This is an optimization exercise on Yosys and OpenROAD, whose aim is small area, a short achievable clock period and few clock cycles per item, not a production implementation.
At most, simulation tests tie the RTL to the original design; equivalence was not proved.
Some runs may be left out. An edit can pass the tests and still lose a function that they never use.
Function not checked in runs 4 to 11: the RTL went through the layout flow alone.

Figure 1. Signal routing as the flow saved it (run 1).
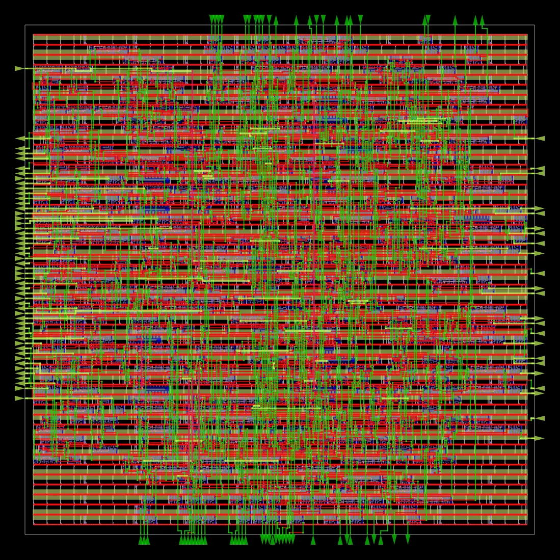
Figure 2. Port wiring (run 1).
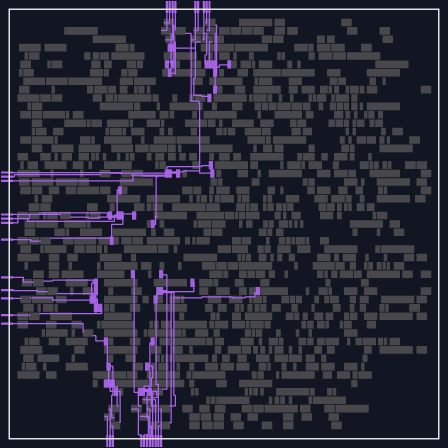
Figure 3. I/O pins on the die edge (run 1).
The bar under the picture is 50 microns long. Pins as bars across the die edge, other pins in gray.
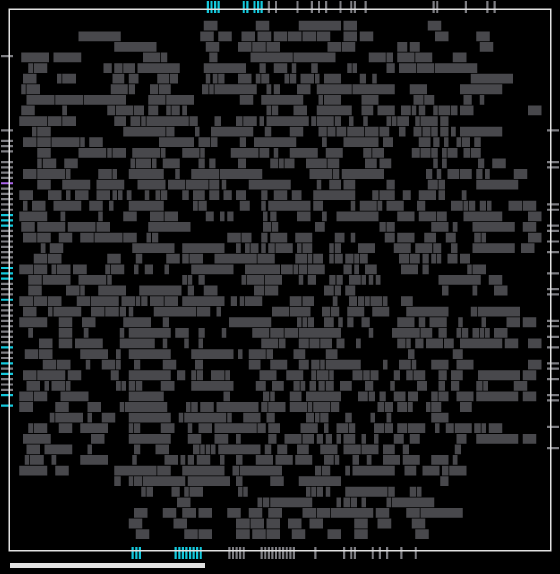
**flow/design.v**
```verilog
`timescale 1ns / 1ps
module divider#(
  parameter WIDTH    = 32,
  parameter CACHING  =  0,  
  parameter INIT_VLD =  0  
)(
  input clk, 
  input rst, 
  input start, 
  input      [WIDTH-1:0] dividend, 
  input      [WIDTH-1:0] divisor, 
  output reg [WIDTH-1:0] quotient, 
  output     [WIDTH-1:0] remainder, 
  output reg zeroErr, 
  output valid
);
  localparam IDLE = 0,
             PREP = 1,
             CALC = 2;
  reg [1:0] state;
  reg [WIDTH-1:0] dividendOp; 
  reg [WIDTH  :0] divisorOp; 
  localparam C_WIDTH = $clog2(WIDTH)+1;
  reg [C_WIDTH-1:0] shiftCounter;
  always@(posedge clk) begin
    if(state == IDLE) begin
      shiftCounter <= 0;
    end case(state)
      PREP: shiftCounter <= shiftCounter+1;
      CALC: shiftCounter <= shiftCounter-1;
    endcase
  end
  wire zeroDivide = divisor == 0;
  wire useCache;  
  wire startCalculation = !zeroDivide && start && !(CACHING && useCache);
  wire subtract  = {1'b0,dividendOp} >= divisorOp && state == CALC;
  wire stopShift = dividendOp < (divisorOp<<1);
  generate  
    if(INIT_VLD) begin
      assign valid = state == IDLE && !start;
    end else begin
      reg valid_en;
      assign valid = valid_en && !start && state == IDLE;
      always@(posedge clk) begin
        if(rst) begin
          valid_en <= 0;
        end else begin
          valid_en <= valid_en || start;
        end
      end
    end
  endgenerate
  always@(posedge clk) begin
    if(rst) begin
      zeroErr <= 0;
    end else begin
      zeroErr <= start && state == IDLE ? zeroDivide : zeroErr;
    end
  end
  always@(posedge clk) begin
    if(startCalculation) begin
      divisorOp <= divisor;
    end else case(state)
      PREP: divisorOp <= divisorOp<<1;
      CALC: divisorOp <= divisorOp>>1;
    endcase
  end
  always@(posedge clk) begin
    if(startCalculation) begin
      dividendOp <= dividend;
    end else begin
      dividendOp <= subtract ? dividendOp-divisorOp : dividendOp; 
    end
  end
  always@(posedge clk) begin
    if(state == PREP) begin
      quotient <= 0;
    end else begin
      quotient <= state == CALC ? (quotient<<1) | subtract : quotient;
    end
  end
  assign remainder = dividendOp;
  always@(posedge clk) begin
    if(rst) begin
      state <= IDLE;
    end else case(state)
      IDLE: state <=  startCalculation ? PREP : state;
      PREP: state <=         stopShift ? CALC : state;
      CALC: state <= shiftCounter == 0 ? IDLE : state;
    endcase
  end
  generate  
    if(CACHING) begin
      reg [WIDTH-1:0] dividend_cached, divisor_cached;
      assign useCache = (dividend == dividend_cached) && (divisor == divisor_cached);
      always@(posedge clk) begin
        if (rst) begin
          dividend_cached <= 0;
          divisor_cached  <= 0;
        end else begin
          dividend_cached <= startCalculation && state == IDLE ? dividend : dividend_cached;
          divisor_cached  <= startCalculation && state == IDLE ? divisor  :  divisor_cached;
        end
      end
    end
  endgenerate
endmodule
```
**flow/config.mk**
```make
export PLATFORM = sky130hd
export DESIGN_NAME = divider
export DESIGN_NICKNAME = divider
export VERILOG_FILES = /design/flow/design.v
export SDC_FILE = /design/flow/constraint.sdc
export NUM_CORES = 4
export LEC_CHECK = 0
export CAP_MARGIN = 20
export CORE_MARGIN = 2
export CORE_UTILIZATION = 40
export SLEW_MARGIN = 20
```
**flow/run.sh**
```bash
#!/bin/bash
# synth_recipe.tcl (not shown) runs the flow's synth.tcl, then flattens the netlist and writes it again
# the make line also repeats each setting of config.mk as NAME=value (left out here)
make -C /OpenROAD-flow-scripts/flow DESIGN_CONFIG=/design/flow/config.mk WORK_HOME=/design/flow/orfs CLKGATE_MAP_FILE= SYNTH_SCRIPT=/design/flow/synth_recipe.tcl finish
```
**flow/constraint.sdc**
```tcl
create_clock -name core_clock -period 5.0 [get_ports {clk}]
set_input_delay 1.0000 -clock core_clock [delete_from_list [all_inputs] [get_ports {clk}]]
set_output_delay 1.0000 -clock core_clock [all_outputs]
set_load 0.01 [all_outputs]
```
==> reports/qor.csv, run 1 <==
metric,value,unit
outcome,"complete, no violations",
"Clk Latency, worst-skew pair",0.35,ns
cell taking the most area after synthesis,edfxtp_1,
number of diodes,0,
most frequent cells in the layout,"132 x clkdlybuf4s50_1, 105 x nor2_1, 84 x a21oi_1",
critical path arrival,3.44,ns
WL/cell,17.4,microns
DPL Wire Length,14900,microns
Vias per Instance,5.36,
met2 wire length,8780,microns
Final Hold Viols,0,
compound-gate portion of the synthesized area,17.0,%
nets,1032,
vias in the first global route,5863,
simple-gate share of the synthesized area,15.0,%
fmax,0.295,GHz
startpoint types,flop,
largest family of logic cells by synthesized area,compound AO/OA/AOI/OAI gates,
Setup Crit Path Kind,reg -> reg,
clk_skew,0.00917,ns
max-capacitance violation count,0,
setup bufs post-CTS,0,
Placer Congestion,0.867,
#FFs+latches synth,107,
fillers,1709,
syn avg cell area,9.37,sq um
final setup TNS,0,ns
HP Class,reg -> reg,
largest net degree at the start of global routing,57,
Mapped Area,7250,sq um
post-synth top area share,29.0,%
"top cells by area, synth","edfxtp_1 29%, ha_1 12%, dfxtp_1 10%",
clock sink count,107,
top routing layer used,met4,
Worst EP required,5.06,ns
clk root buf,clkbuf_16,
max-slew violation count,0,
Setup crit end kind,flop,
Iter 0 DRT Violations,259,
prevailing post-synth register cell,edfxtp_1,
H-tree depth,3,
Largest register FFs,33,
Worst-Margin Slew,0.751,ns
Yosys cell types,63,
net count of the mapped netlist,913,
Slew HR,49.9,%
cts repair resizes,0,
clock transition at the registers of the reported paths,0.08,ns
"most common cell after layout, fill and taps aside",clkdlybuf4s50_1,
share of layout cells above drive strength 1,4.57,%
Post-Place Worst Slack,1.32,ns
starting density of the core,40.5,%
area grow syn2layout,25.9,%
hold depth,2,
FF+latch area,2840,sq um
met1 WL,9610,microns
Residual DRC,0,
CTS Buf Count,9,
post-synthesis xor/xnor area fraction,3.14,%
hold_sp,genblk1.valid_en,
TritonRoute pass-1 iters,5,
Testbench counts for the RTL of run 1, summed over its fixed seeds: cycles 50,286, items 3,200.
## Picture notes: Figure 1
met3 routed WL: 1030 microns
gr usage total: 20.0%

## Picture notes: Figure 2
port	color	bits	direction	edge	end cells	buffers	wire
`divisor`	purple	32	input	12 left, 11 bottom, 9 top	40	32	1260 microns
number of port buffers: 132
IO Pins: 133

## Picture notes: Figure 3
port	color	pins	direction	edge
`divisor`	cyan	32	input	12 left, 11 bottom, 9 top
`zeroErr`	purple	1	output	left
all pins by edge	51 left, 35 bottom, 24 top, 23 right
Die X: 139 microns
die height: 139 microns

## run 1: stage by stage
stage               instance area, sq um  hold slack, ns  cells
floorplan                           7250           0.434    774
global placement                    8820           0.450   1110
detailed placement                  8820           0.452   1110
CTS                                 9110           0.481   1126
global route                        9140           0.502   1127
finish                              9140           0.475   1127
## run 1: layout make-up
type,instances,area share (%)
Clock buffer,12,2.82
Clock inverter,4,0.301
Inverter,49,2.01
Multi-Input combinational cell,587,45.3
Sequential cell,107,31.1
Tap cell,229,3.14
Timing Repair Buffer,139,15.3
## run 1: critical path, stage by stage (launching register included)
cell       delay (ns)
edfxtp_1         0.43
inv_1            0.12
ha_1             0.31
nor2b_1          0.16
o2111ai_1        0.14
a21oi_1          0.25
o21bai_1         0.17
a31oi_2          0.41
a31o_1           0.28
a21oi_1          0.12
o21ai_4          0.45
buf_16           0.24
## run 1: synthesized netlist by cell type (3+ instances only)
cell / n
inv_1: 49
mux2i_1: 63
nor4_1: 12
nand2b_1: 6
and2_1: 7
o31ai_1: 4
nand2_1: 43
buf_2: 4
o211ai_1: 4
xor2_1: 14
a31o_2: 3
buf_1: 3
nor2b_1: 8
nor3_1: 6
nand4_1: 13
xnor2_1: 12
o21ai_0: 22
ha_1: 70
nand3_1: 9
or3_1: 4
or2_2: 4
a31oi_1: 7
and4_1: 3
nor2_1: 105
a211oi_1: 5
a21oi_1: 84
edfxtp_1: 70
and3_1: 7
a211oi_2: 3
o2111ai_1: 3
clkbuf_1: 23
dfxtp_1: 37
a21o_1: 32
## run 1: worst paths after layout
| path | end | slack (ns) |
|---|---|---|
| min reg2reg | genblk1.valid_en | 0.48 |
| max reg2reg | dividendOp[18] | 1.61 |
| max | dividendOp[18] | 1.61 |
| min | genblk1.valid_en | 0.48 |
## run 1: kinds of logic after synthesis
group	Yosys count
AND/OR/NAND/NOR	233
AO/OA/AOI/OAI	192
flip-flops	107
adder cells (fa/ha/maj)	72
buffers and inverters	80
multiplexers	64
XOR/XNOR	26
## run 1: layer usage
metal	up-vias	global-route usage [%]
met4	0	5.21
met5	-	0
met1	2816	28.1
li1	3054	-
met2	159	31.7
met3	17	3.80
==> inputs of run 2 (changes only) <==
==> flow/design.v (replaced) <==
`timescale 1ns / 1ps
module divider#(
  parameter WIDTH    = 32,
  parameter CACHING  =  0,
  parameter INIT_VLD =  0
)(
  input clk,
  input rst,
  input start,
  input      [WIDTH-1:0] dividend,
  input      [WIDTH-1:0] divisor,
  output reg [WIDTH-1:0] quotient,
  output     [WIDTH-1:0] remainder,
  output reg zeroErr,
  output valid
);
  reg [31:0] rem;
  reg [31:0] dsr;
  reg [4:0]  cnt;
  reg        busy;
  reg        vld;
  wire [5:0] za;
  wire [5:0] zb;
  divider_lzc32 u_lza (.x(dividend), .z(za));
  divider_lzc32 u_lzb (.x(divisor), .z(zb));
  wire [6:0] sdiff = {1'b0, zb} - {1'b0, za};    
  wire       shorter = sdiff[6];                  
  wire       zeroDivide = zb[5];
  wire       quick = shorter | zeroDivide;
  wire [4:0] s = sdiff[4:0];
  wire [32:0] diff = {1'b0, rem} - {1'b0, dsr};
  wire        ge = ~diff[32];
  wire        last = cnt == 5'd0;
  assign remainder = rem;
  assign valid = vld;
  always @(posedge clk) begin
    if (rst) begin
      busy <= 1'b0;
      vld  <= 1'b0;
    end else if (start) begin
      busy <= ~quick;
      vld  <= quick;
    end else if (busy && last) begin
      busy <= 1'b0;
      vld  <= 1'b1;
    end
  end
  always @(posedge clk) begin
    if (start) begin
      rem      <= dividend;
      quotient <= 32'd0;
      dsr      <= divisor << s;
      cnt      <= s;
      zeroErr  <= zeroDivide;
    end else begin
      if (busy) begin
        if (ge) rem <= diff[31:0];
        quotient <= {quotient[30:0], ge};
      end
      dsr <= dsr >> 1;
      cnt <= cnt - 5'd1;
    end
  end
endmodule
module divider_lzc32 (
  input  [31:0] x,
  output [5:0]  z
);
  wire [15:0] v0;
  wire [15:0] z0;
  wire [7:0]  v1;
  wire [15:0] z1;
  wire [3:0]  v2;
  wire [11:0] z2;
  wire [1:0]  v3;
  wire [7:0]  z3;
  genvar i;
  generate
    for (i = 0; i < 16; i = i + 1) begin : l0
      assign v0[i] = x[2*i+1] | x[2*i];
      assign z0[i] = ~x[2*i+1];
    end
    for (i = 0; i < 8; i = i + 1) begin : l1
      assign v1[i] = v0[2*i+1] | v0[2*i];
      assign z1[2*i+1:2*i] = v0[2*i+1] ? {1'b0, z0[2*i+1]} : {1'b1, z0[2*i]};
    end
    for (i = 0; i < 4; i = i + 1) begin : l2
      assign v2[i] = v1[2*i+1] | v1[2*i];
      assign z2[3*i+2:3*i] = v1[2*i+1] ? {1'b0, z1[4*i+3:4*i+2]} : {1'b1, z1[4*i+1:4*i]};
    end
    for (i = 0; i < 2; i = i + 1) begin : l3
      assign v3[i] = v2[2*i+1] | v2[2*i];
      assign z3[4*i+3:4*i] = v2[2*i+1] ? {1'b0, z2[6*i+5:6*i+3]} : {1'b1, z2[6*i+2:6*i]};
    end
  endgenerate
  wire [4:0] z4 = v3[1] ? {1'b0, z3[7:4]} : {1'b1, z3[3:0]};
  assign z = (v3[1] | v3[0]) ? {1'b0, z4} : 6'd32;
endmodule
==> flow/flow/run.sh (new file) <==
#!/bin/bash
set -euo pipefail
bash standard.sh "BUFFER_PORTS_ARGS=-buffer_cell sky130_fd_sc_hd__buf_1" finish > make_finish.log 2>&1
==> flow/standard.sh (new file) <==
#!/bin/bash
# synth_recipe.tcl (not shown) runs the flow's synth.tcl, then flattens the netlist and writes it again
# the make line also repeats each setting of config.mk as NAME=value (left out here)
make -C /OpenROAD-flow-scripts/flow DESIGN_CONFIG=/design/flow/config.mk WORK_HOME=/design/flow/orfs CLKGATE_MAP_FILE= SYNTH_SCRIPT=/design/flow/synth_recipe.tcl "${@:-finish}"
removed: flow/run.sh
Figure 4. Signal routing as the flow saved it (run 2).
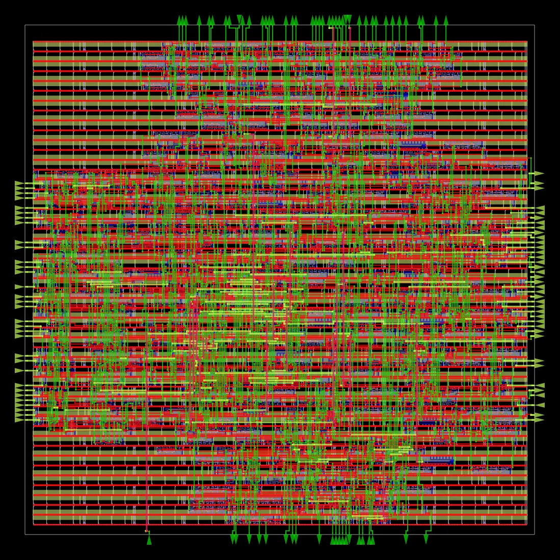
top routing layer used: met4
met1 WL: 10200 microns
met3 routed WL: 1290 microns
via count: 7011

Figure 5. Logic cells by family (run 2).
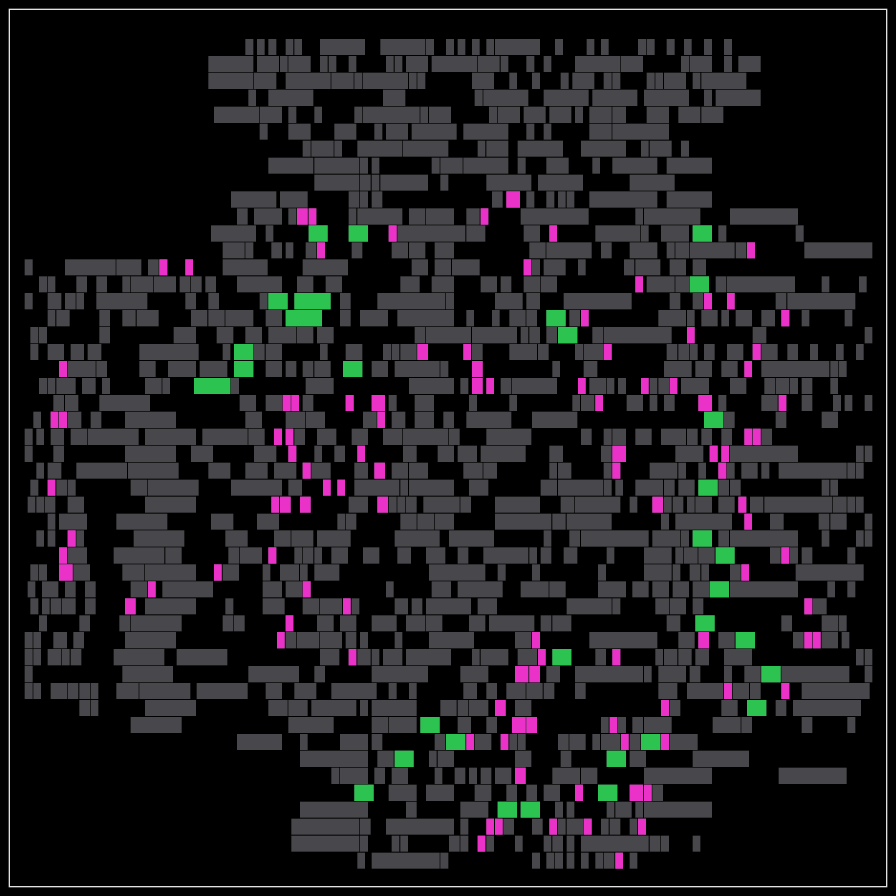
family	color	cells	most used
NAND gates	magenta	107	nand2_1
XOR/XNOR gates	green	32	xnor2_1
most common cell after layout, fill and taps aside: buf_1
fraction of area in multi-input gates: 53.5%
Cell Count, Final, Fillers Out: 1226

Figure 6. Placement density heat map (run 2).
The die is cut into 14 by 14 equal tiles; dark purple is low, yellow is high, 0 to 100% covered.
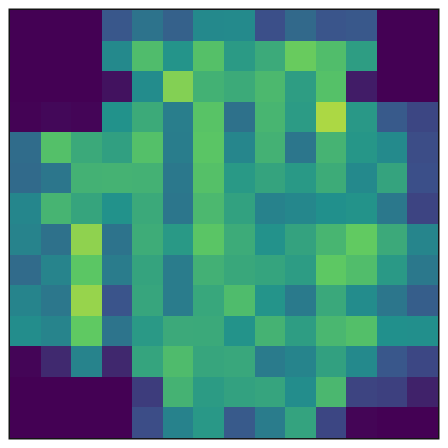
fullest tile	87%
tiles over 75% full	3.6%
nearly empty tiles	15%
emptiest ninth of the die	upper left
mean over tiles	43%
starting density of the core: 41.1%
final core occ: 48.1%
CORE AREA: 18100 sq um

==> run 2 against run 1 <==
Effect of this change:
- sequential share of layout area down 3.5 points
- area after synthesis increased by 2.8%
- via count grew 16%
- critical endpoint is now dsr[28]
- highest routed layer unchanged
==> reports/qor.csv, run 2 <==
metric,value,unit,change
outcome,"complete, no violations",,
Worst EP required,5.29,ns,+0.23 ns
final setup TNS,0,ns,unchanged
Yosys cell types,56,,-11%
post-route design area,8730,sq um,-4.4%
Iter 0 DRT Violations,623,,+140%
IO Pins,133,,unchanged
clk_skew,0.00673,ns,-0.00244 ns
Reg-to-Reg End,rem[15],,
Slew HR,35.5,%,-14 points
H-tree depth,3,,unchanged
Placed Area,8430,sq um,-4.5%
net count of the mapped netlist,955,,+4.6%
syn avg cell area,8.82,sq um,-5.9%
most frequent cell after synthesis,nand2_1,,
hold_sp,cnt[0],,
cts repair resizes,0,,unchanged
critical path arrival,5.12,ns,+1.68 ns
area grow syn2layout,17.1,%,
hold depth,1,,-1
synth cell count leaders,"84 x nand2_1, 77 x nor2_1, 71 x dfxtp_1",,
clock transition at the registers of the reported paths,0.08,ns,about the same
most frequent cells in the layout,"131 x buf_1, 84 x nand2_1, 77 x nor2_1",,
#FFs+latches synth,104,,-2.8%
Setup Crit Path Kind,in -> reg,,
gr usage total,22.1,%,+2.2 points
FF-to-FF setup slack,0.91,ns,-0.70 ns
post-synth top area share,19.1,%,-9.9 points
clock sink count,104,,-2.8%
fillers,1801,,+5.4%
startpoint types,input pin,,
Post-Place Worst Slack,-0.0714,ns,-1.40 ns
share of layout cells above drive strength 1,9.73,%,+5.2 points
"top cells by area, synth","dfxtp_1 19%, edfxtp_1 13%, mux4_2 8.2%",,
CTS Buf Count,9,,unchanged
Setup crit end kind,flop,,
"Clk Latency, worst-skew pair",0.36,ns,about the same
nets,1101,,+6.7%
Testbench counts for the RTL of run 2, summed over its fixed seeds: cycles 24,253, items 3,200.
## run 2: changes by cell type after synthesis, sizes merged, moves of 14 or more
cell,change
a21oi,-24
dfxtp,+34
edfxtp,-37
ha,-30
inv,+14
mux4,+27
nand2,+41
nor2,-28
nor3,+15
o21ai,+36
## run 2: critical path, cell delays in order
cell and delay [ns]:
buf_1 0.11, nor2_1 0.20, nand4_1 0.31, nor4_1 0.35, o21ai_0 0.19, a211oi_1 0.32, o311ai_0 0.19, buf_4 0.20
fa_1 0.43, buf_4 0.17, xnor2_2 0.26, buf_4 0.25, o31ai_1 0.65, o21ai_0 0.29, o21ai_0 0.20
## run 2: kinds of logic (layout without fill, tap and decap cells)
logic type,after synthesis,in the layout,share of synthesized area (%)
adders and majority gates,42,42,7.24
and+or+nand+nor,245,245,14.8
xor gates and xnor gates,32,32,3.76
muxes,84,84,16.0
DFF,104,104,32.3
AOI/OAI and AO/OA,238,238,20.5
buffers and inverters,101,252,5.30
## run 2: worst max-delay path by stage
stage                             from  slack, ns  cells past startpoint  endpoint
after CTS                 dividend[21]       0.28                     15   dsr[28]
final                     dividend[23]       0.17                     15   dsr[28]
after detailed placement  dividend[21]      -0.07                     15   dsr[28]
after global routing      dividend[21]      0.007                     15   dsr[28]
after floorplan             divisor[6]       0.46                     13   dsr[18]
after global placement    dividend[22]      -0.15                     15   dsr[24]
## run 2: final cells by class
cell class	instances	area [sq um]	share of cell area [%]
tap	229	287	3.28
sequential	104	2410	27.6
timing repair buffer	172	812	9.30
inverter	64	240	2.75
clock buffer	9	225	2.58
multi-input combinational	641	4680	53.5
clock inverter	7	81.3	0.931
## run 2: per-layer routing
layer | track usage, % | wire (microns)
met1 | 31.4 | 10200
met2 | 35.1 | 9770
met3 | 2.79 | 1290
met4 | 7.68 | 543
met5 | 0 | 0
==> inputs of run 3 (changes only) <==
==> flow/run.sh (new file) <==
#!/bin/bash
# synth_recipe.tcl (not shown) runs the flow's synth.tcl, then flattens the netlist and writes it again
# the make line also repeats each setting of config.mk as NAME=value (left out here)
make -C /OpenROAD-flow-scripts/flow DESIGN_CONFIG=/design/flow/config.mk WORK_HOME=/design/flow/orfs CLKGATE_MAP_FILE= SYNTH_SCRIPT=/design/flow/synth_recipe.tcl finish
removed: flow/flow/run.sh
removed: flow/standard.sh
Figure 7. Logic cells by family (run 3).
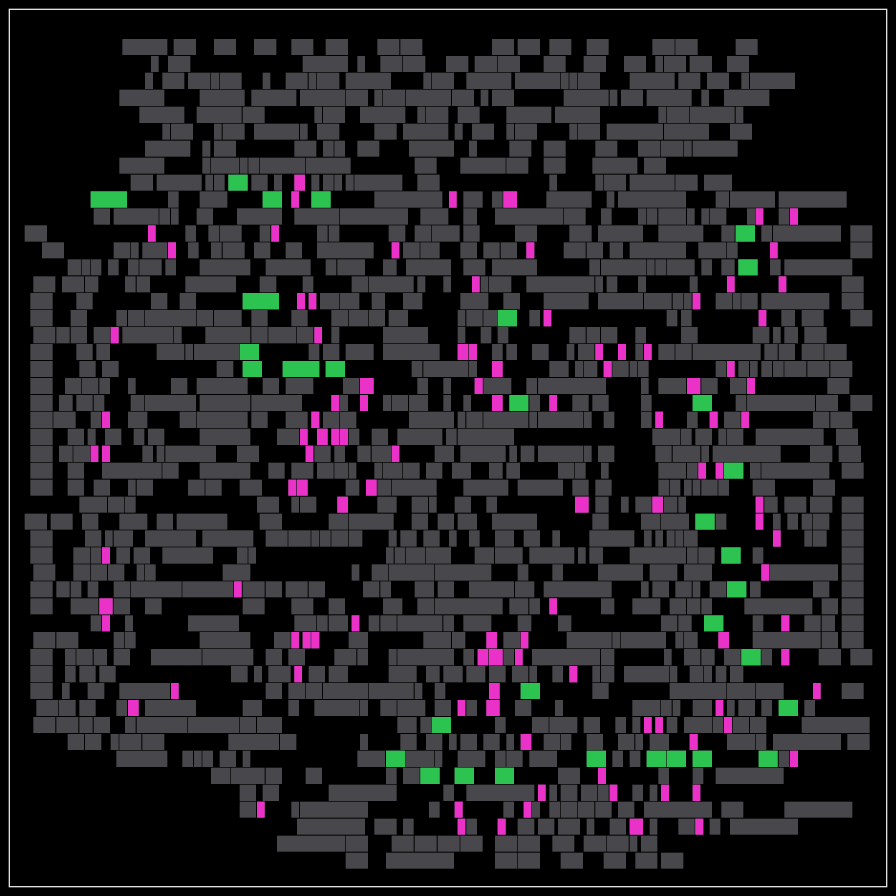
family	color	cells	most used
NAND gates	magenta	107	nand2_1
XOR/XNOR gates	green	32	xnor2_1
most common cell after layout, fill and taps aside: clkdlybuf4s50_1
Cell Count, Final, Fillers Out: 1316

Figure 8. Placement density heat map (run 3).
The die is cut into 14 by 14 equal tiles; dark purple is low, yellow is high, 0 to 100% covered.
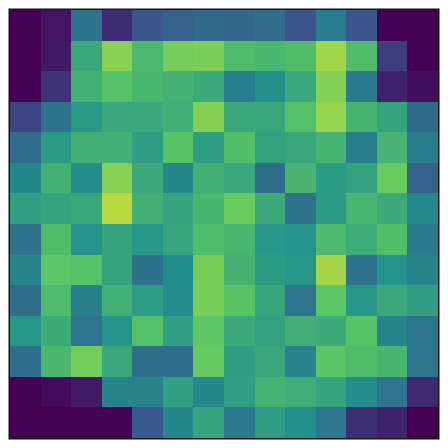
nearly empty tiles	6.1%
mean over tiles	50%
fullest tile	89%
tiles over 75% full	8.2%
final core occ: 56.4%

Figure 9. I/O pins on the die edge (run 3).
The bar under the picture is 50 microns long. Pins as bars across the die edge, other pins in gray.
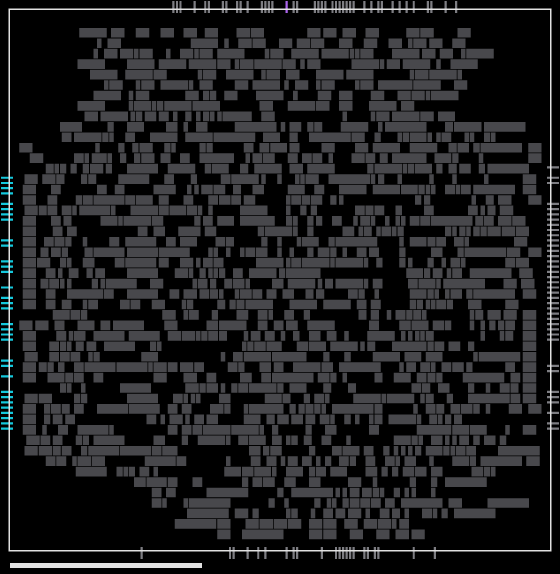
port	color	pins	direction	edge
`divisor`	cyan	32	input	left
`zeroErr`	purple	1	output	top
Die X: 141 microns
die height: 141 microns

==> run 3 against run 2 <==
Effect of this change:
- sequential share of layout area down 4.1 points
- critical path depth unchanged
- critical endpoint is now dsr[25]
- worst setup slack better by 0.12 ns
==> reports/qor.csv, run 3 <==
metric,value,unit,change
outcome,"complete, no violations",,
GR peak layer,met2,,
Worst EP required,5.24,ns,-0.05 ns
share of layout cells above drive strength 1,17.3,%,+7.6 points
startpoint types,input pin,,
Iter 0 DRT Violations,316,,-49%
IO Pins,133,,unchanged
"top cells by area, synth","dfxtp_1 19%, edfxtp_1 13%, mux4_2 8.2%",,
gr usage total,22.9,%,+0.79 points
syn avg cell area,8.82,sq um,unchanged
Slew HR,34.1,%,-1.4 points
Setup crit end kind,flop,,
nets,1191,,+8.2%
max incr delay on CP,0.54,ns,-0.11 ns
Post-Place Worst Slack,-0.0601,ns,+0.0114 ns
via count,7207,,+2.8%
most frequent cell after synthesis,nand2_1,,
met3 GRT Util,2.11,%,-0.68 points
cts repair resizes,0,,unchanged
Yosys cell types,56,,unchanged
starting density of the core,41.1,%,unchanged
clk_skew,0.00976,ns,+0.00303 ns
fillers,1736,,-3.6%
number of port buffers,132,,
critical path's top delay family,buffers and inverters,,
H-tree depth,3,,unchanged
net count of the mapped netlist,955,,unchanged
grt met2 use,38.7,%,+3.6 points
vias in the first global route,6821,,
CP cell instances,"clkdlybuf4s50_1, nor4_1, o31ai_1, a21oi_1, o31ai_1, o211ai_1, inv_1, ha_1, inv_1, fa_1, xnor2_2, buf_4, mux2i_1, nor2_1, or3_1",,
Critical path buffers and inverters,4,,unchanged
"Clk Latency, worst-skew pair",0.36,ns,about the same
Crit-path slowest cell,clkdlybuf4s50_1,,
initial antenna violation count,0,,
#FFs+latches synth,104,,unchanged
global-route wire length before repair,36200,microns,
clock transition at the registers of the reported paths,0.08,ns,about the same
post-synth top area share,19.1,%,unchanged
met1 Usage GRT,31.3,%,-0.043 points
CTS Buf Count,9,,unchanged
clock sink count,104,,unchanged
synth cell count leaders,"84 x nand2_1, 77 x nor2_1, 71 x dfxtp_1",,
area grow syn2layout,37.2,%,
WL/cell,17.2,microns,
Setup Crit Path Kind,in -> reg,,
critical path arrival,4.95,ns,-0.17 ns
CORE AREA,18100,sq um,unchanged
most frequent cells in the layout,"131 x clkdlybuf4s50_1, 128 x buf_4, 84 x nand2_1",,
FF-to-FF setup slack,0.97,ns,+0.06 ns
[run 3: cell types whose count changed in the layout (fill, tap and decap cells not counted), sizes merged]
cell,delta
clkinv,-2
buf,-40
inv,+1
clkdlybuf4s50,+131
[run 3: kinds of logic (layout without fill, tap and decap cells)]
kind of cell | after synthesis | after routing | synth area share [%]
mux | 84 | 84 | 16.0
flops | 104 | 104 | 32.3
buf+inv | 101 | 342 | 5.30
compound gates | 238 | 238 | 20.5
fa+ha+maj | 42 | 42 | 7.24
simple gates | 245 | 245 | 14.8
xor+xnor | 32 | 32 | 3.76
[run 3: cell type report]
type	count	area (sq um)	area share, %
Clock inverter	6	47.5	0.464
Tap cell	229	287	2.80
Clock buffer	10	229	2.24
Sequential cell	104	2410	23.6
Inverter	64	240	2.35
Multi-Input combinational cell	641	4690	45.8
Timing Repair Buffer	262	2330	22.8
[run 3: path summary, 6_finish.rpt]
kind         depth (start not counted)       to         from
max                                 15  dsr[25]  dividend[2]
min reg2reg                          1   cnt[0]       cnt[0]
max reg2reg                         16  rem[17]       rem[0]
min                                  1   cnt[0]       cnt[0]
[run 3: metrics by stage]
step                cells  TNS [ns]  util [%]  cell area (sq um)
floorplan             846         0         -               7460
global placement     1300   -0.0949      54.8               9950
detailed placement   1300    -0.214      54.8               9950
CTS                  1316         0      56.3              10200
global route         1316         0      56.4              10200
finish               1316         0      56.4              10200
[run 3: routing by layer]
layer / up-vias / part of all wire (%)
met5: - / 0
met4: 0 / 2.1
li1: 3600 / -
met1: 3366 / 46
met2: 209 / 47
met3: 32 / 4.6
==> inputs of run 4 (changes only) <==
--- a/flow/design.v
+++ b/flow/design.v
@@ -17,6 +17,7 @@
   reg [31:0] rem;
   reg [31:0] dsr;
   reg [4:0]  cnt;
+  reg        align;
   reg        busy;
   reg        vld;
   wire [5:0] za;
@@ -27,7 +28,6 @@
   wire       shorter = sdiff[6];                  
   wire       zeroDivide = zb[5];
   wire       quick = shorter | zeroDivide;
-  wire [4:0] s = sdiff[4:0];
   wire [32:0] diff = {1'b0, rem} - {1'b0, dsr};
   wire        ge = ~diff[32];
   wire        last = cnt == 5'd0;
@@ -35,11 +35,16 @@
   assign valid = vld;
   always @(posedge clk) begin
     if (rst) begin
-      busy <= 1'b0;
-      vld  <= 1'b0;
+      align <= 1'b0;
+      busy  <= 1'b0;
+      vld   <= 1'b0;
     end else if (start) begin
-      busy <= ~quick;
-      vld  <= quick;
+      align <= ~quick;
+      busy  <= 1'b0;
+      vld   <= quick;
+    end else if (align) begin
+      align <= 1'b0;
+      busy  <= 1'b1;
     end else if (busy && last) begin
       busy <= 1'b0;
       vld  <= 1'b1;
@@ -49,9 +54,11 @@
     if (start) begin
       rem      <= dividend;
       quotient <= 32'd0;
-      dsr      <= divisor << s;
-      cnt      <= s;
+      dsr      <= divisor;
+      cnt      <= sdiff[4:0];
       zeroErr  <= zeroDivide;
+    end else if (align) begin
+      dsr      <= dsr << cnt;
     end else begin
       if (busy) begin
         if (ge) rem <= diff[31:0];
==> flow/flow/run.sh (new file) <==
#!/bin/bash
set -euo pipefail
bash standard.sh "BUFFER_PORTS_ARGS=-buffer_cell sky130_fd_sc_hd__buf_1" finish > make_finish.log 2>&1
==> flow/standard.sh (new file) <==
#!/bin/bash
# synth_recipe.tcl (not shown) runs the flow's synth.tcl, then flattens the netlist and writes it again
# the make line also repeats each setting of config.mk as NAME=value (left out here)
make -C /OpenROAD-flow-scripts/flow DESIGN_CONFIG=/design/flow/config.mk WORK_HOME=/design/flow/orfs CLKGATE_MAP_FILE= SYNTH_SCRIPT=/design/flow/synth_recipe.tcl "${@:-finish}"
--- a/flow/config.mk
+++ b/flow/config.mk
@@ -5,7 +5,9 @@
 export SDC_FILE = /design/flow/constraint.sdc
 export NUM_CORES = 4
 export LEC_CHECK = 0
+export ABC_CLOCK_PERIOD_IN_PS = 2000
 export CAP_MARGIN = 20
 export CORE_MARGIN = 2
 export CORE_UTILIZATION = 40
+export SETUP_SLACK_MARGIN = 2.8
 export SLEW_MARGIN = 20
removed: flow/run.sh
Figure 10. Logic cells by family (run 4).
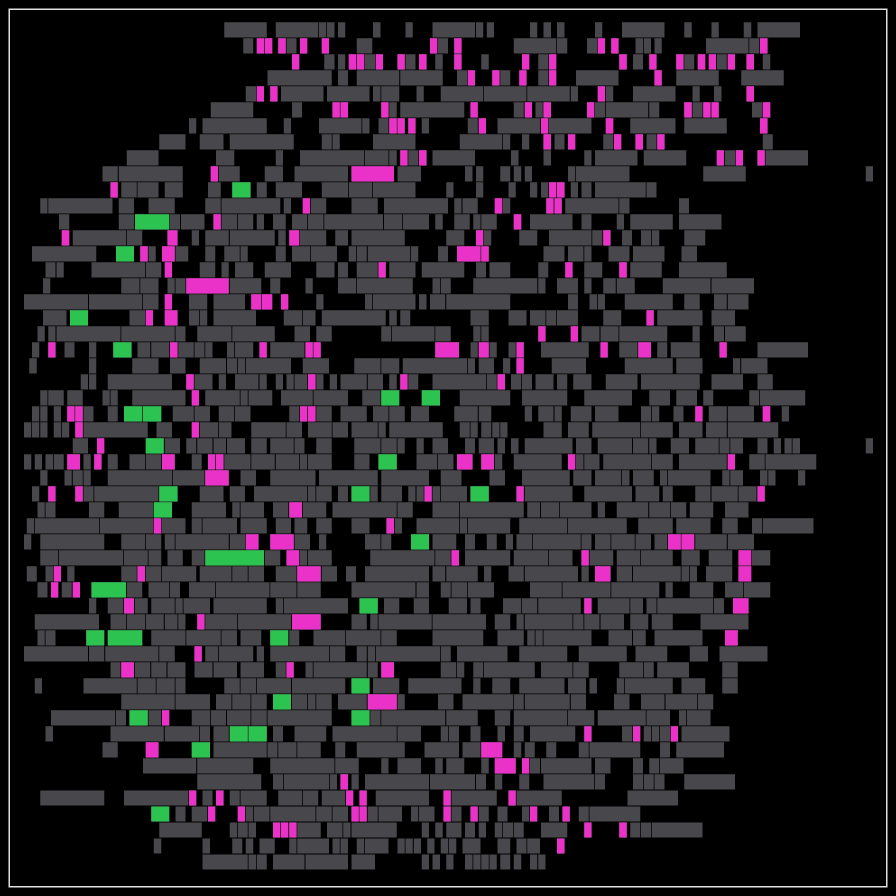
family	color	cells	most used
NAND gates	magenta	196	nand2_1
XOR/XNOR gates	green	30	xor2_1
fraction of area in multi-input gates: 56.8%
most common cell after layout, fill and taps aside: nand2_1
Cell Count, Final, Fillers Out: 1514

Figure 11. Placement density heat map (run 4).
The die is cut into 15 by 15 equal tiles; dark purple is low, yellow is high, 0 to 100% covered.
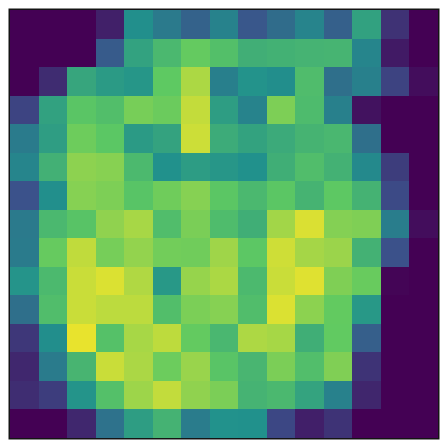
nearly empty tiles	14%
emptiest ninth of the die	lower right
fullest tile	97%
starting density of the core: 40.3%
final core occ: 57.7%
CORE AREA: 20800 sq um

Figure 12. I/O pins on the die edge (run 4).
The bar under the picture is 50 microns long. Pins as bars across the die edge, other pins in gray.
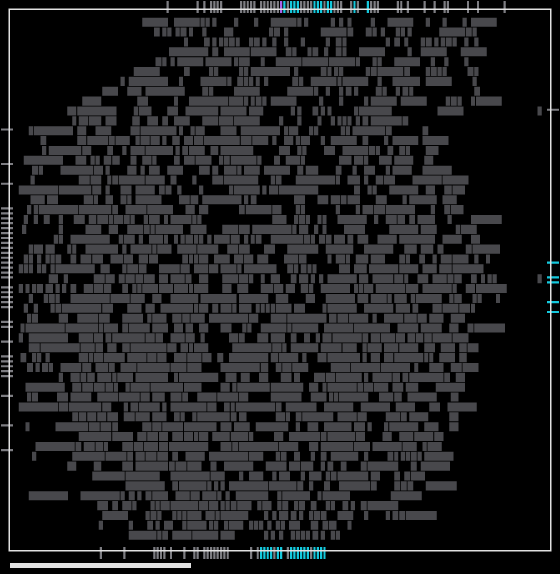
port	color	pins	direction	edge
`zeroErr`	purple	1	output	top
`divisor`	cyan	32	input	16 bottom, 11 top, 5 right
all pins by edge	54 top, 39 bottom, 34 left, 6 right
die height: 149 microns
Die X: 149 microns

==> run 4 against run 3 <==
Effect of this change:
- area after synthesis increased by 13%
- non-clock buffer count decreased by 8
- hold slack got worse by 0.0076 ns
- worst setup slack improved by 1.4 ns
- core utilization increased by 1.3 points
- synthesized cell count increased by 21%
- clock-buffer cell count decreased by 1
- global-route usage increased by 3.2 points
- critical endpoint is now cnt[3]
==> reports/qor.csv, run 4 <==
metric,value,unit,change
Residual DRC,0,,
number of port buffers,132,,unchanged
critical path's top delay family,compound AO/OA/AOI/OAI gates,,
startpoint types,input pin,,
Yosys cell types,74,,+32%
RSZ-0062 raised after global routing,yes,,
net count of the mapped netlist,1134,,+19%
hold_sp,quotient[31],,
gr usage total,26.2,%,+3.2 points
share of layout cells above drive strength 1,34.9,%,+18 points
CTS Buf Count,9,,unchanged
hold slack final,0.468,ns,
"Clk Latency, worst-skew pair",0.37,ns,about the same
clk_skew,0.0145,ns,+0.00470 ns
most frequent cells in the layout,"159 x nand2_1, 118 x buf_1, 82 x buf_4",,
CP cell instances,"buf_6, nor2_4, o31ai_4, a211oi_2, nor3_2, nor4_2, o41ai_2, buf_4, a2111o_1, ha_1, a21o_1, a21oi_2, xor2_1, a21oi_1",,
TritonRoute pass-1 iters,5,,
H-tree depth,3,,unchanged
Placer Congestion,0.915,,
Crit-path slowest cell,a2111o_1,,
outcome,"complete, no violations",,
critical path arrival,3.41,ns,-1.54 ns
IO Pins,133,,unchanged
"top cells by area, synth","dfxtp_1 15%, edfxtp_1 14%, nand2_1 7.7%",,
Worst EP required,5.09,ns,-0.15 ns
Critical path buffers and inverters,2,,-2
synth cell count leaders,"172 x nand2_1, 99 x a21oi_1, 87 x nor2_1",,
Setup crit end kind,flop,,
Iter 0 DRT Violations,779,,+150%
R2R cell count,13,,-3
most frequent cell after synthesis,nand2_1,,
initial antenna violation count,0,,unchanged
post-synthesis xor/xnor area fraction,3.13,%,-0.63 points
max incr delay on CP,0.36,ns,-0.18 ns
largest family of logic cells by synthesized area,compound AO/OA/AOI/OAI gates,,
Adder-Cell Fraction of Synth Area,6.44,%,-0.81 points
Tmin final,3.32,ns,
Synth Warn #,1,,
clock sink count,105,,+0.96%
Critical R2R Launch,rem[0],,
fillers,1827,,+5.2%
Placed Cells,1385,,+6.5%
WL/cell,20.2,microns,+18%
Reg-to-Reg End,rem[14],,
Levels on crit path,14,,-1
global-route wire length before repair,45200,microns,+25%
final setup TNS,0,ns,unchanged
mux cell area share after synthesis,12.6,%,-3.4 points
nets,1343,,+13%
clock transition at the registers of the reported paths,0.08,ns,about the same
endpoints failing setup,0,,
post-synth top area share,15.5,%,-3.6 points
worst hold endpoint,quotient[31],,
compound-gate portion of the synthesized area,24.0,%,+3.4 points
#FFs+latches synth,105,,+0.96%
via count,8838,,+23%
hold depth,2,,+1
Slew HR,33.9,%,-0.19 points
area grow syn2layout,43.0,%,
Placed Area,9350,sq um,-6.0%
post-route design area,12000,sq um,+17%
vias in the first global route,8158,,+20%
FF-to-FF setup slack,2.16,ns,+1.19 ns
simple-gate share of the synthesized area,18.0,%,+3.2 points
Setup Crit Path Kind,in -> reg,,
[run 4: worst reg2reg max path: stages (launching register included)]
cell and delay, ns:
edfxtp_1 0.37, inv_2 0.05, ha_4 0.16, fa_2 0.37
nor2b_4 0.14, o2111ai_2 0.17, a311oi_2 0.25, buf_4 0.19
nor3_4 0.06, nor4_4 0.23, o221ai_4 0.16, buf_6 0.17
nand2_8 0.09, buf_12 0.16
[run 4: stage by stage]
stage	setup slack [ns]	utilization, %
after CTS	1.66	53.7
after detailed placement	1.04	44.9
after global placement	1.05	44.9
final	1.68	57.7
after global routing	1.60	57.7
after floorplan	1.79	-
[run 4: how the worst max path moves through the flow]
| stage | start | slack (ns) | end |
|---|---|---|---|
| final | dividend[3] | 1.68 | cnt[3] |
| after global routing | dividend[7] | 1.60 | cnt[3] |
| after CTS | dividend[7] | 1.66 | vld |
| after detailed placement | dividend[7] | 1.04 | vld |
| after global placement | dividend[7] | 1.05 | vld |
| after floorplan | dividend[3] | 1.79 | vld |
[run 4: metal layers]
metal,up-vias,wire (microns),GRT usage (%)
li1,4157,-,-
met1,4271,12900,34.7
met2,350,14900,43.6
met3,60,1940,4.37
met4,0,955,8.43
met5,-,0,0
[run 4: layout make-up]
type / count / area, sq um / area share (%)
clock buffer: 9 / 225 / 1.88
clock inverter: 7 / 70.1 / 0.584
inverter: 58 / 223 / 1.85
multi-input combinational: 806 / 6820 / 56.8
sequential: 105 / 2580 / 21.5
tap: 275 / 344 / 2.87
timing repair buffer: 254 / 1750 / 14.6
[run 4: logic make-up after synthesis]
logic type | Yosys count
adder cells (fa/ha/maj) | 42
AND/OR/NAND/NOR | 349
flip-flops | 105
XOR/XNOR | 30
multiplexers | 66
AO/OA/AOI/OAI | 318
buffers and inverters | 115
[run 4: what timing repair did]
action | 4_1_cts | 5_1_grt
hold buffers | 0 | 0
pin swaps | 68 | 62
gates cloned | 4 | 1
endpoints found under the setup margin | 129 | 98
resized for setup | 242 | 135
setup buffers | 72 | 36
==> inputs of run 5 (changes only) <==
==> flow/config.mk (replaced) <==
export PLATFORM = sky130hd
export DESIGN_NAME = divider
export DESIGN_NICKNAME = divider
export VERILOG_FILES = /design/flow/design.v
export SDC_FILE = /design/flow/constraint.sdc
export NUM_CORES = 4
export LEC_CHECK = 0
export ABC_CLOCK_PERIOD_IN_PS = 2500
export CAP_MARGIN = 20
export CORE_MARGIN = 2
export CORE_UTILIZATION = 40
export SETUP_SLACK_MARGIN = 2.3
export SLEW_MARGIN = 20
Figure 13. Final layout (run 5).
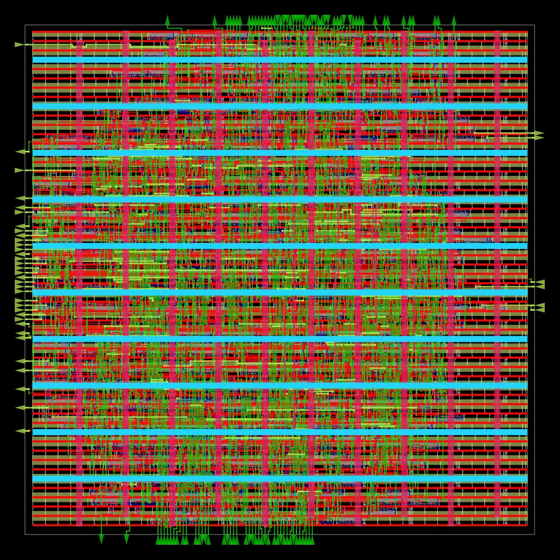
num rows: 53
final core occ: 49.6%
Post-Route WL: 27700 microns

Figure 14. I/O pins on the die edge (run 5).
The bar under the picture is 50 microns long. Pins as bars across the die edge, other pins in gray.
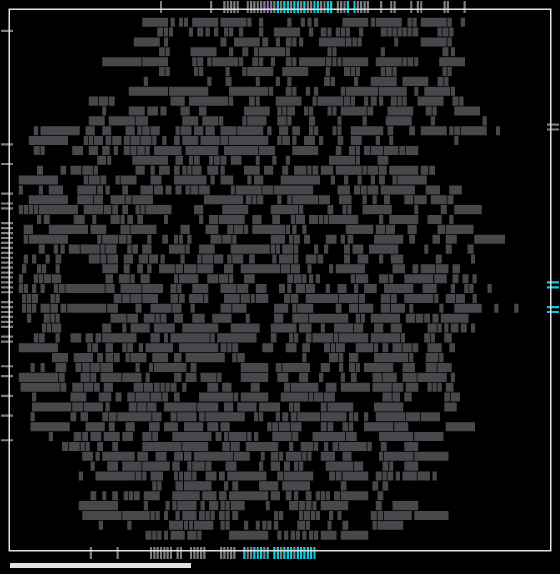
port	color	pins	direction	edge
`divisor`	cyan	32	input	16 bottom, 12 top, 4 right
`zeroErr`	purple	1	output	top
all pins by edge	51 top, 42 bottom, 34 left, 6 right

Figure 15. Logic cells by family (run 5).
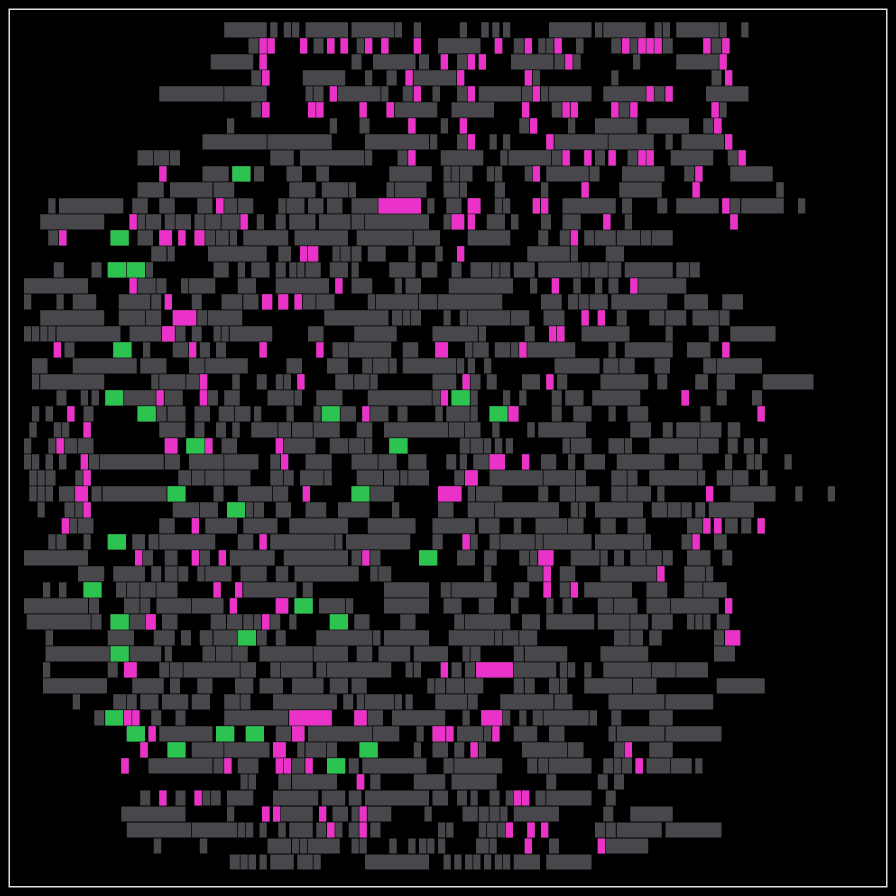
family	color	cells	most used
NAND gates	magenta	197	nand2_1
XOR/XNOR gates	green	30	xnor2_1
fraction of area in multi-input gates: 58.2%
Cell Count, Final, Fillers Out: 1437

==> run 5 against run 4 <==
Effect of this change:
- still clean
- hold slack got worse by 0.0039 ns
- routed wire length decreased by 9.7%
- maximum frequency increased by 5.7%
- highest routed layer unchanged
==> reports/qor.csv, run 5 <==
metric,value,unit,change
vias in the first global route,7700,,-5.6%
Tmin final,3.14,ns,-0.179 ns
most frequent cells in the layout,"168 x nand2_1, 123 x buf_1, 86 x a21oi_1",,
outcome,"complete, no violations",,
global-route wire length before repair,42100,microns,-6.8%
Worst-Margin Slew,0.686,ns,
most frequent cell after synthesis,nand2_1,,
prevailing post-synth register cell,dfxtp_1,,
nets,1266,,-5.7%
critical path's top delay family,simple AND/OR/NAND/NOR gates,,
cts hold-fix bufs,0,,unchanged
Setup Crit Path Kind,in -> reg,,
Residual DRC,0,,unchanged
Async SR Flop Fraction,0,%,
post-synth top area share,15.5,%,unchanged
IO Pins,133,,unchanged
Die X,149,microns,unchanged
Critical path buffers and inverters,3,,+1
Synth Warn #,1,,unchanged
final period utilization,62.8,%,
H-tree depth,3,,unchanged
CTS Buf Count,9,,unchanged
post-route design area,10300,sq um,-14%
largest fanout on the critical path,4,,
clk_skew,0.0138,ns,-0.000621 ns
clock sink count,105,,unchanged
hold_sp,quotient[31],,
Setup crit end kind,flop,,
number of port buffers,132,,unchanged
Critical R2R Launch,rem[0],,
net count of the mapped netlist,1134,,unchanged
"Clk Latency, worst-skew pair",0.36,ns,about the same
gr ovfl total,0,,
CP cell instances,"buf_2, nor4_1, nand4_1, nor3_2, a2111oi_4, fa_2, buf_4, buf_6, xnor2_1, nand2_1, o21ai_1",,
area grow syn2layout,23.1,%,
final setup TNS,0,ns,unchanged
Final Hold Viols,0,,
via count,8237,,-6.8%
endpoints failing setup,0,,unchanged
clk root buf,clkbuf_16,,
die height,149,microns,unchanged
Setup crit start,dividend[3],,
Worst EP required,5.09,ns,about the same
TritonRoute pass-1 iters,5,,unchanged
"top cells by area, synth","dfxtp_1 15%, edfxtp_1 14%, nand2_1 7.7%",,
gr usage total,24.4,%,-1.7 points
Yosys cell types,74,,unchanged
share of layout cells above drive strength 1,20.0,%,-15 points
initial antenna violation count,0,,unchanged
WL/cell,19.3,microns,-4.8%
Placer Congestion,0.909,,-0.63%
RSZ-0062 raised after global routing,yes,,
clock transition at the registers of the reported paths,0.08,ns,about the same
startpoint types,input pin,,
Placed Area,9180,sq um,-1.9%
Crit-path slowest cell,nor4_1,,
synth cell count leaders,"172 x nand2_1, 99 x a21oi_1, 87 x nor2_1",,
"most common cell after layout, fill and taps aside",nand2_1,,
Vias per Instance,5.73,,
critical path arrival,3.24,ns,-0.17 ns
#FFs+latches synth,105,,unchanged
Iter 0 DRT Violations,761,,-2.3%
Slew HR,54.3,%,+20 points
CORE AREA,20800,sq um,unchanged
cell taking the most area after synthesis,dfxtp_1,,
starting density of the core,40.3,%,unchanged
max incr delay on CP,0.43,ns,+0.07 ns
[run 5: cell counts after synthesis]
Identical to the previous run, type by type.
[run 5: layout make-up]
type | instances | area (sq um)
clock inverters | 7 | 81.3
repair buffers | 176 | 927
flip-flops and latches | 105 | 2530
clock buffers | 9 | 225
inverters | 58 | 218
well taps | 275 | 344
multi-input cells | 807 | 6010
fillers | 2047 | 10500
[run 5: cells by family after synthesis]
| logic type | Yosys count | synth area share, % |
|---|---|---|
| AND/OR/NAND/NOR | 349 | 18.0 |
| AO/OA/AOI/OAI | 318 | 24.0 |
| buffers and inverters | 115 | 6.03 |
| flip-flops | 105 | 29.8 |
| multiplexers | 66 | 12.6 |
| adder cells (fa/ha/maj) | 42 | 6.44 |
| XOR/XNOR | 30 | 3.13 |
[run 5: metal layers]
| metal | routed length [microns] | GRT usage [%] |
|---|---|---|
| met4 | 429 | 6.33 |
| met2 | 13500 | 40.9 |
| met5 | 0 | 0 |
| met1 | 12300 | 33.3 |
| met3 | 1400 | 3.27 |
[run 5: repair_timing]
item                       4_1_cts  5_1_grt
buffers inserted                19       14
pin swaps                       27       34
setup endpoints to repair       51       60
cloned                           2        0
resized for setup               59       84
hold endpoints to repair         0        0
[run 5: stage by stage]
stage / setup WS, ns / instances / utilization (%) / hold slack, ns
3_3_place_gp: 1.22 / 1386 / 44.1 / 0.444
4_1_cts: 1.67 / 1423 / 47.5 / 0.463
6_report: 1.86 / 1437 / 49.6 / 0.464
3_5_place_dp: 1.13 / 1386 / 44.1 / 0.451
2_1_floorplan: 1.79 / 1025 / - / 0.481
5_1_grt: 1.69 / 1437 / 49.6 / 0.489
[run 5: worst register-to-register path, stage by stage (launching register included)]
cell and delay, ns:
edfxtp_1 0.35, inv_1 0.05, ha_2 0.19, fa_2 0.38, nor2b_4 0.16, o2111ai_4 0.14, a311oi_2 0.29, buf_4 0.17
nor3_4 0.06, nor4_4 0.21, o221ai_4 0.20, buf_8 0.20, nand2_8 0.11
[run 5: final timing paths]
path                  end  slack (ns)  cells past startpoint
max                cnt[2]        1.86                     11
min          quotient[31]        0.46                      2
max reg2reg        rem[5]        2.20                     12
min reg2reg  quotient[31]        0.46                      2
==> inputs of run 6 (changes only) <==
--- a/flow/design.v
+++ b/flow/design.v
@@ -17,6 +17,7 @@
   reg [31:0] rem;
   reg [31:0] dsr;
   reg [4:0]  cnt;
+  reg [4:0]  zbr;
   reg        align;
   reg        busy;
   reg        vld;
@@ -24,10 +25,12 @@
   wire [5:0] zb;
   divider_lzc32 u_lza (.x(dividend), .z(za));
   divider_lzc32 u_lzb (.x(divisor), .z(zb));
-  wire [6:0] sdiff = {1'b0, zb} - {1'b0, za};    
-  wire       shorter = sdiff[6];                  
-  wire       zeroDivide = zb[5];
+  wire [31:0] sa;                                 
+  divider_smear32 u_sa (.x(dividend), .s(sa));
+  wire       zeroDivide = ~|divisor;
+  wire       shorter = |(divisor & ~sa);          
   wire       quick = shorter | zeroDivide;
+  wire [4:0] s = zbr - cnt;                       
   wire [32:0] diff = {1'b0, rem} - {1'b0, dsr};
   wire        ge = ~diff[32];
   wire        last = cnt == 5'd0;
@@ -55,10 +58,12 @@
       rem      <= dividend;
       quotient <= 32'd0;
       dsr      <= divisor;
-      cnt      <= sdiff[4:0];
+      cnt      <= za[4:0];
+      zbr      <= zb[4:0];
       zeroErr  <= zeroDivide;
     end else if (align) begin
-      dsr      <= dsr << cnt;
+      dsr      <= dsr << s;
+      cnt      <= s;
     end else begin
       if (busy) begin
         if (ge) rem <= diff[31:0];
@@ -103,3 +108,14 @@
   wire [4:0] z4 = v3[1] ? {1'b0, z3[7:4]} : {1'b1, z3[3:0]};
   assign z = (v3[1] | v3[0]) ? {1'b0, z4} : 6'd32;
 endmodule
+module divider_smear32 (
+  input  [31:0] x,
+  output [31:0] s
+);
+  wire [31:0] p0 = x;
+  wire [31:0] p1 = p0 | {1'b0, p0[31:1]};
+  wire [31:0] p2 = p1 | {2'b0, p1[31:2]};
+  wire [31:0] p3 = p2 | {4'b0, p2[31:4]};
+  wire [31:0] p4 = p3 | {8'b0, p3[31:8]};
+  assign s = p4 | {16'b0, p4[31:16]};
+endmodule
Figure 16. Port wiring (run 6).
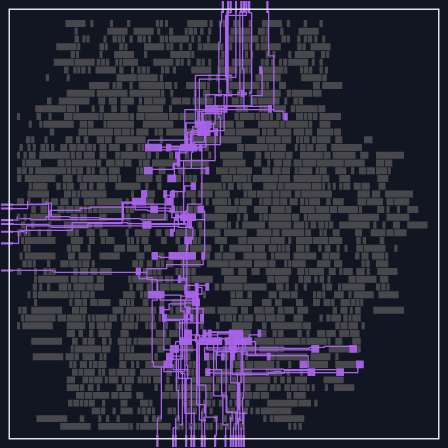
port	color	bits	direction	edge	end cells	buffers	wire
`divisor`	purple	32	input	16 bottom, 9 top, 7 left	94	32	2790 microns

Figure 17. Placement density heat map (run 6).
The die is cut into 15 by 15 equal tiles; dark purple is low, yellow is high, 0 to 100% covered.
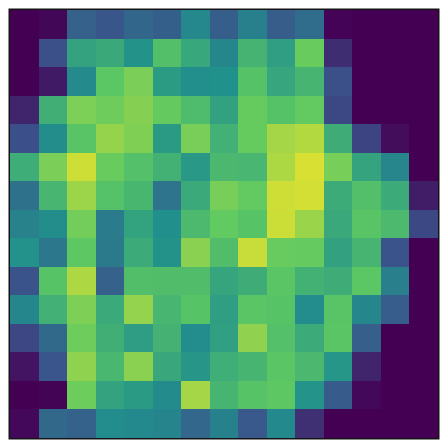
emptiest ninth of the die	upper right
tiles over 75% full	19%
densest ninth of the die	center
fullest tile	94%
mean over tiles	49%
starting density of the core: 40.7%
CORE AREA: 21000 sq um
final core occ: 54.2%

Figure 18. Final layout (run 6).
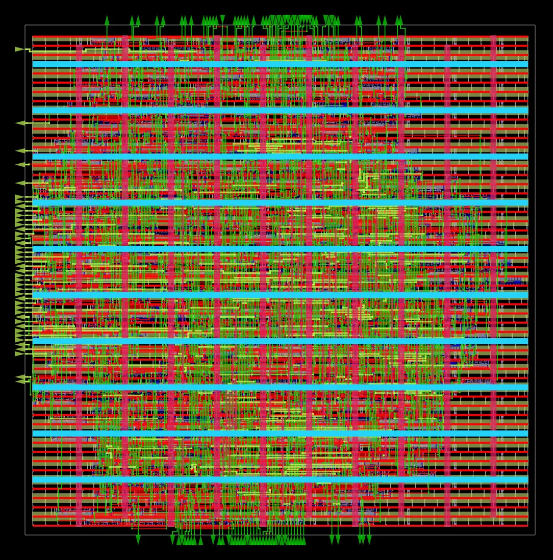
die height: 150 microns
post-route design area: 11400 sq um
Post-Route WL: 32300 microns
DIE AREA: 22600 sq um

==> run 6 against run 5 <==
Effect of this change:
- still clean
- die area up 1.9%
- hold slack worse by 0.0027 ns
- non-clock buffer count up 49
- critical path depth increased by 3
- maximum frequency rose by 2.7%
- routed wire length is 17% higher
- cell area is 10% higher
- register-to-register slack worse by 0.26 ns
- global-route usage up 3.8 points
- critical path type is now reg -> reg
- critical endpoint is now rem[22]
==> reports/qor.csv, run 6 <==
metric,value,unit,change
max-capacitance violation count,0,,
clk root buf,clkbuf_16,,
WL/cell,20.9,microns,+8.3%
initial antenna violation count,0,,unchanged
RSZ-0062 raised after global routing,yes,,
endpoints failing setup,0,,unchanged
gr ovfl total,0,,unchanged
Iter 0 DRT Violations,963,,+27%
area grow syn2layout,33.1,%,
syn avg cell area,7.87,sq um,
Reg-to-Reg End,rem[22],,
Tmin final,3.06,ns,-0.0832 ns
Async SR Flop Fraction,0,%,unchanged
HP Class,reg -> reg,,
Setup crit start,rem[0],,
synth cell count leaders,"189 x nand2_1, 106 x a21oi_1, 95 x nor2_1",,
Slew HR,37.4,%,-17 points
Critical R2R Launch,rem[0],,
startpoint types,flop,,
Yosys cell types,76,,+2.7%
final setup TNS,0,ns,unchanged
cell taking the most area after synthesis,dfxtp_1,,
clk_skew,0.0105,ns,-0.00331 ns
IO Pins,133,,unchanged
#FFs+latches synth,110,,+4.8%
deepest clock path buffer count,2,,
fillers,1937,,-5.4%
Placer Congestion,0.989,,+8.8%
final period utilization,61.1,%,-1.7 points
Top Registers,"dsr: 32 flops, quotient: 32 flops, rem: 32 flops",,
Die X,150,microns,+0.94%
final antenna-violating net count,0,,
nets,1376,,+8.7%
CP cell instances,"inv_1, ha_2, fa_2, nor2b_4, o2111ai_4, a21oi_2, a211oi_4, buf_6, a221oi_4, a41oi_2, buf_4, a21oi_4, buf_12, buf_16",,
"most common cell after layout, fill and taps aside",nand2_1,,
critical path's top delay family,compound AO/OA/AOI/OAI gates,,
R2R cell count,14,,+2
FF-to-FF setup slack,1.94,ns,-0.26 ns
hold_sp,quotient[31],,
Setup crit end kind,flop,,
"EDFF count, synth",40,,
fmax,0.327,GHz,
Vias per Instance,5.97,,+4.2%
outcome,"complete, no violations",,
largest net degree at the start of global routing,68,,
via count,9250,,+12%
hold depth,2,,unchanged
vias in the first global route,8608,,+12%
Final Hold Viols,0,,unchanged
max-slew violation count,0,,
num rows,53,,unchanged
critical path arrival,3.15,ns,-0.09 ns
DPL Wire Length,22900,microns,
clock sink count,110,,+4.8%
max incr delay on CP,0.38,ns,-0.05 ns
"top cells by area, synth","dfxtp_1 16%, edfxtp_1 14%, nand2_1 8.3%",,
Setup Crit Path Kind,reg -> reg,,
Synth Warn #,1,,unchanged
Residual DRC,0,,unchanged
number of port buffers,132,,unchanged
Worst EP required,5.09,ns,about the same
prevailing post-synth register cell,dfxtp_1,,
TritonRoute pass-1 iters,8,,+3
sequential-to-total area share from yosys stat,30.4,%,
largest fanout on the critical path,8,,+4
worst hold endpoint,quotient[31],,
gr usage total,28.2,%,+3.8 points
CTS Buf Count,9,,unchanged
number of diodes,0,,
"Cell Count, Final, Fillers Out",1549,,+7.8%
Worst-Margin Slew,0.938,ns,+0.252 ns
Placed Cells,1453,,+4.8%
most frequent cells in the layout,"180 x nand2_1, 102 x buf_1, 90 x a21oi_1",,
clock transition at the registers of the reported paths,0.08,ns,about the same
net count of the mapped netlist,1194,,+5.3%
Critical path buffers and inverters,5,,+2
global-route wire length before repair,48800,microns,+16%
"Clk Latency, worst-skew pair",0.37,ns,about the same
most frequent cell after synthesis,nand2_1,,
Crit-path slowest cell,fa_2,,
post-synth top area share,16.4,%,+0.87 points
share of layout cells above drive strength 1,26.5,%,+6.5 points
H-tree depth,3,,unchanged
TritonCTS clock tree,built,,
==> run 6: per-layer routing <==
metal  routed length, microns  vias to the layer above  track usage, %
met5                        0                        -               0
met4                      992                        0            10.9
met3                     2760                       65            3.36
met2                    14700                      476            43.5
met1                    13900                     4401            40.2
li1                         -                     4308               -
==> run 6: worst max path at each step <==
stage | to | slack, ns | cells after the start
after floorplan | rem[0] | 2.03 | 10
after global placement | dsr[20] | 1.50 | 12
after detailed placement | rem[4] | 1.39 | 9
after CTS | dsr[18] | 2.00 | 13
after global routing | rem[22] | 1.88 | 14
final | rem[22] | 1.94 | 14
==> run 6: timing repair <==
action                                  CTS  global route
buffers inserted                         51            26
resized for setup                       138           161
cloned                                    3             0
hold buffers                              0             0
hold endpoints to repair                  0             0
endpoints found under the setup margin   86            86
pin swaps                                40            61
==> run 6: final cells by class <==
cell class	instances	area, sq um	share of cell area [%]
Clock buffer	10	229	2.01
Clock inverter	6	52.6	0.461
Inverter	65	244	2.14
Multi-Input combinational cell	858	6430	56.4
Sequential cell	110	2640	23.2
Tap cell	275	344	3.02
Timing Repair Buffer	225	1460	12.8
==> run 6: stage by stage <==
step	hold WS, ns	setup slack [ns]	area (sq um)
after CTS	0.460	2.00	10700
after detailed placement	0.448	1.39	9320
final	0.461	1.94	11400
after floorplan	0.481	2.03	8620
after global routing	0.484	1.88	11400
after global placement	0.442	1.50	9320
==> run 6: logic make-up after synthesis <==
family / Yosys count / synth area share [%]
adder cells (fa/ha/maj): 40 / 6.02
AND/OR/NAND/NOR: 382 / 19.8
flip-flops: 110 / 30.4
buffers and inverters: 120 / 5.64
multiplexers: 58 / 9.05
XOR/XNOR: 37 / 3.87
AO/OA/AOI/OAI: 340 / 25.2
==> inputs of run 7 (changes only) <==
--- a/flow/design.v
+++ b/flow/design.v
@@ -31,9 +31,13 @@
   wire       shorter = |(divisor & ~sa);          
   wire       quick = shorter | zeroDivide;
   wire [4:0] s = zbr - cnt;                       
-  wire [32:0] diff = {1'b0, rem} - {1'b0, dsr};
-  wire        ge = ~diff[32];
-  wire        last = cnt == 5'd0;
+  wire [32:0] diff1 = {1'b0, rem} - {1'b0, dsr};
+  wire [32:0] diff2 = {1'b0, rem} - {2'b0, dsr[31:1]};
+  wire        ge1 = ~diff1[32];
+  wire        ge2 = ~diff2[32];
+  wire        k0 = cnt == 5'd0;
+  wire        two = ~ge1 & ~k0;
+  wire        last = k0 | (cnt == 5'd1 & ~ge1);
   assign remainder = rem;
   assign valid = vld;
   always @(posedge clk) begin
@@ -66,11 +70,22 @@
       cnt      <= s;
     end else begin
       if (busy) begin
-        if (ge) rem <= diff[31:0];
-        quotient <= {quotient[30:0], ge};
+        if (ge1)
+          rem <= diff1[31:0];
+        else if (two && ge2)
+          rem <= diff2[31:0];
+        if (two)
+          quotient <= {quotient[29:0], 1'b0, ge2};
+        else
+          quotient <= {quotient[30:0], ge1};
       end
-      dsr <= dsr >> 1;
-      cnt <= cnt - 5'd1;
+      if (two) begin
+        dsr <= dsr >> 2;
+        cnt <= cnt - 5'd2;
+      end else begin
+        dsr <= dsr >> 1;
+        cnt <= cnt - 5'd1;
+      end
     end
   end
 endmodule
Figure 19. Logic cells by family (run 7).
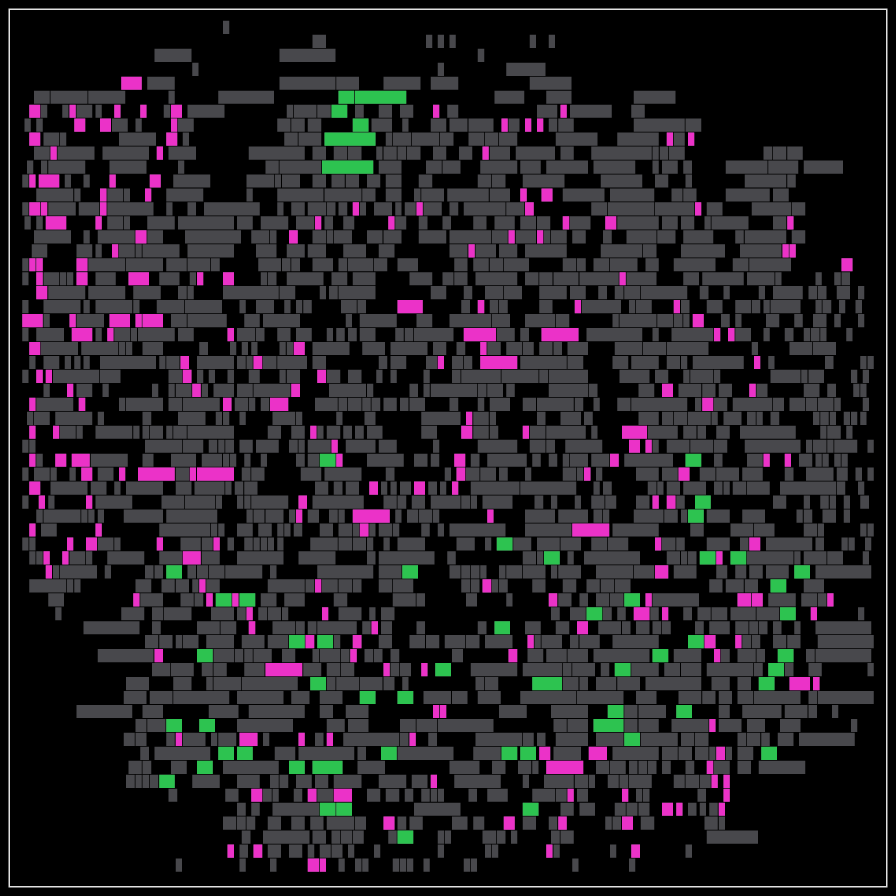
family	color	cells	most used
NAND gates	magenta	223	nand2_1
XOR/XNOR gates	green	58	xnor2_1
fraction of area in multi-input gates: 63.1%
most common cell after layout, fill and taps aside: buf_1
Cell Count, Final, Fillers Out: 2008

Figure 20. Final layout (run 7).
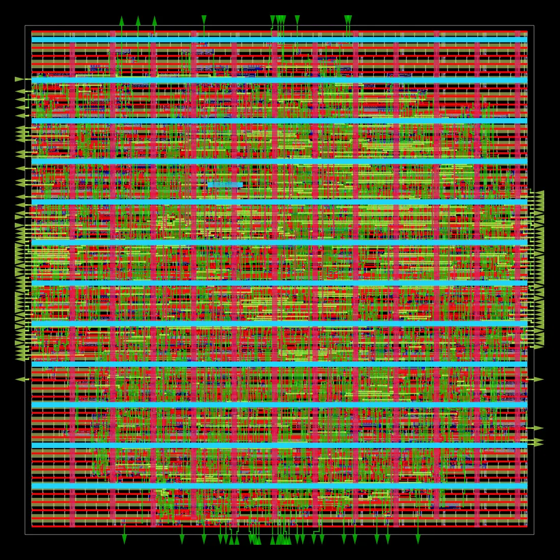
final core occ: 55.0%
DIE AREA: 29100 sq um
post-route design area: 15200 sq um
num rows: 61
die height: 171 microns

Figure 21. Port wiring (run 7).
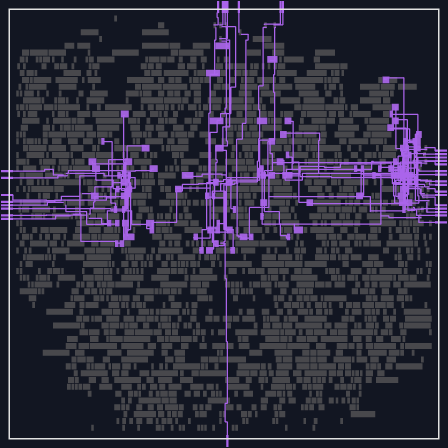
port	color	bits	direction	edge	end cells	buffers	wire
`divisor`	purple	32	input	16 right, 8 left, 7 top, 1 bottom	100	32	3170 microns

==> run 7 against run 6 <==
Effect of this change:
- worst setup slack worse by 0.19 ns
- first-iteration DRC count rose by 48%
- cell area increased by 33%
- critical path depth fell by 3
- hold slack improved by 0.042 ns
- synthesized cell count grew 33%
- critical endpoint is now rem[26]
- highest routed layer is now met5
==> reports/qor.csv, run 7 <==
metric,value,unit,change
RSZ-0062 raised after global routing,yes,,
TritonRoute pass-1 iters,5,,-3
net count of the mapped netlist,1589,,+33%
starting density of the core,40.3,%,-0.38 points
IO Pins,133,,unchanged
largest net degree at the start of global routing,65,,-4.4%
vias in the first global route,11402,,+32%
fillers,2530,,+31%
sequential-to-total area share from yosys stat,23.5,%,-6.9 points
nets,1766,,+28%
Worst-Margin Slew,1.08,ns,+0.144 ns
area grow syn2layout,36.5,%,
hold_sp,quotient[4],,
CTS Buf Count,9,,unchanged
DPL Wire Length,32200,microns,+41%
"top cells by area, synth","dfxtp_1 12%, edfxtp_1 11%, ha_1 8.0%",,
global-route wire length before repair,66800,microns,+37%
startpoint types,flop,,
Slew HR,27.7,%,-9.7 points
Placed Area,12000,sq um,+28%
number of port buffers,132,,unchanged
clock sink count,110,,unchanged
R2R cell count,11,,-3
Async SR Flop Fraction,0,%,unchanged
final antenna-violating net count,0,,unchanged
Die X,171,microns,+14%
H-tree depth,3,,unchanged
worst hold endpoint,quotient[6],,
hold depth,2,,unchanged
Tmin final,3.25,ns,+0.194 ns
TritonCTS clock tree,built,,
"Clk Latency, worst-skew pair",0.39,ns,+0.02 ns
via count,12625,,+36%
CP endpoint,rem[26],,
gr usage total,30.1,%,+1.9 points
most frequent cells in the layout,"129 x buf_1, 127 x nand2_1, 121 x nor2_1",,
Residual DRC,0,,unchanged
Post-Route WL,47000,microns,+46%
CORE AREA,27600,sq um,+31%
prevailing post-synth register cell,dfxtp_1,,
max-capacitance violation count,0,,unchanged
cell count after synthesis,1448,,
Reg-to-Reg End,rem[26],,
deepest clock path buffer count,2,,unchanged
Mapped Area,11100,sq um,
initial antenna violation count,1,,+1
Vias per Instance,6.29,,+5.3%
Setup crit end kind,flop,,
final setup TNS,0,ns,unchanged
Critical R2R Launch,rem[2],,
Yosys cell types,77,,+1.3%
Setup Crit Path Kind,reg -> reg,,
critical path arrival,3.36,ns,+0.21 ns
fmax,0.308,GHz,-6.0%
outcome,"complete, no violations",,
FF-to-FF setup slack,1.75,ns,-0.19 ns
share of layout cells above drive strength 1,28.8,%,+2.3 points
Setup crit start,rem[2],,
syn avg cell area,7.67,sq um,-2.5%
Worst EP required,5.11,ns,+0.02 ns
Placer Congestion,0.972,,-1.7%
Synth Warn #,1,,unchanged
Iter 0 DRT Violations,1427,,+48%
number of diodes,0,,unchanged
clock transition at the registers of the reported paths,0.10,ns,+0.02 ns
most frequent cell after synthesis,nand2_1,,
#FFs+latches synth,110,,unchanged
max-slew violation count,0,,unchanged
cell taking the most area after synthesis,dfxtp_1,,
HP Class,reg -> reg,,
endpoints failing setup,0,,unchanged
Final Hold Viols,0,,unchanged
final period utilization,65.0,%,+3.9 points
post-synth top area share,12.4,%,-3.9 points
Top Registers,"dsr: 32 flops, quotient: 32 flops, rem: 32 flops",,
"EDFF count, synth",41,,+2.5%
clk_skew,0.0185,ns,+0.00794 ns
clk root buf,clkbuf_16,,
largest fanout on the critical path,4,,-4
WL/cell,23.4,microns,+12%
synth cell count leaders,"160 x nand2_1, 151 x a21oi_1, 135 x nor2_1",,
gr ovfl total,0,,unchanged
[run 7: cell types whose count changed after synthesis, moves of 11 or more]
cell | previous run | this run
a21oi_1 | 106 | 151
nor3_1 | 14 | 55
nor2_1 | 95 | 135
ha_1 | 38 | 71
a211oi_1 | 6 | 35
nand2_1 | 189 | 160
a311oi_1 | 10 | 35
xnor2_1 | 20 | 41
clkbuf_1 | 41 | 57
nand3_1 | 18 | 33
inv_1 | 65 | 77
buf_2 | 8 | 19
nor2b_1 | 6 | 17
[run 7: cells by family (layout without fill, tap and decap cells)]
family	after synthesis	count (layout)	synth area share, %
compound gates	502	502	29.9
xor+xnor	58	58	4.57
fa+ha+maj	74	74	8.53
buf+inv	169	341	6.56
flops	110	110	23.5
mux	63	63	7.68
simple gates	472	482	19.3
[run 7: per-layer routing]
metal	wire, microns	up-vias	GRT usage [%]
li1	-	5773	-
met3	4290	98	6.13
met4	1770	2	10.7
met5	10	-	0
met1	19600	6129	40.4
met2	21400	623	48.1
[run 7: layout make-up]
cell class / instances / area, sq um / share of cell area, %
clock inverter: 7 / 101 / 0.668
clock buffer: 9 / 225 / 1.49
tap: 378 / 473 / 3.12
timing repair buffer: 248 / 1850 / 12.2
sequential: 110 / 2640 / 17.4
multi-input combinational: 1179 / 9580 / 63.1
inverter: 77 / 297 / 1.96
[run 7: metrics by stage]
step                      instances  hold WS (ns)  util (%)  setup slack (ns)
final                          2008         0.503      55.0              1.75
after detailed placement       1883         0.494      43.4              1.03
after floorplan                1448         0.483         -              1.80
after global placement         1883         0.486      43.4              1.04
after CTS                      1956         0.499      49.0              1.83
after global routing           2008         0.533      55.0              1.69
[run 7: repair_timing]
| item | CTS | global route |
|---|---|---|
| gates resized for setup | 162 | 264 |
| setup buffers | 46 | 43 |
| pin swaps | 40 | 119 |
| hold buffers | 0 | 0 |
| gates cloned | 11 | 9 |
| setup endpoints to repair | 140 | 142 |
[run 7: worst max-delay path: stages, from the launching register on]
cell      delay (ns)
edfxtp_1        0.46
ha_1            0.37
and2b_1         0.19
o31a_1          0.34
buf_6           0.15
o2111a_1        0.27
o211ai_1        0.32
a31o_2          0.26
o21ai_0         0.10
a21oi_1         0.20
xor2_1          0.22
a221oi_2        0.08
==> inputs of run 8 (changes only) <==
--- a/flow/design.v
+++ b/flow/design.v
@@ -14,78 +14,83 @@
   output reg zeroErr,
   output valid
 );
-  reg [31:0] rem;
+  reg [32:0] rem;       
   reg [31:0] dsr;
   reg [4:0]  cnt;
   reg [4:0]  zbr;
   reg        align;
   reg        busy;
+  reg        fix;
   reg        vld;
-  wire [5:0] za;
-  wire [5:0] zb;
+  wire [5:0]  za;
+  wire [5:0]  zb;
   divider_lzc32 u_lza (.x(dividend), .z(za));
   divider_lzc32 u_lzb (.x(divisor), .z(zb));
   wire [31:0] sa;                                 
   divider_smear32 u_sa (.x(dividend), .s(sa));
-  wire       zeroDivide = ~|divisor;
-  wire       shorter = |(divisor & ~sa);          
-  wire       quick = shorter | zeroDivide;
-  wire [4:0] s = zbr - cnt;                       
-  wire [32:0] diff1 = {1'b0, rem} - {1'b0, dsr};
-  wire [32:0] diff2 = {1'b0, rem} - {2'b0, dsr[31:1]};
-  wire        ge1 = ~diff1[32];
-  wire        ge2 = ~diff2[32];
-  wire        k0 = cnt == 5'd0;
-  wire        two = ~ge1 & ~k0;
-  wire        last = k0 | (cnt == 5'd1 & ~ge1);
-  assign remainder = rem;
+  wire        zeroDivide = ~|divisor;
+  wire        shorter = |(divisor & ~sa);         
+  wire        quick = shorter | zeroDivide;
+  wire [4:0]  s;
+  wire [5:0]  bw;
+  wire [31:0] sh [0:5];
+  assign bw[0] = 1'b0;
+  assign sh[0] = dsr;
+  genvar i;
+  generate
+    for (i = 0; i < 5; i = i + 1) begin : al
+      assign s[i]    = zbr[i] ^ cnt[i] ^ bw[i];
+      assign bw[i+1] = (~zbr[i] & cnt[i]) | (~(zbr[i] ^ cnt[i]) & bw[i]);
+      assign sh[i+1] = s[i] ? (sh[i] << (1 << i)) : sh[i];
+    end
+  endgenerate
+  wire        neg = rem[32];
+  wire [32:0] sum = rem + ({1'b0, dsr} ^ {33{~neg}}) + {32'd0, ~neg};
+  wire        last = cnt == 5'd0;
+  assign remainder = rem[31:0];
   assign valid = vld;
   always @(posedge clk) begin
     if (rst) begin
       align <= 1'b0;
       busy  <= 1'b0;
+      fix   <= 1'b0;
       vld   <= 1'b0;
     end else if (start) begin
       align <= ~quick;
       busy  <= 1'b0;
+      fix   <= 1'b0;
       vld   <= quick;
     end else if (align) begin
       align <= 1'b0;
       busy  <= 1'b1;
     end else if (busy && last) begin
-      busy <= 1'b0;
-      vld  <= 1'b1;
+      busy  <= 1'b0;
+      fix   <= sum[32];
+      vld   <= ~sum[32];
+    end else if (fix) begin
+      fix   <= 1'b0;
+      vld   <= 1'b1;
     end
   end
   always @(posedge clk) begin
     if (start) begin
-      rem      <= dividend;
+      rem      <= {1'b0, dividend};
       quotient <= 32'd0;
       dsr      <= divisor;
       cnt      <= za[4:0];
       zbr      <= zb[4:0];
       zeroErr  <= zeroDivide;
     end else if (align) begin
-      dsr      <= dsr << s;
+      dsr      <= sh[5];
       cnt      <= s;
     end else begin
-      if (busy) begin
-        if (ge1)
-          rem <= diff1[31:0];
-        else if (two && ge2)
-          rem <= diff2[31:0];
-        if (two)
-          quotient <= {quotient[29:0], 1'b0, ge2};
-        else
-          quotient <= {quotient[30:0], ge1};
-      end
-      if (two) begin
-        dsr <= dsr >> 2;
-        cnt <= cnt - 5'd2;
-      end else begin
+      if (busy || fix)
+        rem <= sum;
+      if (busy)
+        quotient <= {quotient[30:0], ~sum[32]};
+      if (!last)
         dsr <= dsr >> 1;
-        cnt <= cnt - 5'd1;
-      end
+      cnt <= cnt - 5'd1;
     end
   end
 endmodule
==> flow/config.mk (replaced) <==
export PLATFORM = sky130hd
export DESIGN_NAME = divider
export DESIGN_NICKNAME = divider
export VERILOG_FILES = /design/flow/design.v
export SDC_FILE = /design/flow/constraint.sdc
export NUM_CORES = 4
export LEC_CHECK = 0
export CAP_MARGIN = 20
export CORE_MARGIN = 2
export CORE_UTILIZATION = 50
export SETUP_SLACK_MARGIN = 2.5
export SLEW_MARGIN = 20
Figure 22. Port wiring (run 8).
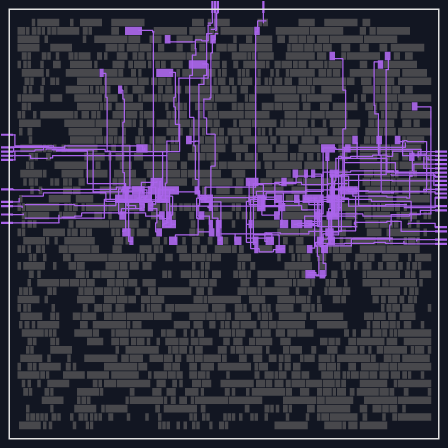
port	color	bits	direction	edge	end cells	buffers	wire
`divisor`	purple	32	input	18 right, 10 left, 4 top	95	32	3110 microns

Figure 23. Signal routing as the flow saved it (run 8).
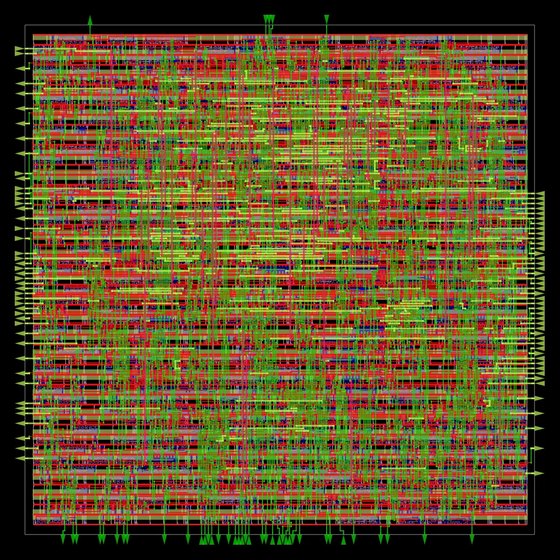
met3 routed WL: 2840 microns
WL/cell: 22.2 microns
via count: 9618
Post-Route WL: 33800 microns

Figure 24. Placement density heat map (run 8).
The die is cut into 14 by 14 equal tiles; dark purple is low, yellow is high, 0 to 100% covered.
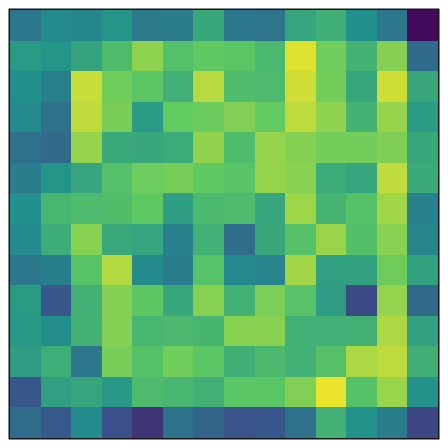
mean over tiles	63%
tiles over 75% full	29%
fullest tile	97%
final core occ: 69.0%
CORE AREA: 17900 sq um

==> run 8 against run 7 <==
Effect of this change:
- register-to-register slack improved by 0.19 ns
- clock-buffer cell count increased by 1
- cell area decreased by 19%
- clock skew decreased by 0.0040 ns
- area after synthesis decreased by 18%
- highest routed layer is now met4
==> reports/qor.csv, run 8 <==
metric,value,unit,change
fmax,0.326,GHz,+6.1%
worst setup margin,1.94,ns,+0.187 ns
max-slew violation count,0,,unchanged
gr ovfl total,0,,unchanged
syn avg cell area,8.40,sq um,+9.4%
met3 GRT Util,5.52,%,-0.61 points
clk root buf,clkbuf_16,,
Async SR Flop Fraction,0,%,unchanged
"Clk Latency, worst-skew pair",0.37,ns,-0.02 ns
"most common cell after layout, fill and taps aside",nand2_1,,
H-tree depth,3,,unchanged
Critical R2R Launch,zbr[0],,
#FFs+latches synth,112,,+1.8%
Setup crit start,zbr[0],,
nets,1393,,-21%
Worst EP required,5.10,ns,about the same
FF+latch area,2950,sq um,+12%
hold slack final,0.464,ns,-0.0388 ns
Die X,139,microns,-19%
Mapped Area,9070,sq um,-18%
vias in the first global route,8934,,-22%
RSZ-0062 raised after global routing,yes,,
post-synth top area share,23.2,%,+11 points
R2R cell count,11,,unchanged
"top cells by area, synth","edfxtp_1 23%, dfxtp_1 9.3%, nand2_1 6.9%",,
Vias per Instance,6.32,,+0.51%
DIE AREA,19200,sq um,-34%
endpoints failing setup,0,,unchanged
most frequent cells in the layout,"156 x nand2_1, 115 x buf_1, 94 x a21oi_1",,
TritonRoute pass-1 iters,5,,unchanged
Placed Cells,1394,,-26%
initial antenna violation count,0,,-1
Residual DRC,0,,unchanged
cts hold-fix bufs,0,,unchanged
gr usage total,33.6,%,+3.5 points
cell taking the most area after synthesis,edfxtp_1,,
GR peak layer,met2,,
CP endpoint,dsr[26],,
sequential-to-total area share from yosys stat,32.4,%,+8.9 points
FF-to-FF setup slack,1.94,ns,+0.19 ns
clock sink count,112,,+1.8%
largest fanout on the critical path,4,,unchanged
prevailing post-synth register cell,edfxtp_1,,
critical path arrival,3.16,ns,-0.20 ns
final antenna-violating net count,0,,unchanged
footprint of the multi-input gates,7020,sq um,-27%
Crit-path slowest cell,fa_2,,
Yosys cell types,76,,-1.3%
area grow syn2layout,36.2,%,
fillers,1451,,-43%
global-route wire length before repair,50800,microns,-24%
share of layout cells above drive strength 1,28.6,%,-0.16 points
deepest clock path buffer count,2,,unchanged
largest net degree at the start of global routing,80,,+23%
number of diodes,0,,unchanged
num rows,49,,-20%
Setup Crit Path Kind,reg -> reg,,
Placed Area,9880,sq um,-17%
outcome,"complete, no violations",,
die height,139,microns,-19%
run 8: cell count changes after synthesis, moves of 27 or more:
cell / before / now
edfxtp_1: 41 / 70
ha_1: 71 / 34
inv_1: 77 / 40
dfxtp_1: 69 / 42
a311oi_1: 35 / 1
a21oi_1: 151 / 108
nor3_1: 55 / 19
nor2_1: 135 / 77
run 8: kinds of logic after synthesis:
| logic type | after synthesis | share of synthesized area [%] |
|---|---|---|
| buf+inv | 98 | 4.17 |
| xor+xnor | 60 | 5.79 |
| flops | 112 | 32.4 |
| mux | 55 | 8.44 |
| fa+ha+maj | 38 | 5.57 |
| simple gates | 384 | 20.1 |
| compound gates | 333 | 23.5 |
run 8: worst min-delay path by stage:
stage                 start           end  slack [ns]  depth (start not counted)
2_1_floorplan           fix           fix        0.45                          2
3_3_place_gp   quotient[31]  quotient[31]        0.44                          2
3_5_place_dp   quotient[31]  quotient[31]        0.45                          2
4_1_cts        quotient[31]  quotient[31]        0.46                          2
5_1_grt        quotient[11]  quotient[12]        0.49                          2
6_report       quotient[31]  quotient[31]        0.46                          2
run 8: worst max-delay path: cells and delay by family, from the launching register on:
kind | cells | cell delay, ns
AO/OA/AOI/OAI | 3 | 0.35
adder cells (fa/ha/maj) | 2 | 0.74
buffers and inverters | 2 | 0.19
flip-flops | 1 | 0.36
multiplexers | 3 | 1.08
AND/OR/NAND/NOR | 1 | 0.08
run 8: area by class of cell:
type / instances / area share [%]
Clock inverter: 6 / 0.486
Inverter: 41 / 1.28
Sequential cell: 112 / 23.9
Multi-Input combinational cell: 870 / 56.8
Tap cell: 229 / 2.32
Timing Repair Buffer: 252 / 13.3
Timing Repair inverter: 2 / 0.101
Clock buffer: 10 / 1.85
run 8: what timing repair did:
item / in CTS / in global routing
cloned: 1 / 1
buffers inserted: 83 / 27
hold endpoints to repair: 0 / 0
gates resized for setup: 180 / 101
pin swaps: 80 / 67
endpoints found under the setup margin: 71 / 99
run 8: routing by layer:
layer  vias to the layer above  part of all wire, %
met5                         -                    0
met4                         0                  4.0
met3                        99                  8.4
met2                       520                   47
met1                      4593                   41
li1                       4406                    -
==> inputs of run 9 (changes only) <==
--- a/flow/config.mk
+++ b/flow/config.mk
@@ -8,5 +8,5 @@
 export CAP_MARGIN = 20
 export CORE_MARGIN = 2
 export CORE_UTILIZATION = 50
-export SETUP_SLACK_MARGIN = 2.5
+export SETUP_SLACK_MARGIN = 1.5
 export SLEW_MARGIN = 20
Figure 25. Final layout (run 9).
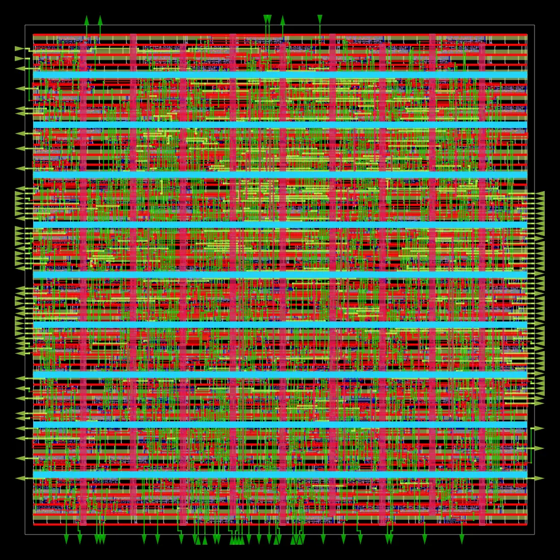
Post-Route WL: 30200 microns
num rows: 49

Figure 26. I/O pins on the die edge (run 9).
The bar under the picture is 50 microns long. Pins as bars across the die edge, other pins in gray.
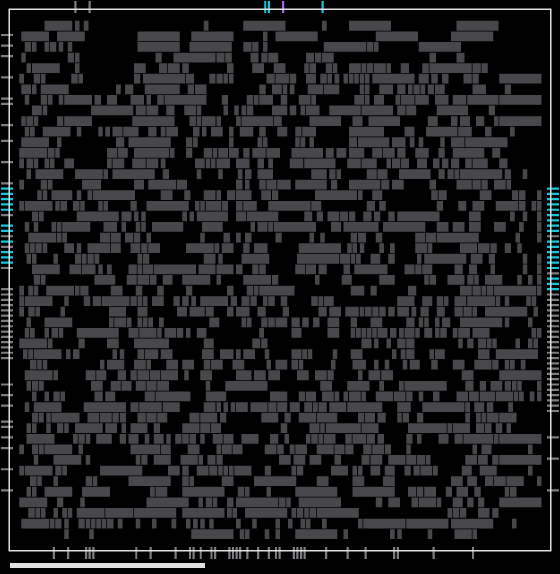
port	color	pins	direction	edge
`divisor`	cyan	32	input	18 right, 11 left, 3 top
`zeroErr`	purple	1	output	top
all pins by edge	48 left, 46 right, 33 bottom, 6 top
die height: 139 microns
Die X: 139 microns

Figure 27. Placement density heat map (run 9).
The die is cut into 14 by 14 equal tiles; dark purple is low, yellow is high, 0 to 100% covered.
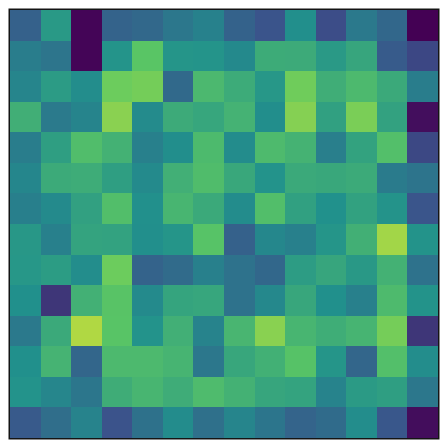
mean over tiles	51%
nearly empty tiles	1.5%
fullest tile	88%
tiles over 75% full	5.6%
final core occ: 56.7%
starting density of the core: 50.7%

==> run 9 against run 8 <==
Effect of this change:
- still clean on timing, DRC and antenna
- core utilization decreased by 12 points
- hold slack improved by 0.0043 ns
- die area unchanged
- critical path type unchanged
- largest cell class unchanged
==> reports/qor.csv, run 9 <==
metric,value,unit,change
Top Registers,"rem: 33 flops, dsr: 32 flops, quotient: 32 flops",,
Residual DRC,0,,unchanged
GR peak layer,met2,,
Async SR Flop Fraction,0,%,unchanged
"top cells by area, synth","edfxtp_1 23%, dfxtp_1 9.3%, nand2_1 6.9%",,
Synth Warn #,1,,
DIE AREA,19200,sq um,unchanged
cts hold-fix bufs,0,,unchanged
final period utilization,66.8,%,
CORE AREA,17900,sq um,unchanged
worst setup margin,1.66,ns,-0.273 ns
max-capacitance violation count,0,,
Placed Area,9760,sq um,-1.3%
"most common cell after layout, fill and taps aside",nand2_1,,
fillers,1728,,+19%
deepest clock path buffer count,2,,unchanged
vias in the first global route,8387,,-6.1%
DPL Wire Length,22900,microns,
outcome,"complete, no violations",,
WL/cell,21.3,microns,-4.2%
CP cell instances,"inv_1, ha_2, fa_2, inv_1, fa_2, clkinvlp_4, buf_4, buf_4, o21a_1, a21oi_1, a22oi_1, o21ai_0",,
Setup Crit Path Kind,reg -> reg,,
cell count after synthesis,1080,,
clock sink count,112,,unchanged
Largest register FFs,33,,
largest fanout on the critical path,20,,+16
final antenna-violating net count,0,,unchanged
post-synth top area share,23.2,%,unchanged
sequential-to-total area share from yosys stat,32.4,%,unchanged
post-route design area,10200,sq um,
syn avg cell area,8.40,sq um,unchanged
Vias per Instance,6.33,,+0.17%
endpoints failing setup,0,,unchanged
number of port buffers,132,,
RSZ-0062 raised after global routing,no,,
global-route wire length before repair,47000,microns,-7.6%
number of diodes,0,,unchanged
nets,1291,,-7.3%
synth cell count leaders,"166 x nand2_1, 108 x a21oi_1, 89 x o21ai_0",,
IO Pins,133,,
prevailing post-synth register cell,edfxtp_1,,
max-slew violation count,0,,unchanged
max incr delay on CP,0.82,ns,
Yosys cell types,76,,unchanged
Worst-Margin Slew,0.984,ns,
critical path arrival,3.52,ns,+0.36 ns
setup bufs post-CTS,0,,-100%
#FFs+latches synth,112,,unchanged
Final Hold Viols,0,,
H-tree depth,3,,unchanged
Tmin final,3.34,ns,
most frequent cell after synthesis,nand2_1,,
Post-Place Worst Slack,1.37,ns,
Setup crit end kind,flop,,
Worst EP required,5.18,ns,+0.08 ns
share of layout cells above drive strength 1,7.72,%,-21 points
cell taking the most area after synthesis,edfxtp_1,,
clk root buf,clkbuf_16,,
HP Class,reg -> reg,,
clock transition at the registers of the reported paths,0.08,ns,
fmax,0.300,GHz,-8.2%
most frequent cells in the layout,"166 x nand2_1, 131 x buf_1, 108 x a21oi_1",,
Placer Congestion,0.980,,
area grow syn2layout,12.0,%,
Biggest register,rem,,
TritonRoute pass-1 iters,8,,+3
Crit-path slowest cell,fa_2,,
"Clk Latency, worst-skew pair",0.37,ns,about the same
gr usage total,30.9,%,-2.8 points
hold slack final,0.468,ns,+0.00430 ns
Mapped Area,9070,sq um,unchanged
initial antenna violation count,0,,unchanged
net count of the mapped netlist,1185,,
gr ovfl total,0,,unchanged
Iter 0 DRT Violations,803,,
startpoint types,flop,,
final setup TNS,0,ns,
via count,8989,,-6.5%
grt met2 use,48.4,%,
largest net degree at the start of global routing,59,,-26%
clk_skew,0.00978,ns,
met1 Usage GRT,42.6,%,
met3 GRT Util,5.21,%,-0.31 points
cts repair resizes,4,,-98%
Slew HR,33.5,%,
run 9: changes by cell type in the layout (fill, tap and decap cells not counted), moves of 9 or more:
cell | previous run | this run
ha_4 | 11 | 0
buf_1 | 115 | 131
a21oi_1 | 94 | 108
ha_1 | 17 | 33
xnor2_4 | 11 | 0
xnor2_1 | 32 | 51
buf_6 | 24 | 2
o21ai_0 | 46 | 87
o21ai_2 | 13 | 0
o21ai_1 | 30 | 3
nor2_1 | 68 | 77
buf_4 | 88 | 17
a21oi_2 | 12 | 1
nand2_1 | 156 | 166
run 9: cell type report:
cell class | instances | area (sq um) | area share (%)
clock buffers | 10 | 229 | 2.25
clock inverters | 6 | 56.3 | 0.554
inverters | 41 | 158 | 1.55
multi-input cells | 870 | 5820 | 57.3
flip-flops and latches | 112 | 2950 | 29.0
well taps | 229 | 287 | 2.82
repair buffers | 152 | 664 | 6.54
run 9: worst paths after layout:
path | from | end | slack, ns | depth (start not counted)
worst min-delay path | quotient[31] | quotient[31] | 0.47 | 2
worst max register to register | zbr[0] | dsr[14] | 1.66 | 12
worst min register to register | quotient[31] | quotient[31] | 0.47 | 2
worst max-delay path | zbr[0] | dsr[14] | 1.66 | 12
run 9: worst max-delay path: cells and delay by family (launching register included):
kind	cells	cell delay, ns
buffers and inverters	5	0.66
flip-flops	1	0.37
adder cells (fa/ha/maj)	3	1.17
AO/OA/AOI/OAI	4	0.92
run 9: cell families after synthesis:
kind of cell | count (synthesis) | synth area share [%]
AO/OA/AOI/OAI | 333 | 23.5
XOR/XNOR | 60 | 5.79
adder cells (fa/ha/maj) | 38 | 5.57
buffers and inverters | 98 | 4.17
flip-flops | 112 | 32.4
multiplexers | 55 | 8.44
AND/OR/NAND/NOR | 384 | 20.1
run 9: layer usage:
layer / wire length (microns) / vias up
li1: - / 4188
met1: 13000 / 4260
met2: 13500 / 473
met3: 2610 / 68
met4: 1130 / 0
met5: 0 / -
run 9: stage by stage:
step                      util, %  std cells
after floorplan                 -       1080
after global placement       54.5       1398
after detailed placement     54.5       1398
after CTS                    56.2       1414
after global routing         56.7       1420
final                        56.7       1420
==> inputs of run 10 (changes only) <==
--- a/flow/design.v
+++ b/flow/design.v
@@ -39,8 +39,9 @@
   genvar i;
   generate
     for (i = 0; i < 5; i = i + 1) begin : al
-      assign s[i]    = zbr[i] ^ cnt[i] ^ bw[i];
-      assign bw[i+1] = (~zbr[i] & cnt[i]) | (~(zbr[i] ^ cnt[i]) & bw[i]);
+      wire eq = zbr[i] ~^ cnt[i];
+      assign s[i]    = eq ? bw[i] : ~bw[i];
+      assign bw[i+1] = eq ? bw[i] : cnt[i];
       assign sh[i+1] = s[i] ? (sh[i] << (1 << i)) : sh[i];
     end
   endgenerate
@@ -74,24 +75,27 @@
   end
   always @(posedge clk) begin
     if (start) begin
-      rem      <= {1'b0, dividend};
       quotient <= 32'd0;
-      dsr      <= divisor;
       cnt      <= za[4:0];
       zbr      <= zb[4:0];
       zeroErr  <= zeroDivide;
     end else if (align) begin
-      dsr      <= sh[5];
       cnt      <= s;
     end else begin
-      if (busy || fix)
-        rem <= sum;
       if (busy)
         quotient <= {quotient[30:0], ~sum[32]};
-      if (!last)
-        dsr <= dsr >> 1;
       cnt <= cnt - 5'd1;
     end
+  end
+  always @(posedge clk) begin
+    if (start)
+      rem <= {1'b0, dividend};
+    else if (busy || fix)
+      rem <= sum;
+  end
+  always @(posedge clk) begin
+    if (!(busy && last))
+      dsr <= start ? divisor : align ? sh[5] : dsr >> 1;
   end
 endmodule
 module divider_lzc32 (
--- a/flow/config.mk
+++ b/flow/config.mk
@@ -8,5 +8,5 @@
 export CAP_MARGIN = 20
 export CORE_MARGIN = 2
 export CORE_UTILIZATION = 50
-export SETUP_SLACK_MARGIN = 1.5
+export SETUP_SLACK_MARGIN = 2.0
 export SLEW_MARGIN = 20
Figure 28. Signal routing as the flow saved it (run 10).
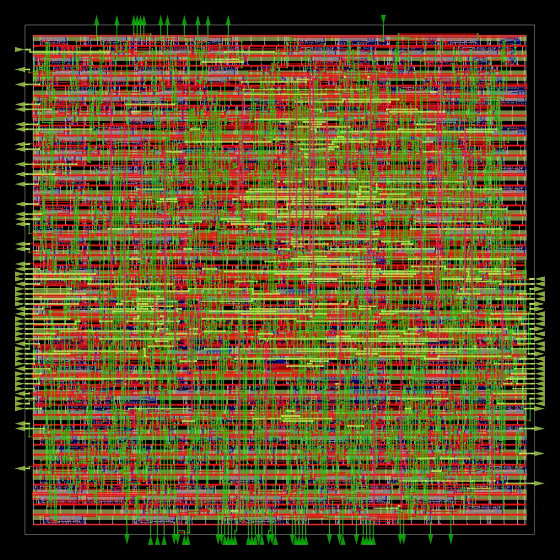
WL/cell: 21.9 microns
Post-Route WL: 32500 microns
met1 WL: 13600 microns
met2 wire length: 14800 microns

Figure 29. Logic cells by family (run 10).
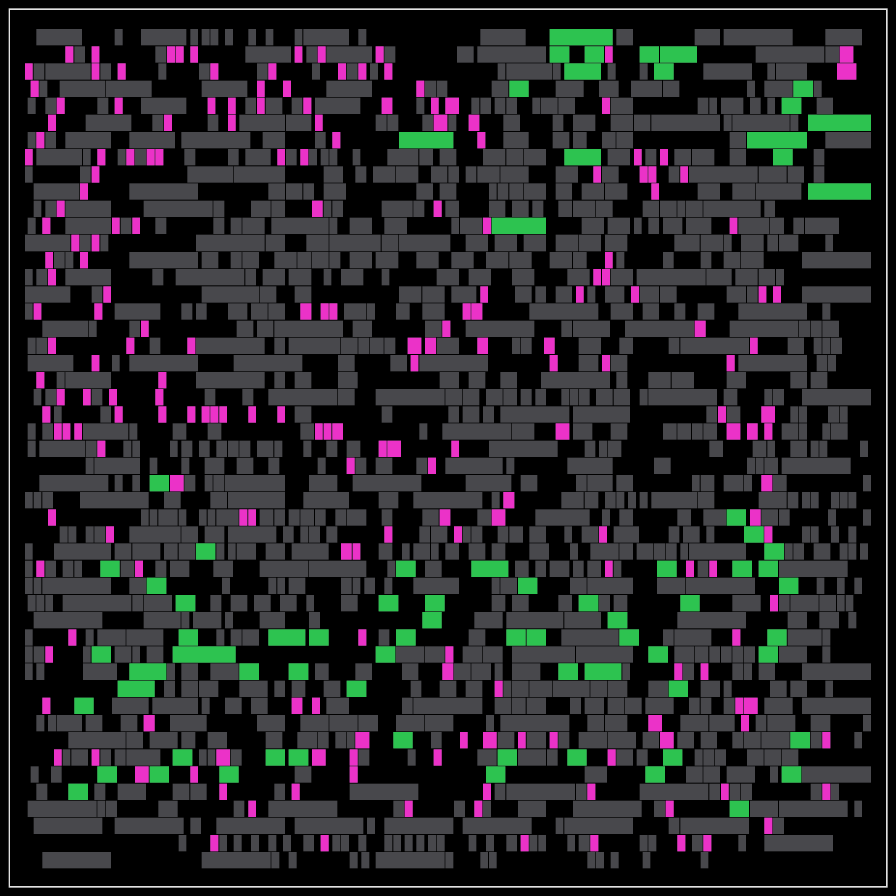
family	color	cells	most used	where
NAND gates	magenta	209	nand2_1	all over the die
XOR/XNOR gates	green	76	xnor2_1	all over the die
fraction of area in multi-input gates: 56.6%
Cell Count, Final, Fillers Out: 1483

Figure 30. Placement density heat map (run 10).
The die is cut into 14 by 14 equal tiles; dark purple is low, yellow is high, 0 to 100% covered.
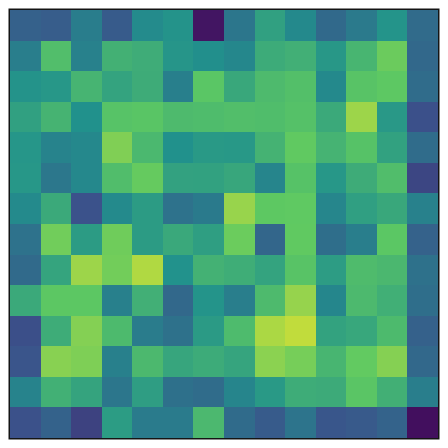
fullest tile	91%
tiles over 75% full	12%
mean over tiles	55%
final core occ: 61.1%
starting density of the core: 50.9%

==> run 10 against run 9 <==
Effect of this change:
- hold slack better by 0.0014 ns
- cell area grew 7.6%
- non-clock buffer count rose by 47
- die area up 0.40%
- clock skew increased by 0.0021 ns
- core utilization grew 4.3 points
- cell count rose by 4.4%
- worst setup slack improved by 0.14 ns
- critical path type unchanged
==> reports/qor.csv, run 10 <==
metric,value,unit,change
outcome,"complete, no violations",,
IO Pins,133,,unchanged
Setup crit start,rem[32],,
largest net degree at the start of global routing,77,,+31%
max-slew violation count,0,,unchanged
fmax,0.312,GHz,+4.3%
Tmin final,3.20,ns,-0.138 ns
Yosys cell types,82,,+7.9%
cell taking the most area after synthesis,edfxtp_1,,
Worst-Margin Slew,0.835,ns,-0.149 ns
via count,9173,,+2.0%
fillers,1671,,-3.3%
HP Class,reg -> reg,,
number of port buffers,132,,unchanged
FF+latch area,2950,sq um,about the same
Mapped Area,9110,sq um,+0.41%
vias in the first global route,8633,,+2.9%
RSZ-0062 raised after global routing,yes,,
TritonRoute pass-1 iters,6,,-2
footprint of the multi-input gates,6180,sq um,+6.3%
Reg-to-Reg End,rem[29],,
initial antenna violation count,0,,unchanged
clock transition at the registers of the reported paths,0.09,ns,about the same
deepest clock path buffer count,2,,unchanged
H-tree depth,3,,unchanged
Worst EP required,5.13,ns,-0.05 ns
Synth Warn #,1,,unchanged
number of diodes,0,,unchanged
Die X,139,microns,+0.20%
Biggest register,rem,,
"top cells by area, synth","edfxtp_1 23%, dfxtp_1 9.2%, nand2_1 7.1%",,
global-route wire length before repair,48700,microns,+3.8%
Async SR Flop Fraction,0,%,unchanged
CORE AREA,17900,sq um,unchanged
net count of the mapped netlist,1195,,+0.84%
syn avg cell area,8.33,sq um,-0.78%
post-synth top area share,23.1,%,-0.096 points
Setup Crit Path Kind,reg -> reg,,
Top Registers,"rem: 33 flops, dsr: 32 flops, quotient: 32 flops",,
Iter 0 DRT Violations,744,,-7.3%
-- run 10: timing repair --
action,in CTS,in global routing
pin swaps,18,36
hold buffers,0,0
buffers inserted,24,29
endpoints found under the setup margin,39,39
cloned,2,2
resized for setup,23,47
-- run 10: logic make-up after synthesis --
kind of cell	synth area share [%]
compound gates	23.2
xor+xnor	7.75
fa+ha+maj	5.17
buf+inv	4.34
flops	32.3
mux	8.44
simple gates	18.8
-- run 10: stage by stage --
step,area (sq um),hold slack (ns)
global route,10900,0.485
global placement,9750,0.449
CTS,10400,0.471
floorplan,9130,0.473
finish,10900,0.470
detailed placement,9750,0.458
-- run 10: worst min path at each step --
| stage | start | endpoint |
|---|---|---|
| after floorplan | fix | fix |
| after global placement | quotient[31] | quotient[31] |
| after detailed placement | quotient[31] | quotient[31] |
| after CTS | quotient[31] | quotient[31] |
| after global routing | quotient[10] | quotient[11] |
| final | quotient[10] | quotient[11] |
-- run 10: layout make-up --
class,count,share of cell area [%]
clock buffer,9,2.06
clock inverter,7,0.859
inverter,36,1.24
multi-input combinational,891,56.6
sequential,112,27.0
tap,229,2.62
timing repair buffer,199,9.70
-- run 10: worst max-delay path, cell delays in order, from the launching register on --
cell      delay (ns)
dfxtp_4         0.41
buf_4           0.18
xnor2_4         0.19
ha_4            0.25
a21oi_4         0.21
o311ai_4        0.15
a211o_1         0.36
a21o_1          0.25
a32oi_4         0.32
o31ai_2         0.12
a31oi_2         0.20
nor4b_2         0.08
a211o_1         0.24
-- run 10: per-layer routing --
metal  wire length, microns  part of all wire, %  up-vias
met5                      0                    0        -
met4                   1240                  3.8        0
met3                   2840                  8.8       73
met2                  14800                   46      487
met1                  13600                   42     4278
li1                       -                    -     4335
==> inputs of run 11 (changes only) <==
==> flow/flow/run.sh (replaced) <==
#!/bin/bash
set -euo pipefail
bash standard.sh "BUFFER_PORTS_ARGS=-buffer_cell sky130_fd_sc_hd__buf_1" "ADDER_MAP_FILE=" finish > make_finish.log 2>&1
Figure 31. Placement density heat map (run 11).
The die is cut into 15 by 15 equal tiles; dark purple is low, yellow is high, 0 to 100% covered.
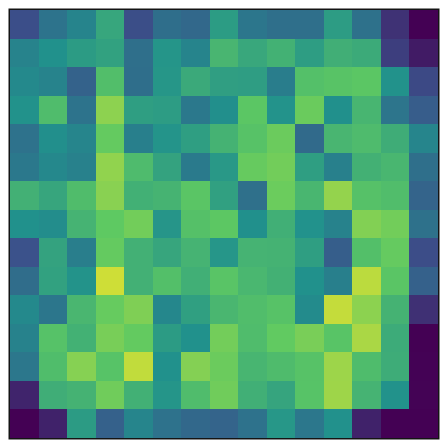
tiles over 75% full	16%
nearly empty tiles	3.1%
fullest tile	93%
mean over tiles	55%
final core occ: 60.3%
CORE AREA: 22500 sq um
starting density of the core: 50.6%

Figure 32. Port wiring (run 11).
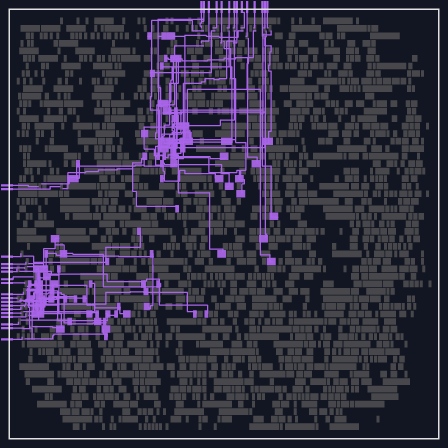
port	color	bits	direction	edge	end cells	buffers	wire
`divisor`	purple	32	input	18 left, 14 top	102	32	2840 microns

Figure 33. I/O pins on the die edge (run 11).
The bar under the picture is 50 microns long. Pins as bars across the die edge, other pins in gray.
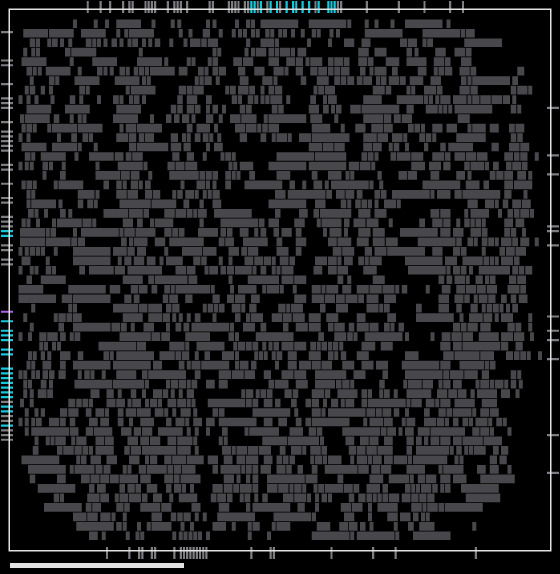
port	color	pins	direction	edge
`divisor`	cyan	32	input	18 left, 14 top
`zeroErr`	purple	1	output	left
all pins by edge	50 left, 48 top, 23 bottom, 12 right
die height: 155 microns
Die X: 155 microns

==> run 11 against run 10 <==
Effect of this change:
- critical path type unchanged
- non-clock buffer count rose by 54
- highest routed layer is now met5
- clock-buffer cell count did not move
- sequential cell count did not move
==> reports/qor.csv, run 11 <==
metric,value,unit,change
Placed Area,11900,sq um,+22%
FF+latch area,2950,sq um,about the same
hold depth,2,,
gr usage total,32.0,%,
Top Registers,"rem: 33 flops, dsr: 32 flops, quotient: 32 flops",,
RSZ-0062 raised after global routing,yes,,
net count of the mapped netlist,1591,,+33%
H-tree depth,3,,unchanged
max-slew violation count,0,,unchanged
"most used cell, CP",buf_6,,
syn avg cell area,7.47,sq um,-10%
Final Hold Viols,0,,
post-synth top area share,18.5,%,-4.6 points
WL/cell,20.2,microns,-7.9%
clock transition at the registers of the reported paths,0.09,ns,about the same
HP Class,reg -> reg,,
Crit-path slowest cell,edfxtp_1,,
footprint of the multi-input gates,8150,sq um,+32%
Worst-Margin Slew,0.737,ns,-0.0972 ns
Critical path buffers and inverters,2,,+1
global-route wire length before repair,61200,microns,+26%
IO Pins,133,,unchanged
number of port buffers,132,,unchanged
largest net degree at the start of global routing,62,,-19%
outcome,"complete, no violations",,
Yosys cell types,96,,+17%
hold slack final,0.469,ns,-0.000337 ns
TritonRoute pass-1 iters,5,,-1
CTS Buf Count,9,,
CP cell instances,"buf_6, or2b_1, a21oi_2, o41ai_4, a41oi_2, and2_4, o221ai_4, a211oi_4, nor4b_4, buf_6, nand3_2, a2bb2oi_2, nor3_2, a221o_1",,
deepest clock path buffer count,2,,unchanged
Mapped Area,11400,sq um,+25%
worst hold endpoint,quotient[31],,
most frequent cells in the layout,"191 x nand2_1, 162 x a21oi_1, 144 x nor2_1",,
"Cell Count, Final, Fillers Out",1961,,+32%
Biggest register,rem,,
max incr delay on CP,0.48,ns,+0.07 ns
fmax,0.298,GHz,-4.7%
number of diodes,0,,unchanged
initial antenna violation count,2,,+2
Async SR Flop Fraction,0,%,unchanged
Setup Crit Path Kind,reg -> reg,,
hold_sp,quotient[31],,
fillers,2111,,+26%
Tmin final,3.36,ns,+0.157 ns
vias in the first global route,11046,,+28%
critical path's top delay family,compound AO/OA/AOI/OAI gates,,
Synth Warn #,1,,unchanged
via count,12246,,+34%
DPL Wire Length,27000,microns,
cts hold-fix bufs,0,,unchanged
post-route design area,13600,sq um,+24%
max-capacitance violation count,0,,
cell taking the most area after synthesis,edfxtp_1,,
Post-Route WL,39600,microns,+22%
Placer Congestion,0.911,,
R2R cell count,14,,
Iter 0 DRT Violations,1419,,+91%
Reg-to-Reg End,rem[28],,
"top cells by area, synth","edfxtp_1 18%, a21oi_1 7.4%, dfxtp_1 7.4%",,
run 11: changes by cell type after synthesis, sizes merged, moves of 20 or more:
cell    delta
clkbuf    +37
o21ai     +44
a21oi     +48
xnor2     +31
buf       +24
nor3      +23
nand2     +20
inv       +25
nor2      +70
ha        -34
run 11: worst max-delay path by stage:
stage / endpoint / slack, ns / start / cells past startpoint
5_1_grt: rem[28] / 1.54 / dsr[1] / 13
3_5_place_dp: rem[31] / 1.19 / rem[32] / 13
2_1_floorplan: rem[28] / 1.98 / rem[10] / 13
4_1_cts: rem[28] / 1.69 / dsr[0] / 15
3_3_place_gp: rem[31] / 1.26 / rem[32] / 13
6_report: rem[28] / 1.64 / dsr[0] / 14
run 11: kinds of logic after synthesis:
kind of cell    after synthesis  share of synthesized area, %
flops                       112                          25.8
xor+xnor                    108                          8.37
buf+inv                     180                          6.91
simple gates                554                          22.7
fa+ha+maj                    19                          1.71
compound gates              466                          26.5
mux                          85                          7.91
run 11: repair_timing:
action | in CTS | in global routing
gates cloned | 2 | 1
gates resized for setup | 68 | 46
pin swaps | 37 | 22
buffers inserted | 69 | 32
endpoints found under the setup margin | 58 | 50
run 11: worst reg2reg max path, cell delays in order, from the launching register on:
cell,delay (ns)
edfxtp_1,0.48
buf_6,0.16
or2b_1,0.19
a21oi_2,0.08
o41ai_4,0.32
a41oi_2,0.20
and2_4,0.22
o221ai_4,0.26
a211oi_4,0.14
nor4b_4,0.30
buf_6,0.16
nand3_2,0.09
a2bb2oi_2,0.20
nor3_2,0.05
a221o_1,0.27
run 11: final cells by class:
class	instances	share of cell area (%)
clock buffers	9	1.66
clock inverters	7	0.710
inverters	62	1.73
multi-input cells	1233	60.1
flip-flops and latches	112	21.7
well taps	285	2.63
repair buffers	253	11.5
run 11: routing by layer:
layer	up-vias	GRT usage (%)	part of all wire, %
met1	5835	46.5	44
li1	5784	-	-
met3	73	3.65	8.0
met4	2	11.2	2.8
met5	-	0	0.033
met2	552	49.3	45

==> screenshots <==
Port wiring.
(a)
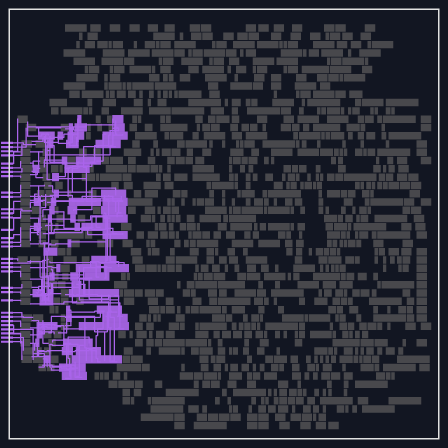
(b)
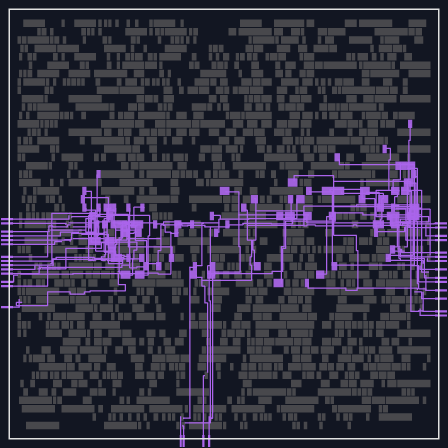
(c)
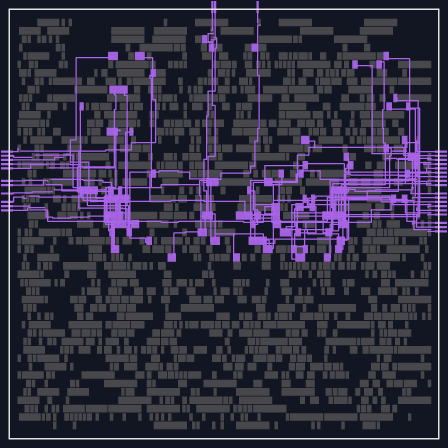
(d)
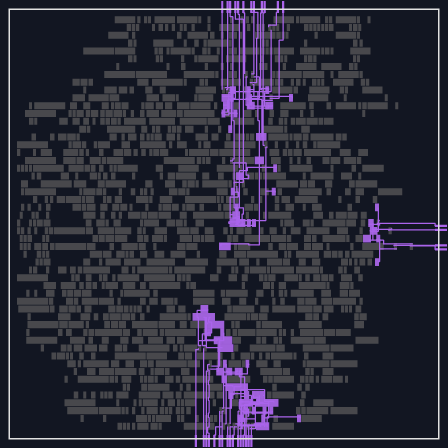
| from | picture |
|---|---|
| run 10 | (b) |
| run 3 | (a) |
| run 5 | (d) |
| run 9 | (c) |

Key to (b):
port	color	bits	direction	edge	end cells	buffers	wire
`divisor`	purple	32	input	14 left, 14 right, 4 bottom	94	32	2750 microns


## Gallery

Final layout.
Plate I
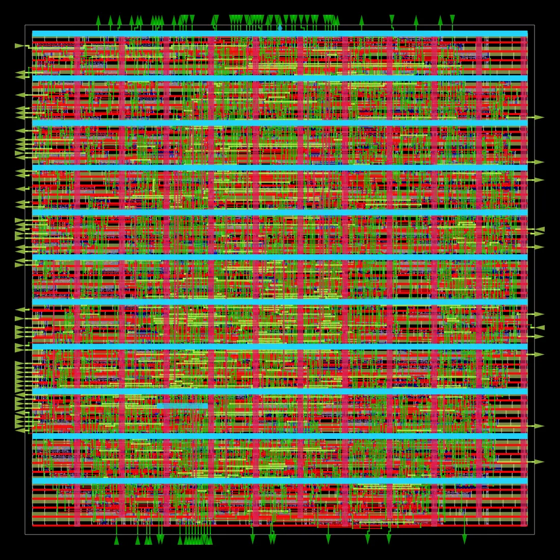
Plate II
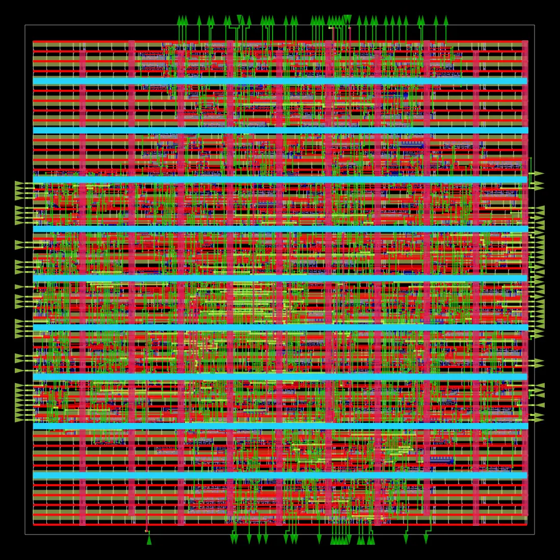
Plate III
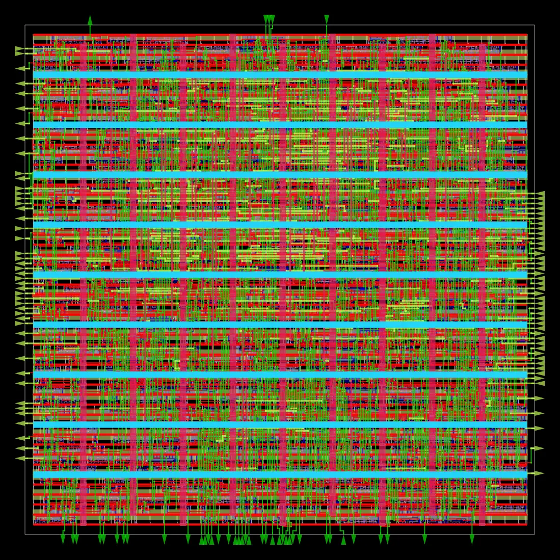
Plate IV
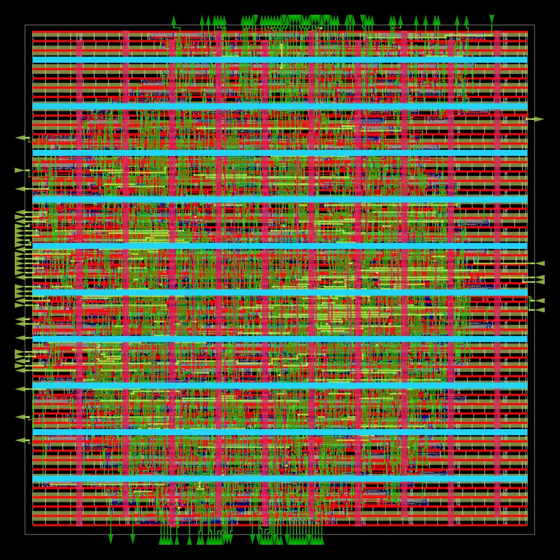
Plate V
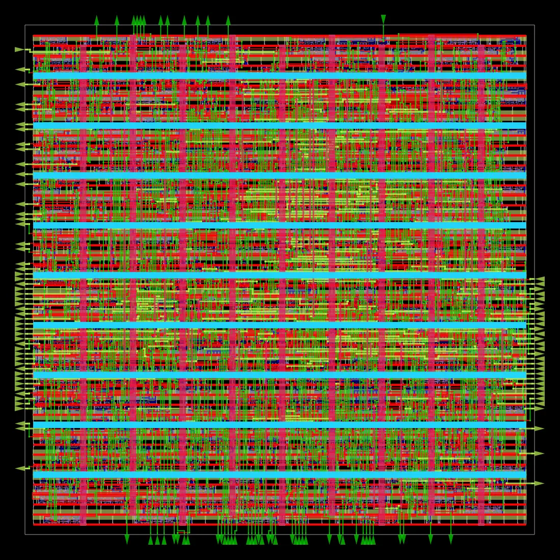
Plate VI
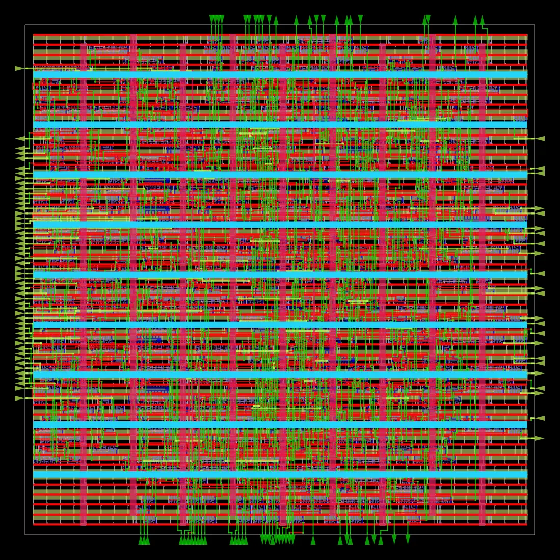
Of these, most wire: Plate I
Of these, most cells: Plate I
Plate IV -> run 4
Plate I -> run 11
Plate III -> run 8
Plate V -> run 10
Plate VI -> run 1
Plate II -> run 2

==> port drivers added, routing unchanged <==
Ports are ideal in the flow. The routed layouts listed here were re-timed in OpenROAD.
Step 1, drivers: a clkbuf_16 drives clk and a buf_2 each remaining input, both assumed.
Step 2 adds t to the input delays and takes it off the output delays; t is the mean of the earliest and latest rising clock arrival at the registers after step 1. Input paths then give back, and output paths get back, about the clock's delay inside the block.
a / b / c = ideal ports / drivers / drivers and shift; a / b = the first two.
run	t (ns)	slack for setup (ns)	hold WS [ns]	worst setup path after step 2
run 1	0.390	1.612 / 1.612 / 1.319	0.475 / 0.475 / 0.475	input to register
run 2	0.401	0.174 / 0.194 / -0.207	0.470 / 0.470 / 0.470	input to register
run 3	0.394	0.292 / 0.300 / -0.094	0.475 / 0.475 / 0.475	input to register
run 4	0.404	1.680 / 1.686 / 1.282	0.468 / 0.468 / 0.468	input to register
run 5	0.400	1.859 / 1.870 / 1.470	0.464 / 0.464 / 0.464	input to register
run 6	0.412	1.943 / 1.943 / 1.721	0.461 / 0.461 / 0.461	input to register
run 7	0.430	1.748 / 1.748 / 1.495	0.503 / 0.503 / 0.503	input to register
run 8	0.409	1.935 / 1.935 / 1.935	0.464 / 0.464 / 0.464	register to register
run 9	0.407	1.662 / 1.662 / 1.615	0.468 / 0.468 / 0.468	input to register
run 10	0.421	1.800 / 1.800 / 1.631	0.470 / 0.470 / 0.470	input to register
run 11	0.417	1.643 / 1.643 / 1.643	0.469 / 0.469 / 0.469	register to register
With both steps, setup timing fails in run 2 and run 3, where it was met with ideal ports. The setup slack of run 4, which loses most, moves by +0.006 ns with the drivers and by -0.398 ns with both steps.
